This is an optimization exercise on Yosys and OpenROAD, whose aim is small area, a short achievable clock period and few clock cycles per item, not a production implementation. In this exercise RTL edits were held to simulation tests only and were not proved equivalent to the original. Not every run is shown, and edits may drop behaviour that the tests do not exercise. Power and IR drop assume default switching activity.

[design/flow/design.v]
`timescale 1ns / 1ps
module Alu (
		input [31:0] inputA,
		input [31:0] inputB,
		input [3:0] operation,
		output [31:0] output_
	);
	assign output_ =
			operation == 0 ? $signed(inputA) + $signed(inputB)
			: operation == 10 ? inputA + inputB
			: operation == 1 ? $signed(inputA) - $signed(inputB)
			: operation == 11 ? inputA - inputB
			: operation == 4 ? inputA & inputB
			: operation == 5 ? inputA | inputB
			: operation == 6 ? inputA ^ inputB
			: operation == 7 ? ~(inputA | inputB)
			: operation == 12 ? inputB << inputA[4:0]
			: operation == 13 ? inputB >> inputA[4:0]
			: operation == 14 ? $unsigned($signed(inputB) >>> inputA[4:0])
			: operation == 2 ? {31'b0, $signed(inputA) < $signed(inputB)}
			: operation == 8 ? {31'b0, inputA < inputB}
			: operation == 3 ? inputB << 16
			: 32'b0;
endmodule
`timescale 1ns / 1ps
module Pc (
		input clock,
		input reset,
		input stall,
		input stall_beq,
		input [31:0] nextPc,
		output reg [31:0] pc
	);
	always @(posedge clock) begin
		if (reset) begin
			pc <= 0;
		end
		else if (stall || stall_beq) begin
			pc <= pc;
		end
		else begin
			pc <= nextPc;
		end
	end
endmodule
`timescale 1ns / 1ps
module IfStage (
		input [31:0] pc,
		input branchEnable,
		input [31:0] branchAddr,
		input [31:0] imem_data,
		output [31:0] pc_4,
		output [31:0] instruction,
		output [31:0] nextPc
	);
	assign pc_4 = pc + 4;
	assign instruction = imem_data;
	assign nextPc = branchEnable ? branchAddr : pc_4;
endmodule
`timescale 1ns / 1ps
module IfIdRegisters (
		input clock,
		input reset,
		input stall,
		input stall_beq,
		input jump_delect_pre_inst,
		input [31:0] if_pc_4,
		input [31:0] if_instruction,
		output reg [31:0] id_pc_4,
		output reg [31:0] id_instruction
	);
	always @(posedge clock) begin
		if (reset) begin
			id_pc_4 <= 0;
			id_instruction <= 0;
		end
		else if (stall || stall_beq) begin
			id_pc_4 <= id_pc_4;
			id_instruction <= id_instruction;
		end
		else if (jump_delect_pre_inst) begin
			id_pc_4 <= 0;
			id_instruction <= 0;
		end
		else begin
			id_pc_4 <= if_pc_4;
			id_instruction <= if_instruction;
		end
	end
endmodule
`timescale 1ns / 1ps
module RegisterFile (
		input clock,
		input reset,
		input [4:0] readAddressA,
		output [31:0] readDataA,
		input [4:0] readAddressB,
		output [31:0] readDataB,
		input shouldWrite,
		input [4:0] writeAddress,
		input [31:0] writeData,
		input wire [4:0] debug_addr,
		output wire [31:0] debug_data
	);
	reg [31:0] registers [1:31];
	wire bypassA = shouldWrite && writeAddress == readAddressA;
	wire bypassB = shouldWrite && writeAddress == readAddressB;
	wire bypassD = shouldWrite && writeAddress == debug_addr;
	assign readDataA = readAddressA == 0 ? 32'b0 : bypassA ? writeData : registers[readAddressA];
	assign readDataB = readAddressB == 0 ? 32'b0 : bypassB ? writeData : registers[readAddressB];
	integer j;
	always @(posedge clock) begin
		if (reset) begin
			for (j = 1; j < 32; j = j + 1) begin
				registers[j] <= 0;
			end
		end else if (shouldWrite && writeAddress != 0) begin
			registers[writeAddress] <= writeData;
		end
	end
	assign debug_data = (debug_addr == 0) ? 32'b0 : bypassD ? writeData : registers[debug_addr];
endmodule
`timescale 1ns / 1ps
module ControlUnit (
		input [31:0] instruction,
		input equal,
		input if_regw_ex,
		input if_regw_me,
		input [4:0] regw_addr_ex,
		input [4:0] regw_addr_me,
		input if_ex_lw,
		output isJumpIndex,
		output [25:0] jumpIndex,
		output isJR,
		output branchEnable,
		output isJAL,
		output signExtendEnable,
		output [3:0] ALUC,
		output shiftEnable,
		output immEnable,
		output writeRegEnable,
		output shouldWriteToRegisterRtElseRd,
		output mem2Reg,
		output writeMemoryEnable,
		output Stall,
		output stall_beq,
		output forwardA1,
		output forwardA2,
		output forwardA3,
		output forwardB1,
		output forwardB2,
		output forwardB3,
		input mem_mem2Reg,
		input ex_mem2Reg,
		output forward_memory
	);
	wire [5:0] code = instruction[31:26];
	wire [5:0] function_ = instruction[5:0];
	wire [4:0] rs = instruction[25:21];
	wire [4:0] rt = instruction[20:16];
	wire Id_use_Ex_Rs = if_regw_ex && regw_addr_ex == rs && rs != 0;
	wire Id_use_Ex_Rt = if_regw_ex && regw_addr_ex == rt && rt != 0;
	wire Id_use_Mem_Rs = if_regw_me && regw_addr_me == rs && rs != 0;
	wire Id_use_Mem_Rt = if_regw_me && regw_addr_me == rt && rt != 0;
	assign forwardA1 = Id_use_Ex_Rs && !ex_mem2Reg;
	assign forwardA2 = Id_use_Mem_Rs && !mem_mem2Reg;
	assign forwardA3 = Id_use_Mem_Rs && mem_mem2Reg;
	assign forwardB1 = Id_use_Ex_Rt && !ex_mem2Reg;
	assign forwardB2 = Id_use_Mem_Rt && !mem_mem2Reg;
	assign forwardB3 = Id_use_Mem_Rt && mem_mem2Reg;
	assign forward_memory = writeMemoryEnable && if_ex_lw && (rt == regw_addr_ex) && rt != 0;
	assign isJumpIndex = code == 6'b000010 || code == 6'b000011;
	assign jumpIndex = instruction[25:0];
	assign isJAL = code == 6'b000011;
	wire isRType = code == 6'b000000;
	assign isJR = isRType && function_ == 6'b001000;
	wire isBeq = code == 6'b000100;
	wire isBranch = isBeq || code == 6'b000101;
	wire shouldBranch = isBranch && (isBeq == equal);
	assign branchEnable = isJumpIndex || isJR || shouldBranch;
	assign stall_beq = isBranch && (Id_use_Ex_Rs || Id_use_Ex_Rt);
	assign Stall = if_ex_lw && (
						((!immEnable || isBranch) && (Id_use_Ex_Rs || Id_use_Ex_Rt)) ||
						((immEnable || isJR) && Id_use_Ex_Rs));
	assign signExtendEnable =
			code == 6'b001000
			|| code == 6'b001001
			|| code == 6'b100011
			|| code == 6'b101011
			|| code == 6'b000100
			|| code == 6'b000101
			|| code == 6'b001010;
	assign ALUC =
			isJAL ? 0
			: isRType ? (
				function_ == 6'b100000 ? 0
				: function_ == 6'b100001 ? 10
				: function_ == 6'b100010 ? 1
				: function_ == 6'b100011 ? 11
				: function_ == 6'b100100 ? 4
				: function_ == 6'b100101 ? 5
				: function_ == 6'b100110 ? 6
				: function_ == 6'b100111 ? 7
				: function_ == 6'b101010 ? 2
				: function_ == 6'b101011 ? 8
				: function_ == 6'b000000 ? 12
				: function_ == 6'b000010 ? 13
				: function_ == 6'b000011 ? 14
				: function_ == 6'b000100 ? 12
				: function_ == 6'b000110 ? 13
				: function_ == 6'b000111 ? 14
				: 15
			)
			: code == 6'b001000 ? 0
			: code == 6'b001001 ? 10
			: code == 6'b001100 ? 4
			: code == 6'b001101 ? 5
			: code == 6'b001110 ? 6
			: code == 6'b001111 ? 3
			: code == 6'b100011 ? 0
			: code == 6'b101011 ? 0
			: code == 6'b000100 ? 1
			: code == 6'b000101 ? 1
			: code == 6'b001010 ? 2
			: code == 6'b001011 ? 8
			: 15;
	assign shiftEnable =
			!isJAL
			&& (isRType && (
				function_ == 6'b000000
				|| function_ == 6'b000010
				|| function_ == 6'b000011
			));
	assign immEnable =
			!isJAL
			&& (
				code == 6'b001000
				|| code == 6'b001001
				|| code == 6'b001100
				|| code == 6'b001101
				|| code == 6'b001110
				|| code == 6'b001111
				|| code == 6'b100011
				|| code == 6'b101011
				|| code == 6'b001010
				|| code == 6'b001011
			);
	assign shouldWriteToRegisterRtElseRd =
			code == 6'b001000
			|| code == 6'b001001
			|| code == 6'b001100
			|| code == 6'b001101
			|| code == 6'b001110
			|| code == 6'b001111
			|| code == 6'b100011
			|| code == 6'b001010
			|| code == 6'b001011;
	assign writeRegEnable =
			(isRType && (
				function_ == 6'b100000
				|| function_ == 6'b100001
				|| function_ == 6'b100010
				|| function_ == 6'b100011
				|| function_ == 6'b100100
				|| function_ == 6'b100101
				|| function_ == 6'b100110
				|| function_ == 6'b100111
				|| function_ == 6'b101010
				|| function_ == 6'b101011
				|| function_ == 6'b000000
				|| function_ == 6'b000010
				|| function_ == 6'b000011
				|| function_ == 6'b000100
				|| function_ == 6'b000110
				|| function_ == 6'b000111
			))
			|| shouldWriteToRegisterRtElseRd
			|| isJAL;
	assign mem2Reg = code == 6'b100011;
	assign writeMemoryEnable = code == 6'b101011;
endmodule
`timescale 1ns / 1ps
module IdStage (
		input clock,
		input reset,
		input [31:0] pc_4,
		input [31:0] instruction,
		input if_regw_ex,
		input if_regw_me,
		input [4:0] regw_addr_ex,
		input [4:0] regw_addr_me,
		input if_ex_lw,
		output branchEnable,
		output [31:0] branchAddr,
		output [31:0] shiftAmount,
		output [31:0] immediate,
		output [31:0] registerRsOrPc_4,
		output [31:0] registerRtOrZero,
		output [3:0] ALUC,
		output shiftEnable,
		output immEnable,
		output writeRegEnable,
		output [4:0] writeRegAddr,
		output mem2Reg,
		output writeMemoryEnable,
		output Stall,
		output stall_beq,
		input wb_writeRegEnable,
		input [4:0] wb_writeRegAddr,
		input [31:0] wb_registerWriteData,
		input wire [4:0] debug_addr,
		output wire [31:0] debug_data,
		input ex_mem2Reg,
		input mem_mem2Reg,
		input [31:0] ex_aluOutput,
		input [31:0] mem_aluOutput,
		input [31:0] mem_memoryData,
		output forward_memory
	);
	wire forwardA1;
	wire forwardA2;
	wire forwardA3;
	wire forwardB1;
	wire forwardB2;
	wire forwardB3;
	wire [31:0] localRegisterRs;
	wire [31:0] localRegisterRt;
	wire [31:0] registerRs =
			forwardA1 ? ex_aluOutput
			: forwardA2 ? mem_aluOutput
			: forwardA3 ? mem_memoryData
			: localRegisterRs;
	wire [31:0] registerRt =
			forwardB1 ? ex_aluOutput
			: forwardB2 ? mem_aluOutput
			: forwardB3 ? mem_memoryData
			: localRegisterRt;
	wire isJumpIndex;
	wire [25:0] jumpIndex;
	wire isJR;
	wire equal;
	wire isJAL;
	wire signExtendEnable;
	wire shouldWriteToRegisterRtElseRd;
	ControlUnit controlUnit (
		.instruction(instruction[31:0]),
		.equal(equal),
		.if_regw_ex(if_regw_ex),
		.if_regw_me(if_regw_me),
		.regw_addr_ex(regw_addr_ex),
		.regw_addr_me(regw_addr_me),
		.if_ex_lw(if_ex_lw),
		.isJumpIndex(isJumpIndex),
		.jumpIndex(jumpIndex[25:0]),
		.isJR(isJR),
		.branchEnable(branchEnable),
		.isJAL(isJAL),
		.signExtendEnable(signExtendEnable),
		.ALUC(ALUC[3:0]),
		.shiftEnable(shiftEnable),
		.immEnable(immEnable),
		.writeRegEnable(writeRegEnable),
		.shouldWriteToRegisterRtElseRd(shouldWriteToRegisterRtElseRd),
		.mem2Reg(mem2Reg),
		.writeMemoryEnable(writeMemoryEnable),
		.Stall(Stall),
		.stall_beq(stall_beq),
		.forwardA1(forwardA1),
		.forwardA2(forwardA2),
		.forwardA3(forwardA3),
		.forwardB1(forwardB1),
		.forwardB2(forwardB2),
		.forwardB3(forwardB3),
		.mem_mem2Reg(mem_mem2Reg),
		.ex_mem2Reg(ex_mem2Reg),
		.forward_memory(forward_memory)
	);
	assign shiftAmount = {27'b0, instruction[10:6]};
	wire [15:0] instructionImmediate = instruction[15:0];
	assign immediate = {
			signExtendEnable ? {16{instructionImmediate[15]}} : 16'b0,
			instructionImmediate};
	wire [4:0] rs = instruction[25:21];
	wire [4:0] rt = instruction[20:16];
	wire [4:0] rd = instruction[15:11];
	assign writeRegAddr =
			isJAL ? 5'd31
			: shouldWriteToRegisterRtElseRd ? rt : rd;
	RegisterFile registerFile (
		.clock(clock),
		.reset(reset),
		.readAddressA(rs[4:0]),
		.readDataA(localRegisterRs[31:0]),
		.readAddressB(rt[4:0]),
		.readDataB(localRegisterRt[31:0]),
		.shouldWrite(wb_writeRegEnable & ~reset),
		.writeAddress(wb_writeRegAddr[4:0]),
		.writeData(wb_registerWriteData[31:0]),
		.debug_addr(debug_addr[4:0]),
		.debug_data(debug_data[31:0])
	);
	assign registerRsOrPc_4 = isJAL ? pc_4 : registerRs;
	assign registerRtOrZero = isJAL ? 32'b0 : registerRt;
	assign equal = registerRs == registerRt;
	wire [31:0] jumpIndexPc = {pc_4[31:28], jumpIndex, 2'b0};
	wire [31:0] branchPc = pc_4 + {immediate[29:0], 2'b0};
	assign branchAddr =
			isJR ? registerRs
			: isJumpIndex ? jumpIndexPc
			: branchPc;
endmodule
`timescale 1ns / 1ps
module IdExRegisters (
		input clock,
		input reset,
		input cache_stall,
		input [31:0] id_instruction,
		input [31:0] id_shiftAmount,
		input [31:0] id_immediate,
		input [31:0] id_registerRsOrPc_4,
		input [31:0] id_registerRtOrZero,
		input [3:0] id_ALUC,
		input id_shiftEnable,
		input id_immEnable,
		input id_writeRegEnable,
		input [4:0] id_writeRegAddr,
		input id_mem2Reg,
		input id_writeMemoryEnable,
		input Stall,
		input id_forward_memory,
		output reg ex_forward_memory,
		output reg [31:0] ex_instruction,
		output reg [31:0] ex_shiftAmount,
		output reg [31:0] ex_immediate,
		output reg [31:0] ex_registerRsOrPc_4,
		output reg [31:0] ex_registerRtOrZero,
		output reg [3:0] ex_ALUC,
		output reg ex_shiftEnable,
		output reg ex_immEnable,
		output reg ex_writeRegEnable,
		output reg [4:0] ex_writeRegAddr,
		output reg ex_mem2Reg,
		output reg ex_writeMemoryEnable
	);
	always @(posedge clock) begin
		if (reset || (Stall && !cache_stall)) begin
			ex_forward_memory <= 0;
			ex_instruction <= 0;
			ex_shiftAmount <= 0;
			ex_immediate <= 0;
			ex_registerRsOrPc_4 <= 0;
			ex_registerRtOrZero <= 0;
			ex_ALUC <= 0;
			ex_shiftEnable <= 0;
			ex_immEnable <= 0;
			ex_writeRegEnable <= 0;
			ex_writeRegAddr <= 0;
			ex_mem2Reg <= 0;
			ex_writeMemoryEnable <= 0;
		end
		else if (!cache_stall) begin
			ex_forward_memory <= id_forward_memory;
			ex_instruction <= id_instruction;
			ex_shiftAmount <= id_shiftAmount;
			ex_immediate <= id_immediate;
			ex_registerRsOrPc_4 <= id_registerRsOrPc_4;
			ex_registerRtOrZero <= id_registerRtOrZero;
			ex_ALUC <= id_ALUC;
			ex_shiftEnable <= id_shiftEnable;
			ex_immEnable <= id_immEnable;
			ex_writeRegEnable <= id_writeRegEnable;
			ex_writeRegAddr <= id_writeRegAddr;
			ex_mem2Reg <= id_mem2Reg;
			ex_writeMemoryEnable <= id_writeMemoryEnable;
		end
	end
endmodule
`timescale 1ns / 1ps
module ExStage (
		input [31:0] shiftAmount,
		input [31:0] immediate,
		input [3:0] ex_ALUC,
		input ex_shiftEnable,
		input ex_immEnable,
		input [31:0] registerRsOrPc_4,
		input [31:0] registerRtOrZero,
		input ex_forward_memory,
		input [31:0] mem_memoryData,
		output [31:0] exe_registerRtOrZero,
		output [31:0] aluOutput
	);
	wire [31:0] aluInputA = ex_shiftEnable ? shiftAmount : registerRsOrPc_4;
	wire [31:0] aluInputB = ex_immEnable ? immediate : registerRtOrZero;
	Alu alu (
		.inputA(aluInputA[31:0]),
		.inputB(aluInputB[31:0]),
		.operation(ex_ALUC[3:0]),
		.output_(aluOutput[31:0])
	);
	assign exe_registerRtOrZero = ex_forward_memory ? mem_memoryData : registerRtOrZero;
endmodule
`timescale 1ns / 1ps
module ExMemRegisters (
		input clock,
		input reset,
		input cache_stall,
		input [31:0] ex_instruction,
		input ex_writeRegEnable,
		input [4:0] ex_writeRegAddr,
		input ex_mem2Reg,
		input [31:0] ex_aluOutput,
		input ex_writeMemoryEnable,
		input [31:0] ex_registerRtOrZero,
		output reg [31:0] mem_instruction,
		output reg mem_writeRegEnable,
		output reg [4:0] mem_writeRegAddr,
		output reg mem_mem2Reg,
		output reg [31:0] mem_aluOutput,
		output reg mem_writeMemoryEnable,
		output reg [31:0] mem_registerRtOrZero
	);
	always @(posedge clock) begin
		if (reset) begin
			mem_instruction <= 0;
			mem_writeRegEnable <= 0;
			mem_writeRegAddr <= 0;
			mem_mem2Reg <= 0;
			mem_aluOutput <= 0;
			mem_writeMemoryEnable <= 0;
			mem_registerRtOrZero <= 0;
		end
		else if (cache_stall) begin
			mem_instruction <= mem_instruction;
			mem_writeRegEnable <= mem_writeRegEnable;
			mem_writeRegAddr <= mem_writeRegAddr;
			mem_mem2Reg <= mem_mem2Reg;
			mem_aluOutput <= mem_aluOutput;
			mem_writeMemoryEnable <= mem_writeMemoryEnable;
			mem_registerRtOrZero <= mem_registerRtOrZero;
		end
		else begin
			mem_instruction <= ex_instruction;
			mem_writeRegEnable <= ex_writeRegEnable;
			mem_writeRegAddr <= ex_writeRegAddr;
			mem_mem2Reg <= ex_mem2Reg;
			mem_aluOutput <= ex_aluOutput;
			mem_writeMemoryEnable <= ex_writeMemoryEnable;
			mem_registerRtOrZero <= ex_registerRtOrZero;
		end
	end
endmodule
`timescale 1ns / 1ps
module cache(
		input cpu_rst,
		input clock,
		input write_en,
		input read_en,
		input [31:0] cpu_addr,
		input ack,
		input [31:0] storedata,
		input [31:0] fetchdata,
		output [31:0] memory_addr,
		output reg [31:0] memory_data,
		output reg writeMemoryEnable,
		output reg cs,
		output [31:0] data_read,
		output cmd_stall
	);
	reg [2:0] state;
	reg [31:0] cache_data1 [7:0];
	reg [31:0] cache_data2 [7:0];
	reg [31:0] cache_data3 [7:0];
	reg [31:0] cache_data4 [7:0];
	reg [24:0] tag [3:0];
	reg [3:0] valid;
	reg [3:0] dirty;
	reg [29:0] mem_word;
	assign memory_addr = {mem_word, 2'b00};
	wire [2:0] offset;
	wire [1:0] index;
	wire [24:0] addr_tag;
	reg [2:0] count;
	assign offset = cpu_addr[4:2];
	assign index = cpu_addr[6:5];
	assign addr_tag = cpu_addr[31:7];
	wire hit = valid[index] && tag[index] == addr_tag;
	assign data_read = index==0 ? cache_data1[offset]:
					   index==1 ? cache_data2[offset]:
					   index==2 ? cache_data3[offset]:
					   cache_data4[offset];
	assign cmd_stall = (read_en || write_en) && (state != 0 || !hit);
	always @(posedge clock) begin
		if (cpu_rst) begin
			state <= 0;
			valid <= 0;
			dirty <= 0;
			count <= 0;
			cs <= 0;
			writeMemoryEnable <= 0;
		end
		else if (read_en || write_en) begin
		case (state)
		0: begin
			if (hit) begin
				if (write_en) begin
					case (index)
					0: cache_data1[offset] <= storedata;
					1: cache_data2[offset] <= storedata;
					2: cache_data3[offset] <= storedata;
					3: cache_data4[offset] <= storedata;
					endcase
					dirty[index] <= 1;
				end
			end
			else begin
				state <= valid[index] && dirty[index] ? 1 : 2;
			end
		end
		1: begin
			cs <= 1;
			mem_word[29:5] <= tag[index];
			mem_word[4:3] <= index;
			mem_word[2:0] <= count;
			memory_data <= index==0 ? cache_data1[count]:
						   index==1 ? cache_data2[count]:
						   index==2 ? cache_data3[count]:
						   cache_data4[count];
			writeMemoryEnable <= 1;
			count <= ack ? count + 1 : count;
			state <= count == 7 && ack ? 3 : 1;
		end
		2: begin
			cs <= 1;
			mem_word[29:3] <= cpu_addr[31:5];
			mem_word[2:0] <= ack ? count + 3'd1 : count;
			if (ack) begin
				case (index)
				0: cache_data1[count] <= fetchdata;
				1: cache_data2[count] <= fetchdata;
				2: cache_data3[count] <= fetchdata;
				3: cache_data4[count] <= fetchdata;
				endcase
			end
			count <= ack ? count + 1 : count;
			state <= count == 7 && ack ? 4 : 2;
		end
		3: begin
			cs <= 0;
			writeMemoryEnable <= 0;
			valid[index] <= 0;
			dirty[index] <= 0;
			state <= 2;
			count <= 0;
		end
		4: begin
			cs <= 0;
			valid[index] <= 1;
			dirty[index] <= 0;
			tag[index] <= addr_tag[24:0];
			state <= 0;
			count <= 0;
		end
		default: state <= 0;
		endcase
		end
	end
endmodule
`timescale 1ns / 1ps
module MemStage (
		input clock,
		input reset,
		input [31:0] aluOutput,
		input writeMemoryEnable,
		input read_en,
		input [31:0] registerRtOrZero,
		output [31:0] memoryData,
		output cache_stall,
		output dmem_cs,
		output dmem_we,
		output [31:0] dmem_addr,
		output [31:0] dmem_wdata,
		input dmem_ack,
		input [31:0] dmem_rdata
	);
	wire memery_we;
	cache cac(
		.cpu_rst(reset),
		.clock(clock),
		.write_en(writeMemoryEnable),
		.read_en(read_en),
		.cpu_addr(aluOutput),
		.storedata(registerRtOrZero),
		.fetchdata(dmem_rdata),
		.ack(dmem_ack),
		.memory_addr(dmem_addr),
		.memory_data(dmem_wdata),
		.cs(dmem_cs),
		.writeMemoryEnable(memery_we),
		.data_read(memoryData),
		.cmd_stall(cache_stall)
	);
	assign dmem_we = memery_we & ~reset;
endmodule
`timescale 1ns / 1ps
module MemWbRegisters (
		input clock,
		input reset,
		input cache_stall,
		input [31:0] mem_instruction,
		input mem_writeRegEnable,
		input [4:0] mem_writeRegAddr,
		input mem_mem2Reg,
		input [31:0] mem_memoryData,
		input [31:0] mem_aluOutput,
		output reg [31:0] wb_instruction,
		output reg wb_writeRegEnable,
		output reg [4:0] wb_writeRegAddr,
		output reg wb_mem2Reg,
		output reg [31:0] wb_memoryData,
		output reg [31:0] wb_aluOutput
	);
	always @(posedge clock) begin
		if (reset || cache_stall) begin
			wb_instruction <= 0;
			wb_writeRegEnable <= 0;
			wb_writeRegAddr <= 0;
			wb_mem2Reg <= 0;
			wb_memoryData <= 0;
			wb_aluOutput <= 0;
		end else begin
			wb_instruction <= mem_instruction;
			wb_writeRegEnable <= mem_writeRegEnable;
			wb_writeRegAddr <= mem_writeRegAddr;
			wb_mem2Reg <= mem_mem2Reg;
			wb_memoryData <= mem_memoryData;
			wb_aluOutput <= mem_aluOutput;
		end
	end
endmodule
`timescale 1ns / 1ps
module WbStage (
		input mem2Reg,
		input [31:0] memoryData,
		input [31:0] aluOutput,
		output [31:0] registerWriteData
	);
	assign registerWriteData = mem2Reg ? memoryData : aluOutput;
endmodule
`timescale 1ns / 1ps
module Cpu (
		input clock,
		input reset,
		output [31:0] imem_addr,
		input [31:0] imem_data,
		output dmem_cs,
		output dmem_we,
		output [31:0] dmem_addr,
		output [31:0] dmem_wdata,
		input dmem_ack,
		input [31:0] dmem_rdata,
		input wire [4:0] debug_addr,
		output wire [31:0] debug_data
	);
	wire clk = clock;
	wire [31:0] if_pc;
	wire [31:0] if_pc_4;
	wire [31:0] if_instruction;
	wire [31:0] if_nextPc;
	wire [31:0] id_pc_4;
	wire [31:0] id_instruction;
	wire branchEnable;
	wire [31:0] branchAddr;
	wire [31:0] id_shiftAmount;
	wire [31:0] id_immediate;
	wire [31:0] id_registerRsOrPc_4;
	wire [31:0] id_registerRtOrZero;
	wire [3:0] id_ALUC;
	wire id_shiftEnable;
	wire id_immEnable;
	wire id_writeRegEnable;
	wire [4:0] id_writeRegAddr;
	wire id_mem2Reg;
	wire id_writeMemoryEnable;
	wire [31:0] ex_instruction;
	wire [31:0] ex_shiftAmount;
	wire [31:0] ex_immediate;
	wire [31:0] ex_registerRsOrPc_4;
	wire [31:0] ex_registerRtOrZero;
	wire [31:0] exe_registerRtOrZero_new;
	wire [3:0] ex_ALUC;
	wire ex_shiftEnable;
	wire ex_immEnable;
	wire ex_writeRegEnable;
	wire [4:0] ex_writeRegAddr;
	wire ex_mem2Reg;
	wire ex_writeMemoryEnable;
	wire [31:0] ex_aluOutput;
	wire [31:0] mem_instruction;
	wire mem_writeRegEnable;
	wire [4:0] mem_writeRegAddr;
	wire mem_mem2Reg;
	wire [31:0] mem_aluOutput;
	wire mem_writeMemoryEnable;
	wire [31:0] mem_registerRtOrZero;
	wire [31:0] mem_memoryData;
	wire [31:0] wb_instruction;
	wire wb_writeRegEnable;
	wire [4:0] wb_writeRegAddr;
	wire wb_mem2Reg;
	wire [31:0] wb_memoryData;
	wire [31:0] wb_aluOutput;
	wire [31:0] wb_registerWriteData;
	wire stall;
	wire stall_beq;
	wire cache_stall;
	assign imem_addr = if_pc;
	Pc pc (
		.clock(clk),
		.reset(reset),
		.stall(stall || cache_stall),
		.stall_beq(stall_beq),
		.nextPc(if_nextPc[31:0]),
		.pc(if_pc[31:0])
	);
	IfStage ifStage (
		.pc(if_pc[31:0]),
		.branchEnable(branchEnable),
		.branchAddr(branchAddr[31:0]),
		.imem_data(imem_data[31:0]),
		.pc_4(if_pc_4[31:0]),
		.instruction(if_instruction[31:0]),
		.nextPc(if_nextPc[31:0])
	);
	IfIdRegisters ifIdRegisters (
		.clock(clk),
		.reset(reset),
		.stall(stall || cache_stall),
		.stall_beq(stall_beq),
		.jump_delect_pre_inst(branchEnable),
		.if_pc_4(if_pc_4[31:0]),
		.if_instruction(if_instruction[31:0]),
		.id_pc_4(id_pc_4[31:0]),
		.id_instruction(id_instruction[31:0])
	);
	wire id_forward_memory;
	wire ex_forward_memory;
	IdStage idStage (
		.clock(clk),
		.reset(reset),
		.pc_4(id_pc_4[31:0]),
		.instruction(id_instruction[31:0]),
		.if_regw_ex(ex_writeRegEnable),
		.if_regw_me(mem_writeRegEnable),
		.regw_addr_ex(ex_writeRegAddr[4:0]),
		.regw_addr_me(mem_writeRegAddr[4:0]),
		.if_ex_lw(ex_mem2Reg),
		.branchEnable(branchEnable),
		.branchAddr(branchAddr[31:0]),
		.shiftAmount(id_shiftAmount[31:0]),
		.immediate(id_immediate[31:0]),
		.registerRsOrPc_4(id_registerRsOrPc_4[31:0]),
		.registerRtOrZero(id_registerRtOrZero[31:0]),
		.ALUC(id_ALUC[3:0]),
		.shiftEnable(id_shiftEnable),
		.immEnable(id_immEnable),
		.writeRegEnable(id_writeRegEnable),
		.writeRegAddr(id_writeRegAddr[4:0]),
		.mem2Reg(id_mem2Reg),
		.writeMemoryEnable(id_writeMemoryEnable),
		.Stall(stall),
		.stall_beq(stall_beq),
		.wb_writeRegEnable(wb_writeRegEnable),
		.wb_writeRegAddr(wb_writeRegAddr[4:0]),
		.wb_registerWriteData(wb_registerWriteData[31:0]),
		.debug_addr(debug_addr[4:0]),
		.debug_data(debug_data[31:0]),
		.ex_mem2Reg(ex_mem2Reg),
		.mem_mem2Reg(mem_mem2Reg),
		.ex_aluOutput(ex_aluOutput[31:0]),
		.mem_aluOutput(mem_aluOutput[31:0]),
		.mem_memoryData(mem_memoryData[31:0]),
		.forward_memory(id_forward_memory)
	);
	IdExRegisters idExRegisters (
		.clock(clk),
		.reset(reset),
		.cache_stall(cache_stall),
		.id_instruction(id_instruction[31:0]),
		.id_shiftAmount(id_shiftAmount[31:0]),
		.id_immediate(id_immediate[31:0]),
		.id_registerRsOrPc_4(id_registerRsOrPc_4[31:0]),
		.id_registerRtOrZero(id_registerRtOrZero[31:0]),
		.id_ALUC(id_ALUC[3:0]),
		.id_shiftEnable(id_shiftEnable),
		.id_immEnable(id_immEnable),
		.id_writeRegEnable(id_writeRegEnable),
		.id_writeRegAddr(id_writeRegAddr[4:0]),
		.id_mem2Reg(id_mem2Reg),
		.id_writeMemoryEnable(id_writeMemoryEnable),
		.Stall(stall),
		.id_forward_memory(id_forward_memory),
		.ex_forward_memory(ex_forward_memory),
		.ex_instruction(ex_instruction[31:0]),
		.ex_shiftAmount(ex_shiftAmount[31:0]),
		.ex_immediate(ex_immediate[31:0]),
		.ex_registerRsOrPc_4(ex_registerRsOrPc_4[31:0]),
		.ex_registerRtOrZero(ex_registerRtOrZero[31:0]),
		.ex_ALUC(ex_ALUC[3:0]),
		.ex_shiftEnable(ex_shiftEnable),
		.ex_immEnable(ex_immEnable),
		.ex_writeRegEnable(ex_writeRegEnable),
		.ex_writeRegAddr(ex_writeRegAddr[4:0]),
		.ex_mem2Reg(ex_mem2Reg),
		.ex_writeMemoryEnable(ex_writeMemoryEnable)
	);
	ExStage exStage (
		.shiftAmount(ex_shiftAmount[31:0]),
		.immediate(ex_immediate[31:0]),
		.ex_ALUC(ex_ALUC[3:0]),
		.ex_shiftEnable(ex_shiftEnable),
		.ex_immEnable(ex_immEnable),
		.registerRsOrPc_4(ex_registerRsOrPc_4[31:0]),
		.registerRtOrZero(ex_registerRtOrZero[31:0]),
		.ex_forward_memory(ex_forward_memory),
		.mem_memoryData(mem_memoryData[31:0]),
		.exe_registerRtOrZero(exe_registerRtOrZero_new[31:0]),
		.aluOutput(ex_aluOutput[31:0])
	);
	ExMemRegisters exMemRegisters (
		.clock(clk),
		.reset(reset),
		.cache_stall(cache_stall),
		.ex_instruction(ex_instruction[31:0]),
		.ex_writeRegEnable(ex_writeRegEnable),
		.ex_writeRegAddr(ex_writeRegAddr[4:0]),
		.ex_mem2Reg(ex_mem2Reg),
		.ex_aluOutput(ex_aluOutput[31:0]),
		.ex_writeMemoryEnable(ex_writeMemoryEnable),
		.ex_registerRtOrZero(exe_registerRtOrZero_new[31:0]),
		.mem_instruction(mem_instruction[31:0]),
		.mem_writeRegEnable(mem_writeRegEnable),
		.mem_writeRegAddr(mem_writeRegAddr[4:0]),
		.mem_mem2Reg(mem_mem2Reg),
		.mem_aluOutput(mem_aluOutput[31:0]),
		.mem_writeMemoryEnable(mem_writeMemoryEnable),
		.mem_registerRtOrZero(mem_registerRtOrZero[31:0])
	);
	MemStage memStage (
		.clock(clk),
		.reset(reset),
		.aluOutput(mem_aluOutput[31:0]),
		.writeMemoryEnable(mem_writeMemoryEnable),
		.read_en(mem_mem2Reg),
		.registerRtOrZero(mem_registerRtOrZero[31:0]),
		.memoryData(mem_memoryData[31:0]),
		.cache_stall(cache_stall),
		.dmem_cs(dmem_cs),
		.dmem_we(dmem_we),
		.dmem_addr(dmem_addr),
		.dmem_wdata(dmem_wdata),
		.dmem_ack(dmem_ack),
		.dmem_rdata(dmem_rdata)
	);
	MemWbRegisters memWbRegisters (
		.clock(clk),
		.reset(reset),
		.cache_stall(cache_stall),
		.mem_instruction(mem_instruction[31:0]),
		.mem_writeRegEnable(mem_writeRegEnable),
		.mem_writeRegAddr(mem_writeRegAddr[4:0]),
		.mem_mem2Reg(mem_mem2Reg),
		.mem_memoryData(mem_memoryData[31:0]),
		.mem_aluOutput(mem_aluOutput[31:0]),
		.wb_instruction(wb_instruction[31:0]),
		.wb_writeRegEnable(wb_writeRegEnable),
		.wb_writeRegAddr(wb_writeRegAddr[4:0]),
		.wb_mem2Reg(wb_mem2Reg),
		.wb_memoryData(wb_memoryData[31:0]),
		.wb_aluOutput(wb_aluOutput[31:0])
	);
	WbStage wbStage (
		.mem2Reg(wb_mem2Reg),
		.memoryData(wb_memoryData[31:0]),
		.aluOutput(wb_aluOutput[31:0]),
		.registerWriteData(wb_registerWriteData[31:0])
	);
endmodule
[design/flow/run.sh]
#!/bin/bash
# synth_recipe.tcl (not shown) runs the flow's synth.tcl, then flattens the netlist and writes it again
# the make line also repeats each setting of config.mk as NAME=value (left out here)
make -C /OpenROAD-flow-scripts/flow DESIGN_CONFIG=/design/flow/config.mk WORK_HOME=/design/flow/orfs CLKGATE_MAP_FILE= SYNTH_SCRIPT=/design/flow/synth_recipe.tcl finish
[design/flow/config.mk]
export PLATFORM = sky130hd
export DESIGN_NAME = Cpu
export DESIGN_NICKNAME = Cpu
export VERILOG_FILES = /design/flow/design.v
export SDC_FILE = /design/flow/constraint.sdc
export NUM_CORES = 4
export LEC_CHECK = 0
export CAP_MARGIN = 20
export CORE_MARGIN = 2
export CORE_UTILIZATION = 40
export PLACE_DENSITY = 0.6
export SLEW_MARGIN = 20
[design/flow/constraint.sdc]
create_clock -name core_clock -period 15.0 [get_ports {clock}]
set_input_delay 3.0000 -clock core_clock [delete_from_list [all_inputs] [get_ports {clock}]]
set_output_delay 3.0000 -clock core_clock [all_outputs]
set_load 0.01 [all_outputs]
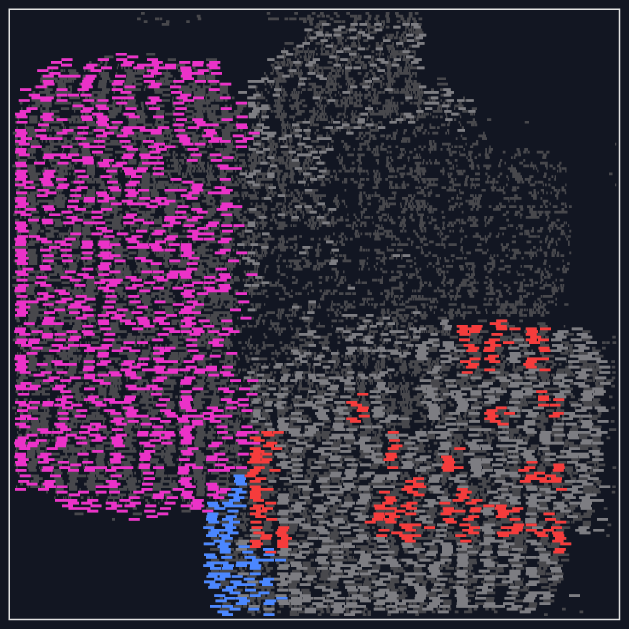
Figure 1: run 1, sequential cells colored by netlist name.
Drawn at 1 px/um.
color	name in the netlist	flops
magenta	idStage.registerFile.registers	1024
red	memStage.cac.cache_data4	256
blue	memStage.cac.tag	100
Register Area: 0.0738 sq mm
fraction of area in registers: 0.449

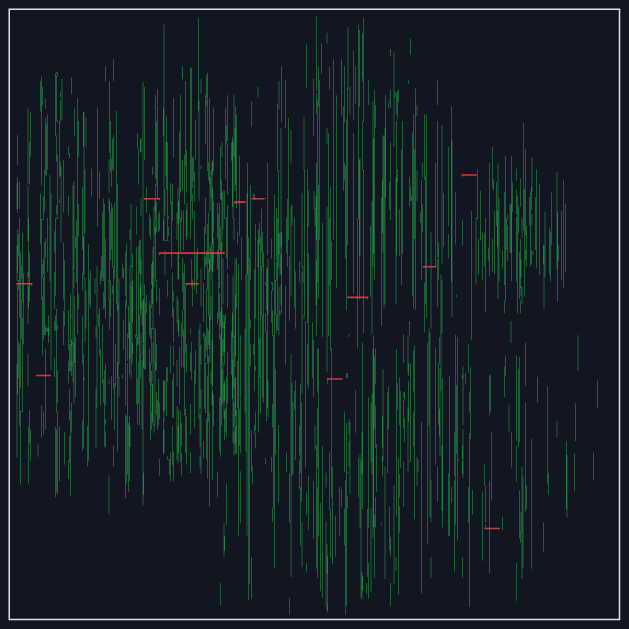
Figure 2: run 1, signal wires by layer.
Drawn at 1 px/um. Only two layers are drawn.
color	layer	wire length
red	metal 5	213 um
green	metal 4	54.6 mm
Routed WL per cell: 40.3 um
DR vias: 111252
global-route usage over all layers: 0.341
drt total wl: 646000 um

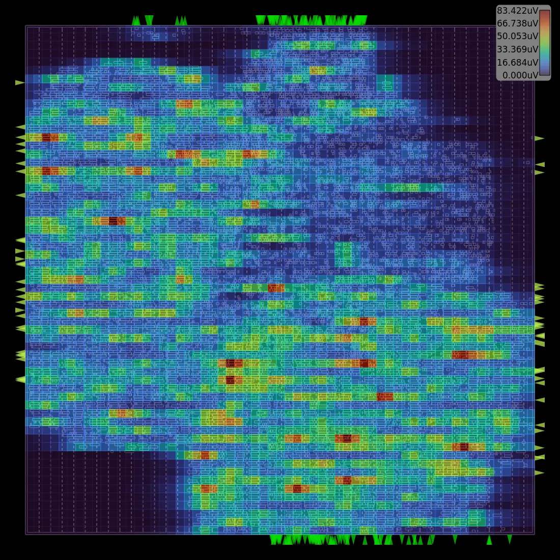
Figure 3: run 1, static IR drop.
switching pwr: 6.79 mW
Cell Pwr Density: 125 mW/mm^2
design internal power: 13.8 mW
Design Power: 20.6 mW

==> impl_metrics.toml, run 1 <==
[yosys]
synth_compound_area_frac = 0.0861
synthFlopType = "edfxtp_1"
synth_area_leader_cell = "edfxtp_1"
synth_edf_count = 2210
ys_seq_area_frac = 0.504
synth.most_common_cell = "edfxtp_1"
avgSynthCellArea_sq_um = 13.3
synth_top_family_by_area = "multiplexers"
synthCells = 11025
synthArstFlopShare = 0
syn_area_sq_mm = 0.146
synth-simple-area-share = 0.0911

[critical_path]
cp_max_fo = 74
reg2reg_depth = 21
cp_data_required_time_ns = 12.00
start_kind = "input pin"
end_kind = "primary output"

[timing]
period_share = 0.684
tightest_slew_ns = 1.26
period_minus_slack_ns = 10.26
finalClockSkew_ns = 0.0911

[drt]
postRouteAntennaNets = 0
vias_per_cell = 6.93
dr.first_iter.drc_count = 17025
drc = 0

[run]
maxCapViolCount = 0

[global_routing]
use_met3 = 0.0968
grt_max_degree = 114
antenna_found_initial = 43

[final_layout]
regMostFlops = "idStage.registerFile.registers"
layout_common_cells = "edfxtp_1, nor2_1, mux4_2"

[outcome]
status = "complete, no violations"

[clock_tree]
cts_hold_buf = 0

[placed_design]
portBuffers = 199
Testbench counts for the RTL of run 1, summed over its fixed seeds: cycles 190,248, instrs 67,724.
## run 1: metrics by stage
step	worst slack, ns	hold slack, ns	power (mW)	utilization	cell area (sq um)
global placement	4.60	0.449	13.4	0.425	155000
global route	4.90	0.493	21.0	0.451	165000
floorplan	5.88	0.432	11.1	-	146000
detailed placement	5.04	0.449	13.4	0.425	155000
finish	4.74	0.456	20.6	0.451	165000
CTS	5.09	0.455	20.5	0.451	164000
## run 1: worst max-delay path, stage by stage
cell and delay [ns]:
buf_8 0.52, buf_4 0.80, mux4_2 0.37, mux4_2 0.23
nor2b_1 0.17, a211oi_1 0.12, a211oi_1 1.08, clkdlybuf4s50_1 0.74
## run 1: layout make-up
cell class	instances	area (sq um)	area share
Clock inverter	135	1270	0.00774
Sequential cell	2579	73800	0.449
Timing Repair Buffer	645	5650	0.0343
Multi-Input combinational cell	7292	69100	0.420
Inverter	168	632	0.00384
Antenna cell	25	62.6	0.000380
Clock buffer	384	8010	0.0487
Tap cell	4816	6030	0.0366
Figure 4. The metal 2 layer (run 1).
Drawn at 1 px/um.
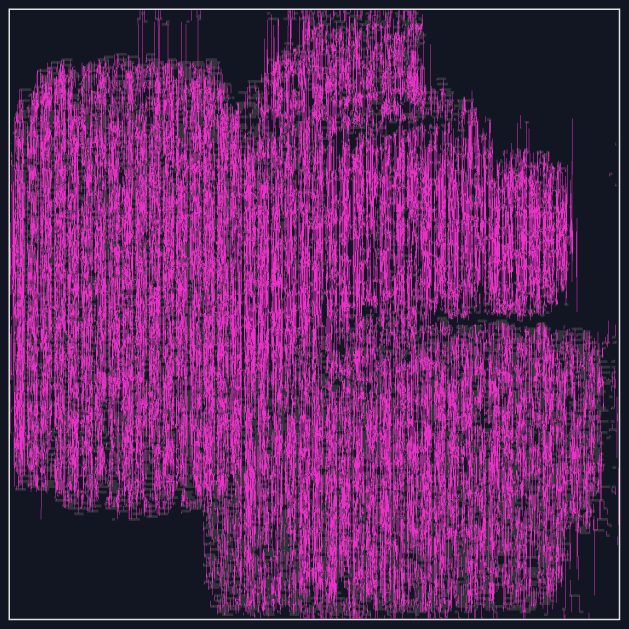

==> run 2: a larger rewrite; changed files in full <==
==> design/flow/design.v <==
`timescale 1ns / 1ps
module Alu (
		input [31:0] a,
		input [31:0] b,
		input sub,
		input [1:0] sel,
		input unsignedCompare,
		input [1:0] logicOp,
		input isLui,
		input [1:0] shiftOp,
		input [4:0] shiftAmount,
		output [31:0] sum,
		output [31:0] result
	);
	wire [31:0] bx = sub ? ~b : b;
	wire [32:0] full = {1'b0, a} + {1'b0, bx} + {32'b0, sub};
	assign sum = full[31:0];
	wire lessSigned = (a[31] != b[31]) ? a[31] : full[31];
	wire lessUnsigned = ~full[32];
	wire less = unsignedCompare ? lessUnsigned : lessSigned;
	reg [31:0] logicResult;
	always @(*) begin
		case (logicOp)
			2'd0: logicResult = a & b;
			2'd1: logicResult = a | b;
			2'd2: logicResult = a ^ b;
			default: logicResult = isLui ? {b[15:0], 16'b0} : ~(a | b);
		endcase
	end
	reg [31:0] shiftResult;
	always @(*) begin
		case (shiftOp)
			2'd0: shiftResult = b << shiftAmount;
			2'd3: shiftResult = $unsigned($signed(b) >>> shiftAmount);
			default: shiftResult = b >> shiftAmount;
		endcase
	end
	assign result =
			sel == 2'd0 ? sum
			: sel == 2'd1 ? {31'b0, less}
			: sel == 2'd2 ? logicResult
			: shiftResult;
endmodule
`timescale 1ns / 1ps
module RegisterFile (
		input clock,
		input reset,
		input [4:0] readAddressA,
		output [31:0] readDataA,
		input [4:0] readAddressB,
		output [31:0] readDataB,
		input shouldWrite,
		input [4:0] writeAddress,
		input [31:0] writeData,
		input [4:0] debug_addr,
		output [31:0] debug_data
	);
	reg [31:0] registers [1:31];
	reg [31:1] valid;
	wire [31:0] validAll = {valid, 1'b0};
	always @(posedge clock) begin
		if (shouldWrite && writeAddress != 0)
			registers[writeAddress] <= writeData;
	end
	always @(posedge clock) begin
		if (reset)
			valid <= 0;
		else if (shouldWrite && writeAddress != 0)
			valid[writeAddress] <= 1'b1;
	end
	assign readDataA = validAll[readAddressA] ? registers[readAddressA] : 32'b0;
	assign readDataB = validAll[readAddressB] ? registers[readAddressB] : 32'b0;
	assign debug_data = validAll[debug_addr] ? registers[debug_addr] : 32'b0;
endmodule
`timescale 1ns / 1ps
module cache (
		input clock,
		input reset,
		input isLoad,
		input isStore,
		input [11:2] addr,
		input [31:0] storeData,
		output loadHit,
		output [31:0] loadData,
		output storeWait,
		output dmem_cs,
		output dmem_we,
		output [31:0] dmem_addr,
		output [31:0] dmem_wdata,
		input dmem_ack,
		input [31:0] dmem_rdata
	);
	reg [31:0] line [0:7];
	reg [7:0] lineValid;
	reg [11:5] lineTag;
	reg filling;
	reg [2:0] fillWord;
	reg storePending;
	reg [11:2] storeAddr;
	reg [31:0] storeBuf;
	reg [3:0] ackCount;
	wire [2:0] word = addr[4:2];
	wire tagEqual = lineTag == addr[11:5];
	wire bufferHit = tagEqual && lineValid[word];
	wire fillAck = dmem_ack && filling && !storePending;
	wire busHit = fillAck && tagEqual && fillWord == word;
	assign loadHit = bufferHit || busHit;
	assign loadData = bufferHit ? line[word] : dmem_rdata;
	wire loadMiss = isLoad && !loadHit;
	wire storeDone = storePending && dmem_ack;
	assign storeWait = storePending && !dmem_ack;
	wire storeIssue = isStore && !storeWait;
	assign dmem_cs = !reset && ackCount != 4'd9
			&& (storePending || filling || isLoad || isStore);
	assign dmem_we = storePending;
	assign dmem_addr = {20'b0, storePending ? storeAddr : {lineTag, fillWord}, 2'b00};
	assign dmem_wdata = storeBuf;
	wire [7:0] fillBit = 8'b1 << fillWord;
	wire [7:0] wordBit = 8'b1 << word;
	always @(posedge clock) begin
		if (reset)
			ackCount <= 0;
		else if (!dmem_cs)
			ackCount <= 0;
		else if (dmem_ack)
			ackCount <= ackCount + 4'd1;
	end
	always @(posedge clock) begin
		if (fillAck)
			line[fillWord] <= dmem_rdata;
	end
	always @(posedge clock) begin
		if (reset) begin
			lineValid <= 0;
			filling <= 0;
		end else begin
			if (fillAck) begin
				lineValid <= lineValid | fillBit;
				fillWord <= fillWord + 3'd1;
				if ((lineValid | fillBit) == 8'hff)
					filling <= 0;
			end
			if (storeIssue && tagEqual)
				lineValid <= (fillAck ? lineValid | fillBit : lineValid) & ~wordBit;
			if (loadMiss) begin
				lineTag <= addr[11:5];
				fillWord <= word;
				filling <= 1;
				if (!tagEqual)
					lineValid <= 0;
			end
		end
	end
	always @(posedge clock) begin
		if (reset)
			storePending <= 0;
		else if (storeIssue)
			storePending <= 1;
		else if (storeDone)
			storePending <= 0;
	end
	always @(posedge clock) begin
		if (storeIssue) begin
			storeAddr <= addr;
			storeBuf <= storeData;
		end
	end
endmodule
`timescale 1ns / 1ps
module Cpu (
		input clock,
		input reset,
		output [31:0] imem_addr,
		input [31:0] imem_data,
		output dmem_cs,
		output dmem_we,
		output [31:0] dmem_addr,
		output [31:0] dmem_wdata,
		input dmem_ack,
		input [31:0] dmem_rdata,
		input wire [4:0] debug_addr,
		output wire [31:0] debug_data
	);
	reg [31:0] pc;
	assign imem_addr = pc;
	wire [31:0] ins = imem_data;
	wire [5:0] op = ins[31:26];
	wire [4:0] rs = ins[25:21];
	wire [4:0] rt = ins[20:16];
	wire [4:0] rd = ins[15:11];
	wire [4:0] shamt = ins[10:6];
	wire [5:0] fn = ins[5:0];
	wire [15:0] imm = ins[15:0];
	wire isR = op == 6'b000000;
	wire isJr = isR && fn == 6'b001000;
	wire isImm = op[5:3] == 3'b001;
	wire isLoad = op == 6'b100011;
	wire isStore = op == 6'b101011;
	wire isBeq = op == 6'b000100;
	wire isBne = op == 6'b000101;
	wire isJ = op == 6'b000010;
	wire isJal = op == 6'b000011;
	wire zeroExtend = isImm && (op[2] || op[1:0] == 2'b11);
	wire [31:0] immediate = {zeroExtend ? 16'b0 : {16{imm[15]}}, imm};
	wire [31:0] rsValue;
	wire [31:0] rtValue;
	wire sub = isR ? fn[1] : (isImm && op[1] && !op[2]);
	wire [1:0] sel =
			isR ? (!fn[5] ? 2'd3 : fn[2] ? 2'd2 : fn[3] ? 2'd1 : 2'd0)
			: isImm ? (op[2] ? 2'd2 : op[1] ? 2'd1 : 2'd0)
			: 2'd0;
	wire unsignedCompare = isR ? fn[0] : op[0];
	wire [1:0] logicOp = isR ? fn[1:0] : op[1:0];
	wire isLui = !isR;
	wire [4:0] shiftAmount = fn[2] ? rsValue[4:0] : shamt;
	wire [31:0] aluB = isR ? rtValue : immediate;
	wire [31:0] sum;
	wire [31:0] aluResult;
	Alu alu (
		.a(rsValue),
		.b(aluB),
		.sub(sub),
		.sel(sel),
		.unsignedCompare(unsignedCompare),
		.logicOp(logicOp),
		.isLui(isLui),
		.shiftOp(fn[1:0]),
		.shiftAmount(shiftAmount),
		.sum(sum),
		.result(aluResult)
	);
	wire loadHit;
	wire [31:0] loadData;
	wire storeWait;
	cache dataMemory (
		.clock(clock),
		.reset(reset),
		.isLoad(isLoad),
		.isStore(isStore),
		.addr(sum[11:2]),
		.storeData(rtValue),
		.loadHit(loadHit),
		.loadData(loadData),
		.storeWait(storeWait),
		.dmem_cs(dmem_cs),
		.dmem_we(dmem_we),
		.dmem_addr(dmem_addr),
		.dmem_wdata(dmem_wdata),
		.dmem_ack(dmem_ack),
		.dmem_rdata(dmem_rdata)
	);
	wire stall = (isLoad && !loadHit) || (isStore && storeWait);
	wire [31:0] pc4 = pc + 32'd4;
	wire writeEnable = (isR && !isJr) || isImm || isJal || (isLoad && loadHit);
	wire [4:0] writeAddress = isJal ? 5'd31 : isR ? rd : rt;
	wire [31:0] writeData = isJal ? pc4 : isLoad ? loadData : aluResult;
	RegisterFile registerFile (
		.clock(clock),
		.reset(reset),
		.readAddressA(rs),
		.readDataA(rsValue),
		.readAddressB(rt),
		.readDataB(rtValue),
		.shouldWrite(writeEnable),
		.writeAddress(writeAddress),
		.writeData(writeData),
		.debug_addr(debug_addr),
		.debug_data(debug_data)
	);
	wire equal = rsValue == rtValue;
	wire taken = (isBeq && equal) || (isBne && !equal);
	wire [31:0] branchTarget = pc4 + {{14{imm[15]}}, imm, 2'b00};
	wire [31:0] jumpTarget = {pc4[31:28], ins[25:0], 2'b00};
	always @(posedge clock) begin
		if (reset)
			pc <= 0;
		else if (!stall)
			pc <= isJr ? rsValue
					: (isJ || isJal) ? jumpTarget
					: taken ? branchTarget
					: pc4;
	end
endmodule
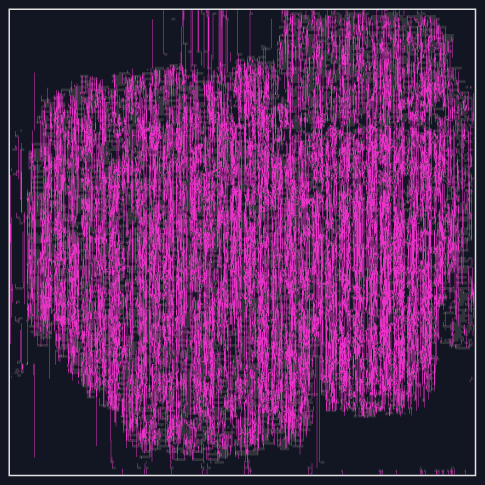
Figure 5: run 2, the metal 2 layer.
Drawn at 1 px/um.
wire length on this layer	155 mm
share of all routed wire	45%
nets with wire on the layer	5642
DR vias: 63832
drt total wl: 349000 um

==> impl_metrics.toml, run 2 <==
[outcome]
status = "complete, no violations"

[drt]
vias_per_cell = 6.87
wl_per_cell_um = 37.5
postRouteAntennaNets = 0
dr.first_iter.drc_count = 10543

[timing]
setup_slack_ns = 2.74
period_share = 0.817
tightest_slew_ns = 1.28
finalClockSkew_ns = 0.0755
period_minus_slack_ns = 12.26

[critical_path]
reg2reg_depth = 22
slowest_stage = "nor2_4"
cp_data_required_time_ns = 15.45
cp_max_fo = 60
critPathMaxStageDelay_ns = 0.97
start_kind = "input pin"
cp_common_cell = "buf_4"
path_depth = 26
crit_family = "simple AND/OR/NAND/NOR gates"

[global_routing]
grt_use_total = 0.316
antenna_found_initial = 20
grt_max_degree = 120

[final_layout]
regMostFlops = "registerFile.registers"
final_core_util = 0.453
layout_common_cells = "edfxtp_1, mux4_2, mux2i_1"
design_area_sq_mm = 0.0957

[placed_design]
portBuffers = 179
dp.final_hpwl_um = 234000
placed_cell_area_sq_mm = 0.0903
pre_cts_ws_ns = 2.05

[run]
maxCapViolCount = 0

[yosys]
synth.most_common_cell = "edfxtp_1"
synth_area_leader_cell = "edfxtp_1"
synthArstFlopShare = 0
syn_area_sq_mm = 0.0849

[floorplanning]
ioPinCount = 202

[clock_tree]
cts_hold_buf = 0
Testbench counts for the RTL of run 2, summed over its fixed seeds: cycles 79,183, instrs 67,724.
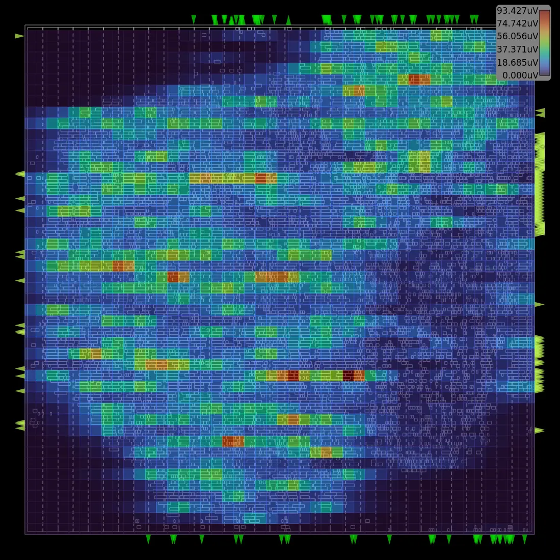
Figure 6: run 2, static IR drop.
switching pwr: 3.01 mW
Design Power: 10.4 mW
Cell Pwr Density: 108 mW/mm^2
design internal power: 7.34 mW

-- run 2: changes by cell type in the layout (fill, tap and decap cells not counted), moves of 157 or more --
cell | previous run | this run
a21oi_1 | 483 | 314
a22oi_1 | 230 | 42
buf_4 | 425 | 242
dfxtp_1 | 345 | 77
edfxtp_1 | 2210 | 1300
mux2i_1 | 322 | 479
mux4_2 | 1442 | 754
nand2_1 | 633 | 383
nor2_1 | 1511 | 413
-- run 2: final cells by class --
cell class	count	area, sq um
repair buffers	440	4030
multi-input cells	4258	41700
diodes	6	15.0
clock inverters	108	1450
fillers	18739	116000
flip-flops and latches	1377	40600
inverters	115	434
well taps	2821	3530
clock buffers	172	3920
-- run 2: per-layer routing --
layer  track usage  vias up
met5       0.00290        -
met4         0.189       14
met3        0.0810     1004
met2         0.478     4653
met1         0.408    32676
li1              -    25485
-- run 2: cell families after synthesis --
group                    after synthesis  synth area share
AO/OA/AOI/OAI                       1310             0.104
buffers and inverters                633            0.0401
flip-flops                          1377             0.478
AND/OR/NAND/NOR                     1329            0.0722
XOR/XNOR                             137            0.0148
adder cells (fa/ha/maj)              149            0.0221
multiplexers                        1311             0.269
other                                  1         0.0000442
Figure 7. Sequential cells colored by netlist name (run 2).
Drawn at 1 px/um.
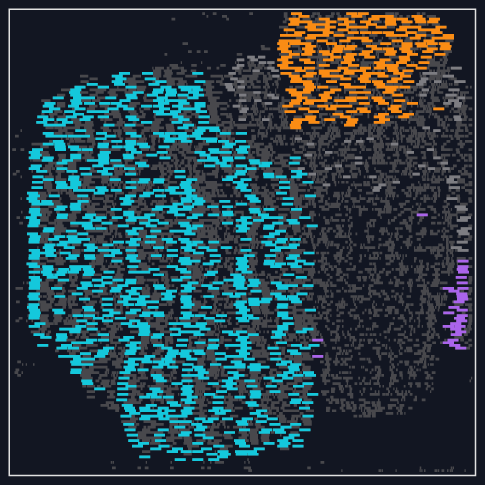

==> run 3: a larger rewrite; changed files in full <==
==> design/flow/design.v <==
`timescale 1ns / 1ps
module Alu (
		input [31:0] a,
		input [31:0] bx,
		input sub,
		input [1:0] sel,
		input unsignedCompare,
		input [1:0] logicOp,
		input isLui,
		input [1:0] shiftOp,
		input [4:0] shiftAmount,
		output [31:0] sum,
		output [31:0] result
	);
	wire [31:0] b = bx;
	wire b31 = bx[31] ^ sub;
	wire [32:0] full = {1'b0, a} + {1'b0, bx} + {32'b0, sub};
	assign sum = full[31:0];
	wire lessSigned = (a[31] != b31) ? a[31] : full[31];
	wire lessUnsigned = ~full[32];
	wire less = unsignedCompare ? lessUnsigned : lessSigned;
	reg [31:0] logicResult;
	always @(*) begin
		case (logicOp)
			2'd0: logicResult = a & b;
			2'd1: logicResult = a | b;
			2'd2: logicResult = a ^ b;
			default: logicResult = isLui ? {b[15:0], 16'b0} : ~(a | b);
		endcase
	end
	function [31:0] reverse(input [31:0] x);
		integer k;
		for (k = 0; k < 32; k = k + 1)
			reverse[k] = x[31 - k];
	endfunction
	wire shiftLeft = !shiftOp[1];
	wire [31:0] shiftIn = shiftLeft ? reverse(b) : b;
	wire shiftFill = shiftOp[0] && shiftOp[1] && b[31];
	wire [63:0] shifted = {{32{shiftFill}}, shiftIn} >> shiftAmount;
	wire [31:0] shiftResult = shiftLeft ? reverse(shifted[31:0]) : shifted[31:0];
	assign result =
			sel == 2'd0 ? sum
			: sel == 2'd1 ? {31'b0, less}
			: sel == 2'd2 ? logicResult
			: shiftResult;
endmodule
`timescale 1ns / 1ps
module RegisterFile (
		input clock,
		input reset,
		input [4:0] readAddressA,
		output [31:0] readDataA,
		input [4:0] readAddressB,
		output [31:0] readDataB,
		input shouldWrite,
		input [4:0] writeAddress,
		input [31:0] writeData,
		input [4:0] debug_addr,
		output [31:0] debug_data
	);
	reg [31:0] registers [1:31];
	reg [31:1] valid;
	wire [31:0] validAll = {valid, 1'b0};
	always @(posedge clock) begin
		if (shouldWrite && writeAddress != 0)
			registers[writeAddress] <= writeData;
	end
	always @(posedge clock) begin
		if (reset)
			valid <= 0;
		else if (shouldWrite && writeAddress != 0)
			valid[writeAddress] <= 1'b1;
	end
	assign readDataA = validAll[readAddressA] ? registers[readAddressA] : 32'b0;
	assign readDataB = validAll[readAddressB] ? registers[readAddressB] : 32'b0;
	wire [31:0] debugOr [0:31];
	assign debugOr[0] = 32'b0;
	genvar i;
	generate
		for (i = 1; i < 32; i = i + 1) begin : d
			wire select = debug_addr == i && valid[i];
			assign debugOr[i] = debugOr[i - 1] | ({32{select}} & registers[i]);
		end
	endgenerate
	assign debug_data = debugOr[31];
endmodule
`timescale 1ns / 1ps
module cache #(parameter W = 2) (
		input clock,
		input reset,
		input isLoad,
		input isStore,
		input [11:2] addr,
		input [31:0] storeData,
		output loadHit,
		output [31:0] loadData,
		output storeWait,
		output dmem_cs,
		output dmem_we,
		output [31:0] dmem_addr,
		output [31:0] dmem_wdata,
		input dmem_ack,
		input [31:0] dmem_rdata
	);
	reg [31:0] line [0:(1 << W) - 1];
	reg [(1 << W) - 1:0] lineValid;
	reg [11:W + 2] lineTag;
	reg filling;
	reg [W - 1:0] fillWord;
	reg storePending;
	reg [11:2] storeAddr;
	reg [31:0] storeBuf;
	reg [3:0] ackCount;
	wire [W - 1:0] word = addr[W + 1:2];
	wire tagEqual = lineTag == addr[11:W + 2];
	wire bufferHit = tagEqual && lineValid[word];
	wire busAccess = !storePending && (isLoad || isStore);
	wire busFill = !storePending && !isLoad && !isStore && filling;
	wire fillAck = dmem_ack && busFill;
	wire loadAck = dmem_ack && busAccess && isLoad;
	assign loadHit = bufferHit || loadAck;
	assign loadData = bufferHit ? line[word] : dmem_rdata;
	wire loadMiss = isLoad && !bufferHit;
	wire storeDone = storePending && dmem_ack;
	assign storeWait = storePending && !dmem_ack;
	wire storeIssue = isStore && !storeWait;
	wire storeBuffered = storeIssue && !(busAccess && dmem_ack);
	assign dmem_cs = !reset && ackCount != 4'd9;
	assign dmem_we = storePending || busAccess && isStore;
	assign dmem_addr = {20'b0,
			storePending ? storeAddr : busAccess ? addr : {lineTag, fillWord},
			2'b00};
	assign dmem_wdata = storePending ? storeBuf : storeData;
	wire [(1 << W) - 1:0] fillBit = 1 << fillWord;
	wire [(1 << W) - 1:0] wordBit = 1 << word;
	always @(posedge clock) begin
		if (reset || !dmem_cs)
			ackCount <= 0;
		else if (dmem_ack)
			ackCount <= ackCount + 4'd1;
	end
	always @(posedge clock) begin
		if (fillAck)
			line[fillWord] <= dmem_rdata;
		else if (loadAck)
			line[word] <= dmem_rdata;
	end
	always @(posedge clock) begin
		if (reset) begin
			lineValid <= 0;
			filling <= 0;
		end else if (isLoad && loadHit && &word) begin
			lineTag <= addr[11:W + 2] + 1'b1;
			filling <= 1;
			lineValid <= 0;
			fillWord <= 0;
		end else if (loadMiss) begin
			lineTag <= addr[11:W + 2];
			filling <= 1;
			lineValid <= (tagEqual ? lineValid : 0) | (loadAck ? wordBit : 0);
			fillWord <= loadAck ? word + 1'b1 : word;
		end else begin
			if (fillAck) begin
				lineValid <= lineValid | fillBit;
				fillWord <= fillWord + 1'b1;
				if (&(lineValid | fillBit))
					filling <= 0;
			end
			if (storeIssue && tagEqual)
				lineValid <= lineValid & ~wordBit;
		end
	end
	always @(posedge clock) begin
		if (reset)
			storePending <= 0;
		else if (storeBuffered)
			storePending <= 1;
		else if (storeDone)
			storePending <= 0;
	end
	always @(posedge clock) begin
		if (storeBuffered) begin
			storeAddr <= addr;
			storeBuf <= storeData;
		end
	end
endmodule
`timescale 1ns / 1ps
module Cpu (
		input clock,
		input reset,
		output [31:0] imem_addr,
		input [31:0] imem_data,
		output dmem_cs,
		output dmem_we,
		output [31:0] dmem_addr,
		output [31:0] dmem_wdata,
		input dmem_ack,
		input [31:0] dmem_rdata,
		input wire [4:0] debug_addr,
		output wire [31:0] debug_data
	);
	reg [31:0] pc;
	assign imem_addr = pc;
	wire [31:0] fetched = imem_data;
	wire [5:0] op = fetched[31:26];
	wire [4:0] rs = fetched[25:21];
	wire [4:0] rt = fetched[20:16];
	wire [4:0] rd = fetched[15:11];
	wire [5:0] fn = fetched[5:0];
	wire [15:0] imm = fetched[15:0];
	wire fetchJump = op[5:1] == 5'b00001;
	wire [31:0] pc4 = pc + 32'd4;
	wire [31:0] jumpTarget = {pc4[31:28], fetched[25:0], 2'b00};
	wire [31:0] branchTarget = pc4 + {{14{imm[15]}}, imm, 2'b00};
	wire isR = op == 6'b000000;
	wire isJr = isR && fn == 6'b001000;
	wire isImm = op[5:3] == 3'b001;
	wire isJal = op == 6'b000011;
	wire zeroExtend = isImm && (op[2] || op[1:0] == 2'b11);
	wire [31:0] immediate = {zeroExtend ? 16'b0 : {16{imm[15]}}, imm};
	wire sub = isR ? (fn[5] && !fn[2] && fn[1]) : (isImm && op[1] && !op[2]);
	wire [1:0] sel =
			isR ? (!fn[5] ? 2'd3 : fn[2] ? 2'd2 : fn[3] ? 2'd1 : 2'd0)
			: isImm ? (op[2] ? 2'd2 : op[1] ? 2'd1 : 2'd0)
			: 2'd0;
	wire [31:0] rsRead;
	wire [31:0] rtRead;
	wire writeEnable;
	wire [31:0] writeData;
	reg [4:0] writeAddress;
	wire forwardRs = writeEnable && writeAddress == rs && rs != 0;
	wire forwardRt = writeEnable && writeAddress == rt && rt != 0;
	wire [31:0] rsNext = forwardRs ? writeData : rsRead;
	wire [31:0] rtNext = forwardRt ? writeData : rtRead;
	wire equal = rsNext == rtNext;
	wire taken = (op == 6'b000100 && equal) || (op == 6'b000101 && !equal);
	wire [31:0] nextPc = isJr ? rsNext : fetchJump ? jumpTarget : taken ? branchTarget : pc4;
	reg valid;
	reg [31:0] rsValue;
	reg [31:0] rtValue;
	reg [31:0] bValue;
	reg [4:0] shiftAmount;
	reg subtract;
	reg [1:0] aluSelect;
	reg unsignedCompare;
	reg [1:0] logicOp;
	reg isLui;
	reg [1:0] shiftOp;
	reg loadOp;
	reg storeOp;
	reg jalOp;
	reg writes;
	wire [31:0] sum;
	wire [31:0] aluResult;
	Alu alu (
		.a(rsValue),
		.bx(bValue),
		.sub(subtract),
		.sel(aluSelect),
		.unsignedCompare(unsignedCompare),
		.logicOp(logicOp),
		.isLui(isLui),
		.shiftOp(shiftOp),
		.shiftAmount(shiftAmount),
		.sum(sum),
		.result(aluResult)
	);
	wire isLoad = valid && loadOp;
	wire isStore = valid && storeOp;
	wire loadHit;
	wire [31:0] loadData;
	wire storeWait;
	cache dataMemory (
		.clock(clock),
		.reset(reset),
		.isLoad(isLoad),
		.isStore(isStore),
		.addr(sum[11:2]),
		.storeData(rtValue),
		.loadHit(loadHit),
		.loadData(loadData),
		.storeWait(storeWait),
		.dmem_cs(dmem_cs),
		.dmem_we(dmem_we),
		.dmem_addr(dmem_addr),
		.dmem_wdata(dmem_wdata),
		.dmem_ack(dmem_ack),
		.dmem_rdata(dmem_rdata)
	);
	wire stall = (isLoad && !loadHit) || (isStore && storeWait);
	assign writeEnable = valid && (writes || (loadOp && loadHit));
	assign writeData = jalOp ? bValue : loadOp ? loadData : aluResult;
	RegisterFile registerFile (
		.clock(clock),
		.reset(reset),
		.readAddressA(rs),
		.readDataA(rsRead),
		.readAddressB(rt),
		.readDataB(rtRead),
		.shouldWrite(writeEnable),
		.writeAddress(writeAddress),
		.writeData(writeData),
		.debug_addr(debug_addr),
		.debug_data(debug_data)
	);
	always @(posedge clock) begin
		if (reset) begin
			pc <= 0;
			valid <= 0;
		end else if (!stall) begin
			pc <= nextPc;
			valid <= 1;
		end
	end
	always @(posedge clock) begin
		if (!stall) begin
			rsValue <= rsNext;
			rtValue <= rtNext;
			bValue <= isJal ? pc4 : (isR ? rtNext : immediate) ^ {32{sub}};
			shiftAmount <= fn[2] ? rsNext[4:0] : fetched[10:6];
			subtract <= sub;
			aluSelect <= sel;
			unsignedCompare <= isR ? fn[0] : op[0];
			logicOp <= isR ? fn[1:0] : op[1:0];
			isLui <= !isR;
			shiftOp <= fn[1:0];
			loadOp <= op == 6'b100011;
			storeOp <= op == 6'b101011;
			jalOp <= isJal;
			writes <= (isR && !isJr) || isImm || isJal;
			writeAddress <= isJal ? 5'd31 : isR ? rd : rt;
		end
	end
endmodule
==> design/flow/config.mk <==
export PLATFORM = sky130hd
export DESIGN_NAME = Cpu
export DESIGN_NICKNAME = Cpu
export VERILOG_FILES = /design/flow/design.v
export SDC_FILE = /design/flow/constraint.sdc
export NUM_CORES = 4
export LEC_CHECK = 0
export CAP_MARGIN = 20
export CORE_MARGIN = 2
export CORE_UTILIZATION = 40
export PLACE_DENSITY = 0.6
export SETUP_SLACK_MARGIN = 5
export SLEW_MARGIN = 20
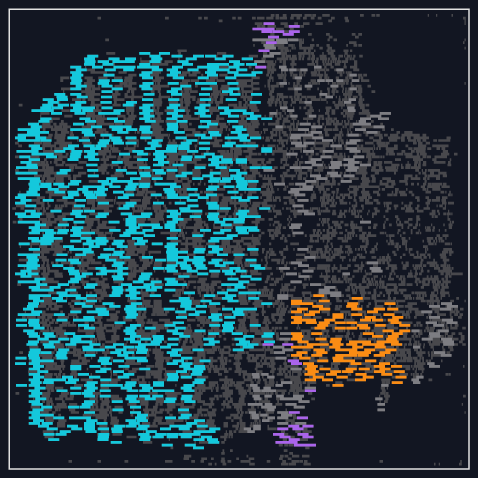
Figure 8: run 3, sequential cells colored by netlist name.
Drawn at 1 px/um.
color	name in the netlist	flops
orange	dataMemory.line	128
purple	dataMemory.storeBuf	32
cyan	registerFile.registers	1024
fraction of area in registers: 0.443
Register Area: 0.0412 sq mm
Final Util: 0.454

==> impl_metrics.toml, run 3 <==
[outcome]
status = "complete, no violations"

[drt]
wl_per_cell_um = 40.6
dr.first_iter.drc_count = 12949
vias = 65097
wl_um = 363000
vias_per_cell = 7.28
postRouteAntennaNets = 0

[global_routing]
use_met3 = 0.114
grt_use_total = 0.338
top_usage_layer = "met2"
grt_util_met2 = 0.505

[critical_path]
path_depth = 9
crit_family = "simple AND/OR/NAND/NOR gates"
slowest_stage = "and3_2"
cp_common_cell = "clkdlybuf4s50_1"
cp_data_required_time_ns = 12.00
cp_max_fo = 18

[timing]
period_share = 0.668
finalClockSkew_ns = 0.0842
period_minus_slack_ns = 10.03
tightest_slew_ns = 1.34

[yosys]
synth_area_leader_cell = "edfxtp_1"
synth.most_common_cell = "edfxtp_1"
synthArstFlopShare = 0

[final_layout]
regMostFlops = "registerFile.registers"
design_area_sq_mm = 0.0929
n_fill_cell = 18019

[placed_design]
pre_cts_ws_ns = 4.49
placed_cell_area_sq_mm = 0.0877
Testbench counts for the RTL of run 3, summed over its fixed seeds: cycles 71,445, instrs 67,724.
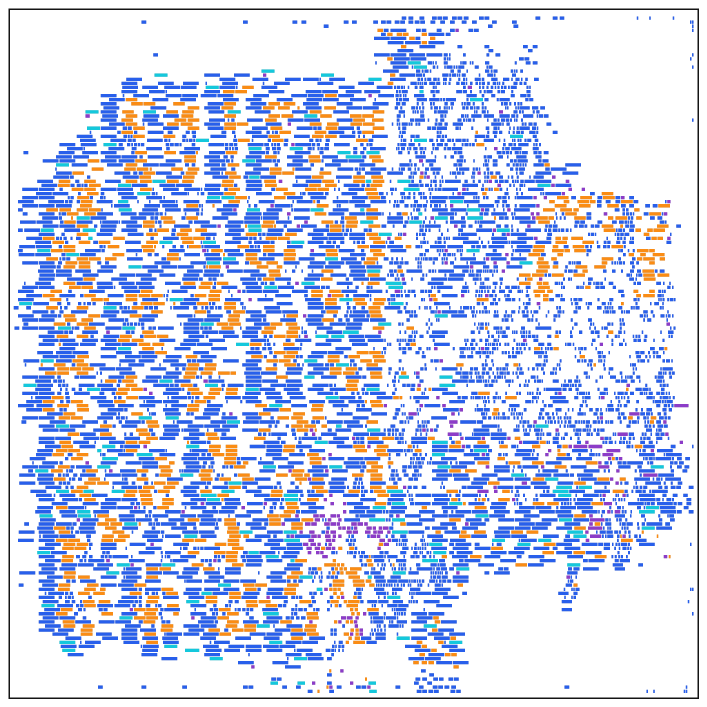
Figure 9: run 3, cells by drive strength.
Drawn at 1.5 px/um.
color	size	cells	share
blue	_0 and _1 cells	4804	77%
cyan	_6 and larger	202	3.2%
orange	_2 cells	958	15%
purple	_3 and _4 cells	276	4.4%
setup ws final: 4.97 ns
P&R area growth vs syn: 12.6%

## run 3: cell types whose count changed in the layout (fill, tap and decap cells not counted), sizes merged, moves of 75 or more
cell / change
a22o: +76
nand3: +75
a21oi: -78
nor2: -129
a22oi: +283
mux2i: -363
## run 3: layout make-up
type / instances / area (sq um) / share of cell area
Inverter: 167 / 639 / 0.00688
Tap cell: 2688 / 3360 / 0.0362
Timing Repair Buffer: 394 / 3540 / 0.0381
Antenna cell: 14 / 35.0 / 0.000377
Clock buffer: 184 / 4010 / 0.0431
Sequential cell: 1396 / 41200 / 0.443
Multi-Input combinational cell: 4003 / 39100 / 0.420
Clock inverter: 96 / 1090 / 0.0117
## run 3: logic make-up after synthesis
logic type,after synthesis,share of synthesized area
mux,954,0.229
other cells,1,0.0000454
xor+xnor,181,0.0196
compound gates,1445,0.125
buf+inv,712,0.0370
simple gates,1249,0.0723
fa+ha+maj,120,0.0185
flops,1396,0.499
## run 3: power by group
group | switching (mW) | internal (mW)
Sequential | 0.0645 | 4.53
Combinational | 1.19 | 0.639
Clock | 1.71 | 2.15
Total | 2.96 | 7.32
Figure 10. The metal 2 layer (run 3).
Drawn at 1 px/um.
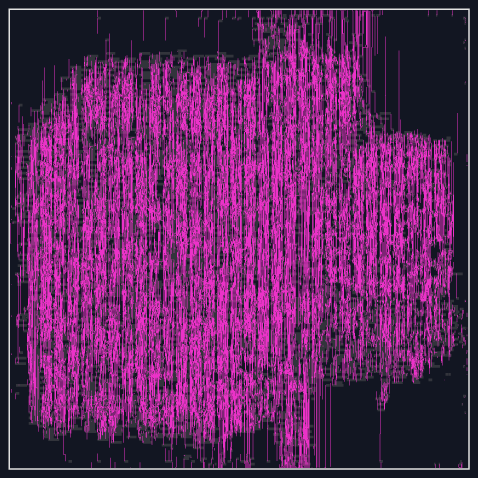

--- run 4 (diff from run 3) ---
--- a/design/flow/design.v
+++ b/design/flow/design.v
@@ -73,16 +73,7 @@
 	end
 	assign readDataA = validAll[readAddressA] ? registers[readAddressA] : 32'b0;
 	assign readDataB = validAll[readAddressB] ? registers[readAddressB] : 32'b0;
-	wire [31:0] debugOr [0:31];
-	assign debugOr[0] = 32'b0;
-	genvar i;
-	generate
-		for (i = 1; i < 32; i = i + 1) begin : d
-			wire select = debug_addr == i && valid[i];
-			assign debugOr[i] = debugOr[i - 1] | ({32{select}} & registers[i]);
-		end
-	endgenerate
-	assign debug_data = debugOr[31];
+	assign debug_data = validAll[debug_addr] ? registers[debug_addr] : 32'b0;
 endmodule
 `timescale 1ns / 1ps
 module cache #(parameter W = 2) (
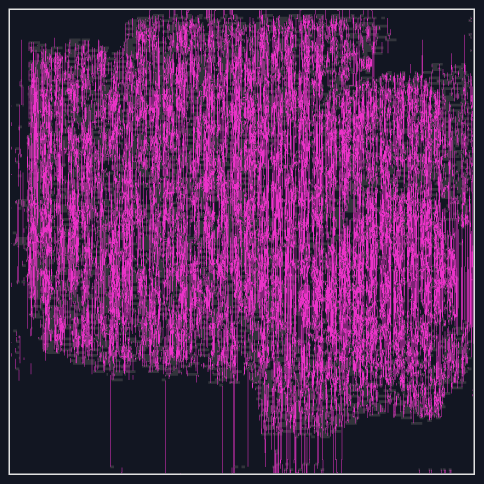
Figure 11: run 4, the metal 2 layer.
Drawn at 1 px/um.
share of all routed wire	45%
wire length on this layer	150 mm
longest straight run	152 um
nets with wire on the layer	5561
global-route track usage on met2: 0.463
DR vias: 62143

==> impl_metrics.toml, run 4 <==
[outcome]
status = "complete, no violations"

[final_layout]
buffers = 372
regMostFlops = "registerFile.registers"
dominant_cells = "multi-input gates"
antennaDiodeCount = 4
seq_cell_count = 1364
buffer_area_frac = 0.0363
inverters = 177
design_area_sq_mm = 0.0949
nMultiInputCombCells = 4090
n_clock_buffer = 181
multi_input_area_sq_mm = 0.0418
clock_area_frac = 0.0548
final_cells = 9095
multi_input_area_share = 0.441
n_fill_cell = 18557

[timing]
tightest_slew_ns = 1.26
finalClockSkew_ns = 0.0899
period_share = 0.651
max_freq_ghz = 0.102
period_minus_slack_ns = 9.76

[yosys]
synth_adder_area_share = 0.0182
synth_edf_count = 1290
synth_area_leader_cell = "edfxtp_1"
synth.most_common_cell = "edfxtp_1"
synth-xor-area-share = 0.0183
synth-simple-area-share = 0.0658
synthArstFlopShare = 0
synth-seq-cells = 1364
synth_compound_area_frac = 0.0965
synth_top_family_by_area = "multiplexers"
synthMuxAreaShare = 0.289

[global_routing]
grt_use_total = 0.305

[floorplanning]
tap_cells = 2805
design.core.area_sq_mm = 0.210

[power_and_ir_drop]
pwr-share-seq = 0.429
peakVddDrop_mv = 0.125
p_sw_frac = 0.298
comb_power_share = 0.197
p_clk_frac = 0.374
power.internal_mw = 7.34
p_sw_mw = 3.11

[drt]
postRouteAntennaNets = 0
vias_per_cell = 6.83
dr.first_iter.drc_count = 9648
wl_per_cell_um = 36.7
wl_um = 333000

[critical_path]
cp_max_fo = 70
cp_data_required_time_ns = 12.00

[clock_tree]
cts_hold_buf = 0
cts_tree = "yes"

[hold_path]
min_delay_path_depth = 0

[placed_design]
pre_cts_ws_ns = 4.91
Testbench counts for the RTL of run 4, summed over its fixed seeds: cycles 71,445, instrs 67,724.
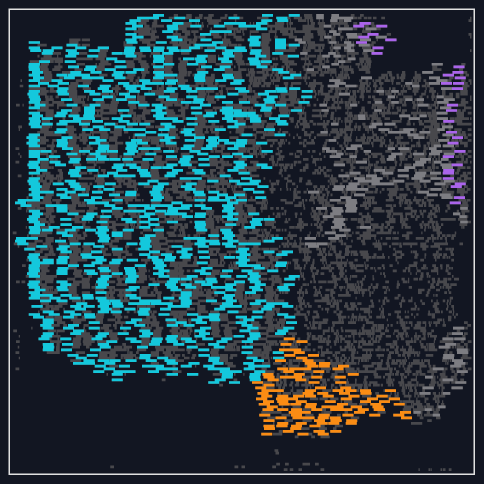
Figure 12: run 4, sequential cells colored by netlist name.
Drawn at 1 px/um.
color	name in the netlist	flops
purple	dataMemory.storeBuf	32
orange	dataMemory.line	128
cyan	registerFile.registers	992
not colored	212
Final Util: 0.452
sequential power: 4.48 mW
Register Area: 0.0402 sq mm
fraction of area in registers: 0.424

[run 4: cell count changes after synthesis, sizes merged, moves of 26 or more]
cell / delta
a22o: -82
a221oi: -80
mux4: +133
nor2: +121
o221ai: +66
a222oi: -33
a22oi: -302
edfxtp: -32
a21oi: +91
clkbuf: -26
nand3: -112
mux2i: +263
o21ai: +26
o22ai: +42
[run 4: critical path: stages]
cell and delay, ns:
buf_8 0.52, buf_4 0.58, buf_6 0.57, mux4_2 0.40, mux4_2 0.47, mux2i_1 0.36
nor2_1 0.15, clkdlybuf4s50_1 0.53
[run 4: power groups by stage]
stage | Combinational [mW] | Sequential, mW | Clock [mW]
2_1_floorplan | 1.22 | 4.52 | 0
3_3_place_gp | 1.98 | 4.55 | 0
4_1_cts | 2.00 | 4.48 | 3.95
3_5_place_dp | 1.99 | 4.56 | 0
6_report | 2.06 | 4.48 | 3.91
5_1_grt | 2.15 | 4.48 | 4.10
[run 4: layer usage]
layer	track usage	vias to the layer above	wire length (um)
met4	0.162	12	20900
met5	0	-	78
met1	0.399	32037	124000
li1	-	25025	-
met3	0.0814	831	38400
met2	0.463	4238	150000
[run 4: timing repair]
action,in CTS,in global routing
setup endpoints to repair,2,3
resized for setup,2,2
cloned,0,0
Figure 13. Static IR drop (run 4).
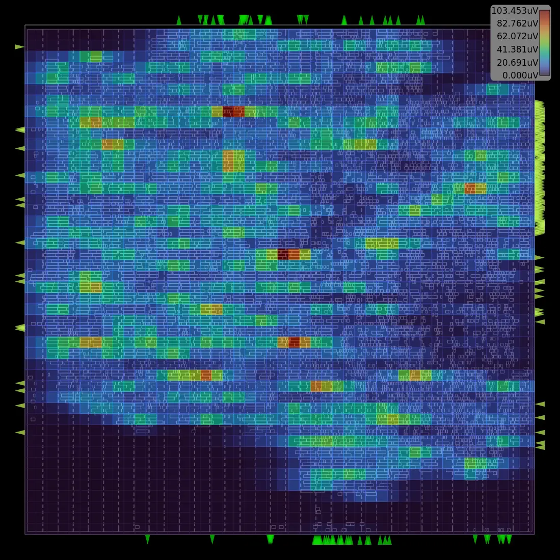

--- run 5 (diff from run 4) ---
==> design/flow/flow/run.sh (new file) <==
#!/bin/bash
set -euo pipefail
export SETUP_SLACK_MARGIN=7
bash standard.sh finish > standard_flow.log 2>&1
==> design/flow/standard.sh (new file) <==
#!/bin/bash
# synth_recipe.tcl (not shown) runs the flow's synth.tcl, then flattens the netlist and writes it again
# the make line also repeats each setting of config.mk as NAME=value (left out here)
make -C /OpenROAD-flow-scripts/flow DESIGN_CONFIG=/design/flow/config.mk WORK_HOME=/design/flow/orfs CLKGATE_MAP_FILE= SYNTH_SCRIPT=/design/flow/synth_recipe.tcl "${@:-finish}"
--- a/design/flow/config.mk
+++ b/design/flow/config.mk
@@ -8,6 +8,7 @@
 export CAP_MARGIN = 20
 export CORE_MARGIN = 2
 export CORE_UTILIZATION = 40
+export CTS_BUF_LIST = sky130_fd_sc_hd__clkbuf_8
+export CTS_CLUSTER_SIZE = 30
 export PLACE_DENSITY = 0.6
-export SETUP_SLACK_MARGIN = 5
 export SLEW_MARGIN = 20
removed: design/flow/run.sh
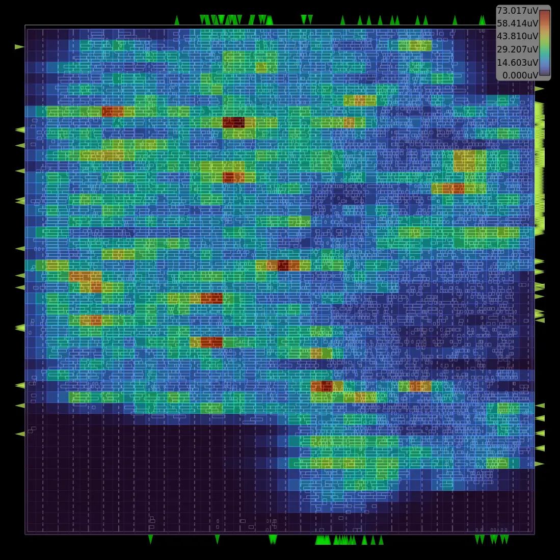
Figure 14: run 5, static IR drop.
design internal power: 6.85 mW
Design Power: 10.0 mW
switching pwr: 3.14 mW

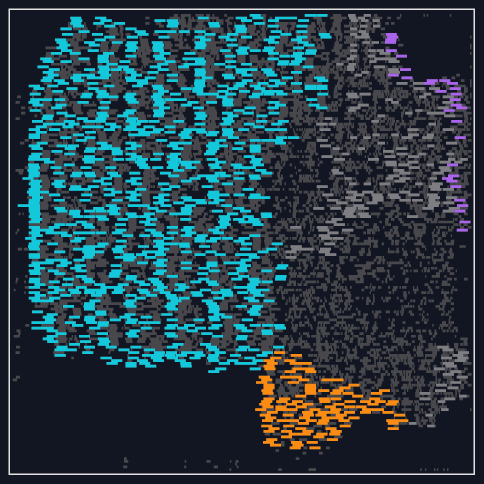
Figure 15: run 5, sequential cells colored by netlist name.
Drawn at 1 px/um.
color	name in the netlist	flops
cyan	registerFile.registers	992
purple	dataMemory.storeBuf	32
orange	dataMemory.line	128
sequential power: 4.49 mW
Final Util: 0.458

==> impl_metrics.toml, run 5 <==
[floorplanning]
design.core.area_sq_mm = 0.210

[final_layout]
n_fill_cell = 18519
regMostFlops = "registerFile.registers"
design_area_sq_mm = 0.0960
final_cells = 9295
seq_area_sq_mm = 0.0402
layout_common_cells = "edfxtp_1, mux4_2, nor2_1"

[global_routing]
use_met3 = 0.0931
grt_util_met2 = 0.468
grt_use_total = 0.315
met1_usage = 0.410
top_usage_layer = "met2"

[critical_path]
cp_data_required_time_ns = 12.00
critPathMaxStageDelay_ns = 0.48
slowest_stage = "mux4_2"
reg2reg_slack_ns = 7.12
crit_family = "multiplexers"
crit_chain = "buf_16, buf_16, mux4_2, mux4_2, mux2i_1, nor2_4, buf_6"
cp_max_fo = 63
cp_num_buf_inv = 3

[yosys]
synthCells = 6146
synth_common_cells = "edfxtp_1, mux4_2, nor2_1"
synth_edf_count = 1290
synth_area_leader_cell = "edfxtp_1"
synth-seq-cells = 1364
ys_seq_area_frac = 0.476
synthArstFlopShare = 0
synth.most_common_cell = "edfxtp_1"

[timing]
tightest_slew_ns = 1.35
period_share = 0.550
period_minus_slack_ns = 8.25
finalClockSkew_ns = 0.112
max_freq_ghz = 0.121

[drt]
wl_met3_um = 45100
wl_met2_um = 152000
vias = 63887
wl_um = 347000
vias_per_cell = 6.87
dr.first_iter.drc_count = 10584
wl_per_cell_um = 37.3
postRouteAntennaNets = 0

[power_and_ir_drop]
power_density_mw_per_mm2 = 104

[clock_tree]
cts_tree = "yes"
cts_hold_buf = 0
cts_resized = 243
cts_num_sinks = 1364

[placed_design]
pre_cts_ws_ns = 4.93

[outcome]
status = "complete, no violations"
-- run 5: cell counts after synthesis --
No cell type changed its count.
-- run 5: cell families after synthesis --
group | count (synthesis) | share of synthesized area
flops | 1364 | 0.476
other cells | 1 | 0.0000444
simple gates | 1206 | 0.0658
buf+inv | 713 | 0.0357
mux | 1344 | 0.289
compound gates | 1225 | 0.0965
fa+ha+maj | 121 | 0.0182
xor+xnor | 172 | 0.0183
-- run 5: cell type report --
cell class,count,share of cell area
Multi-Input combinational cell,4090,0.441
Antenna cell,13,0.000339
Tap cell,2805,0.0366
Timing Repair Buffer,421,0.0491
Clock inverter,191,0.0136
Sequential cell,1364,0.419
Clock buffer,234,0.0335
Inverter,177,0.00714
-- run 5: final timing paths --
kind             startpoint                 endpoint  cells past startpoint
min             rtValue[14]  dataMemory.storeBuf[14]                      0
max reg2reg  shiftAmount[2]                    pc[5]                     19
max           debug_addr[1]           debug_data[16]                      7
min reg2reg     rtValue[14]  dataMemory.storeBuf[14]                      0
-- run 5: where the power goes --
group	total, mW	internal, mW	switching (mW)
clock	3.37	1.70	1.67
combinational	2.14	0.737	1.41
sequential	4.49	4.42	0.0667
total	10.0	6.85	3.14
Figure 16. Cells by drive strength (run 5).
Drawn at 1.5 px/um.
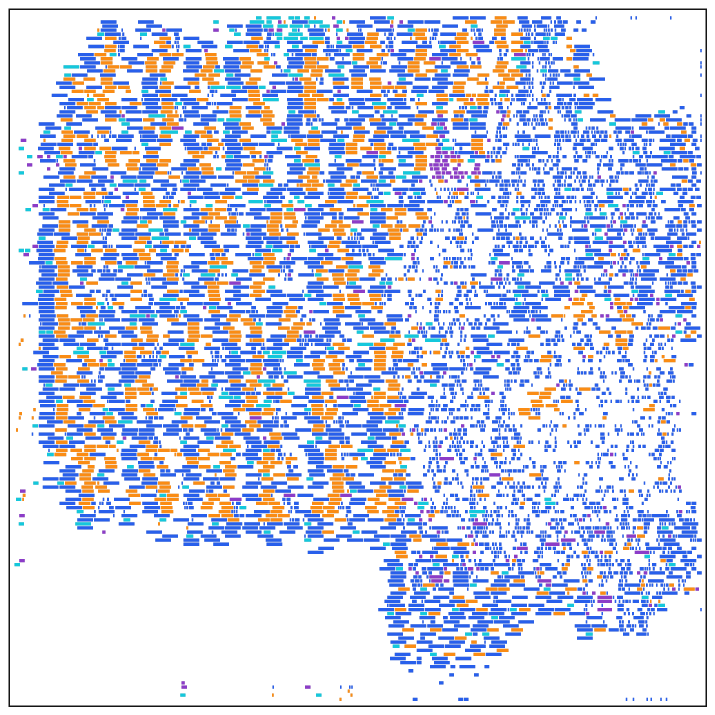

--- run 6 (diff from run 5) ---
--- a/design/flow/config.mk
+++ b/design/flow/config.mk
@@ -7,8 +7,8 @@
 export LEC_CHECK = 0
 export CAP_MARGIN = 20
 export CORE_MARGIN = 2
-export CORE_UTILIZATION = 40
+export CORE_UTILIZATION = 50
 export CTS_BUF_LIST = sky130_fd_sc_hd__clkbuf_8
 export CTS_CLUSTER_SIZE = 30
-export PLACE_DENSITY = 0.6
+export PLACE_DENSITY = 0.68
 export SLEW_MARGIN = 20
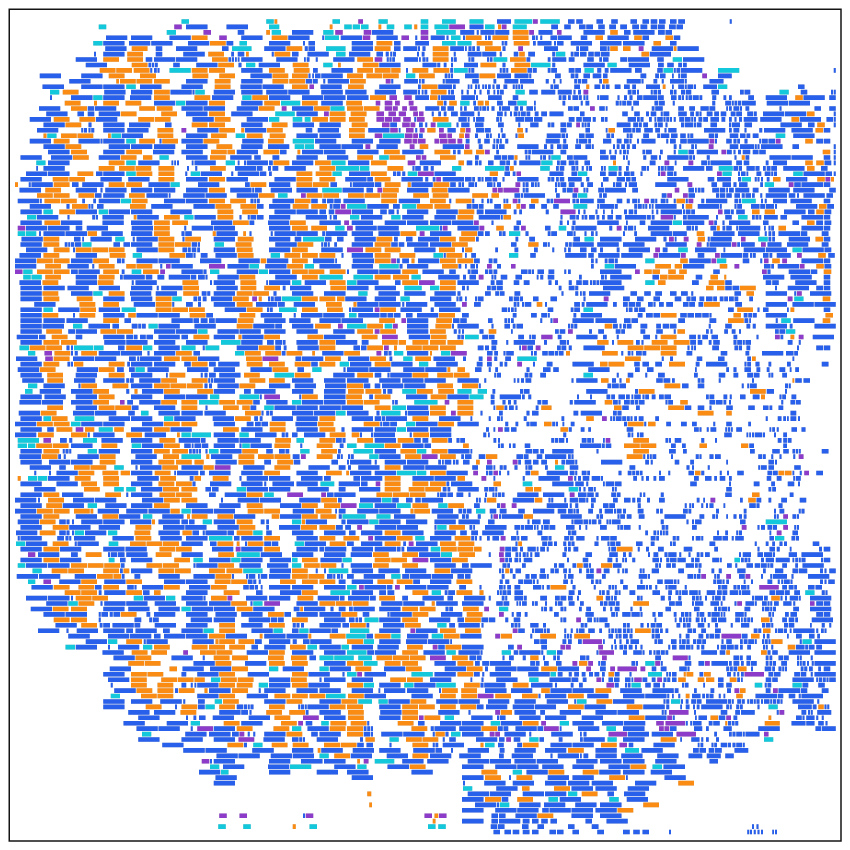
Figure 17: run 6, cells by drive strength.
Drawn at 2 px/um.
color	size	cells	share
purple	_3 and _4 cells	295	4.5%
orange	_2 cells	1120	17%
blue	_0 and _1 cells	4710	72%
cyan	_6 and larger	379	5.8%
setup ws final: 6.82 ns
fin area: 0.0957 sq mm
Non-clk bufs: 464
P&R area growth vs syn: 13.3%

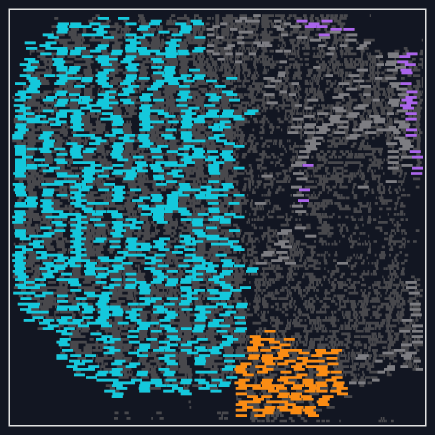
Figure 18: run 6, sequential cells colored by netlist name.
Drawn at 1 px/um.
color	name in the netlist	flops
orange	dataMemory.line	128
purple	dataMemory.storeBuf	32
cyan	registerFile.registers	992
not colored	212
fraction of area in registers: 0.420
Final Util: 0.571
sequential power: 4.48 mW

==> impl_metrics.toml, run 6 <==
[outcome]
status = "complete, no violations"

[critical_path]
path_depth = 9
cp_data_required_time_ns = 12.00
crit_start = "debug_addr[0]"

[final_layout]
buffer_area_frac = 0.0563
seq_cell_count = 1364

[timing]
period_minus_slack_ns = 8.18
finalClockSkew_ns = 0.0972

[power_and_ir_drop]
power_density_mw_per_mm2 = 103
p_clk_frac = 0.325
maxPowerGroup = "registers"
p_sw_mw = 3.08
power.total_mw = 9.85
power.internal_mw = 6.77
pwr-share-seq = 0.455
pg_comb_mw = 2.16

[yosys]
synth_common_cells = "edfxtp_1, mux4_2, nor2_1"
synth_compound_area_frac = 0.0965
synthMuxAreaShare = 0.289

[global_routing]
grt_use_total = 0.386
top_usage_layer = "met2"

[drt]
wl_um = 338000
wl_met3_um = 45100
vias = 64399

[hold_path]
min_to = "dataMemory.storeBuf[22]"
min_from = "rtValue[22]"
[run 6: cell types whose count changed in the layout (fill, tap and decap cells not counted), sizes merged]
cell | previous run | this run
diode | 13 | 7
buf | 270 | 321
bufinv | 13 | 9
inv | 239 | 235
clkinvlp | 10 | 9
dlygate4sd2 | 1 | 0
clkbuf | 241 | 235
bufbuf | 12 | 7
clkinv | 106 | 103
[run 6: cell families after synthesis]
family                   count (synthesis)
other                                    1
adder cells (fa/ha/maj)                121
flip-flops                            1364
AND/OR/NAND/NOR                       1206
XOR/XNOR                               172
buffers and inverters                  713
multiplexers                          1344
AO/OA/AOI/OAI                         1225
[run 6: repair_timing]
item,in CTS,in global routing
cloned,32,3
pin swaps,14,13
resized for setup,309,86
buffers inserted,51,12
setup endpoints to repair,62,64
hold buffers,0,0
hold endpoints to repair,0,0
[run 6: stage by stage]
| stage | setup slack, ns | hold slack, ns |
|---|---|---|
| 3_5_place_dp | 4.84 | 0.436 |
| 6_report | 6.82 | 0.443 |
| 4_1_cts | 6.90 | 0.446 |
| 2_1_floorplan | 7.01 | 0.422 |
| 3_3_place_gp | 4.98 | 0.432 |
| 5_1_grt | 6.81 | 0.458 |

## re-timing with driven ports
The flow's constraints put no driver on any port. The routed layouts listed below were extracted and timed again, unchanged, in two steps. Step 1 (the two cells are an assumption about what drives the block):
set clk [get_ports {clock}]
set_driving_cell -lib_cell sky130_fd_sc_hd__clkbuf_16 $clk
set_driving_cell -lib_cell sky130_fd_sc_hd__buf_2 [delete_from_list [all_inputs] $clk]
Step 2 times the ports against the registers' clock, not the clock port: input delays grow and output delays shrink by t, the midpoint of the rising clock arrivals with the driver on. Three values: ideal ports, drivers, drivers and shift; two values: the first two.
run | t (ns) | setup WS [ns] | hold slack, ns | slew at the worst register clock pin (ns) | worst slew at a driven data input, ns
run 1 | 1.031 | 4.744 / 4.697 / 4.648 | 0.456 / 0.456 / 0.456 | 0.07 / 0.07 | 0.20
run 2 | 0.900 | 2.745 / 2.762 / 1.862 | 0.504 / 0.504 / 0.504 | 0.07 / 0.07 | 0.08
run 3 | 0.894 | 4.973 / 4.951 / 4.353 | 0.446 / 0.446 / 0.446 | 0.07 / 0.07 | 0.17
run 4 | 0.899 | 5.235 / 5.182 / 4.841 | 0.446 / 0.446 / 0.446 | 0.07 / 0.07 | 0.10
run 5 | 1.087 | 6.748 / 6.492 / 5.915 | 0.447 / 0.447 / 0.447 | 0.08 / 0.08 | 0.27
run 6 | 1.054 | 6.825 / 6.246 / 5.883 | 0.443 / 0.443 / 0.443 | 0.08 / 0.08 | 0.69
After both steps every run listed still meets setup and hold. For run 6, which loses most, drivers alone change the setup slack by -0.579 ns; drivers and shift together by -0.942 ns.
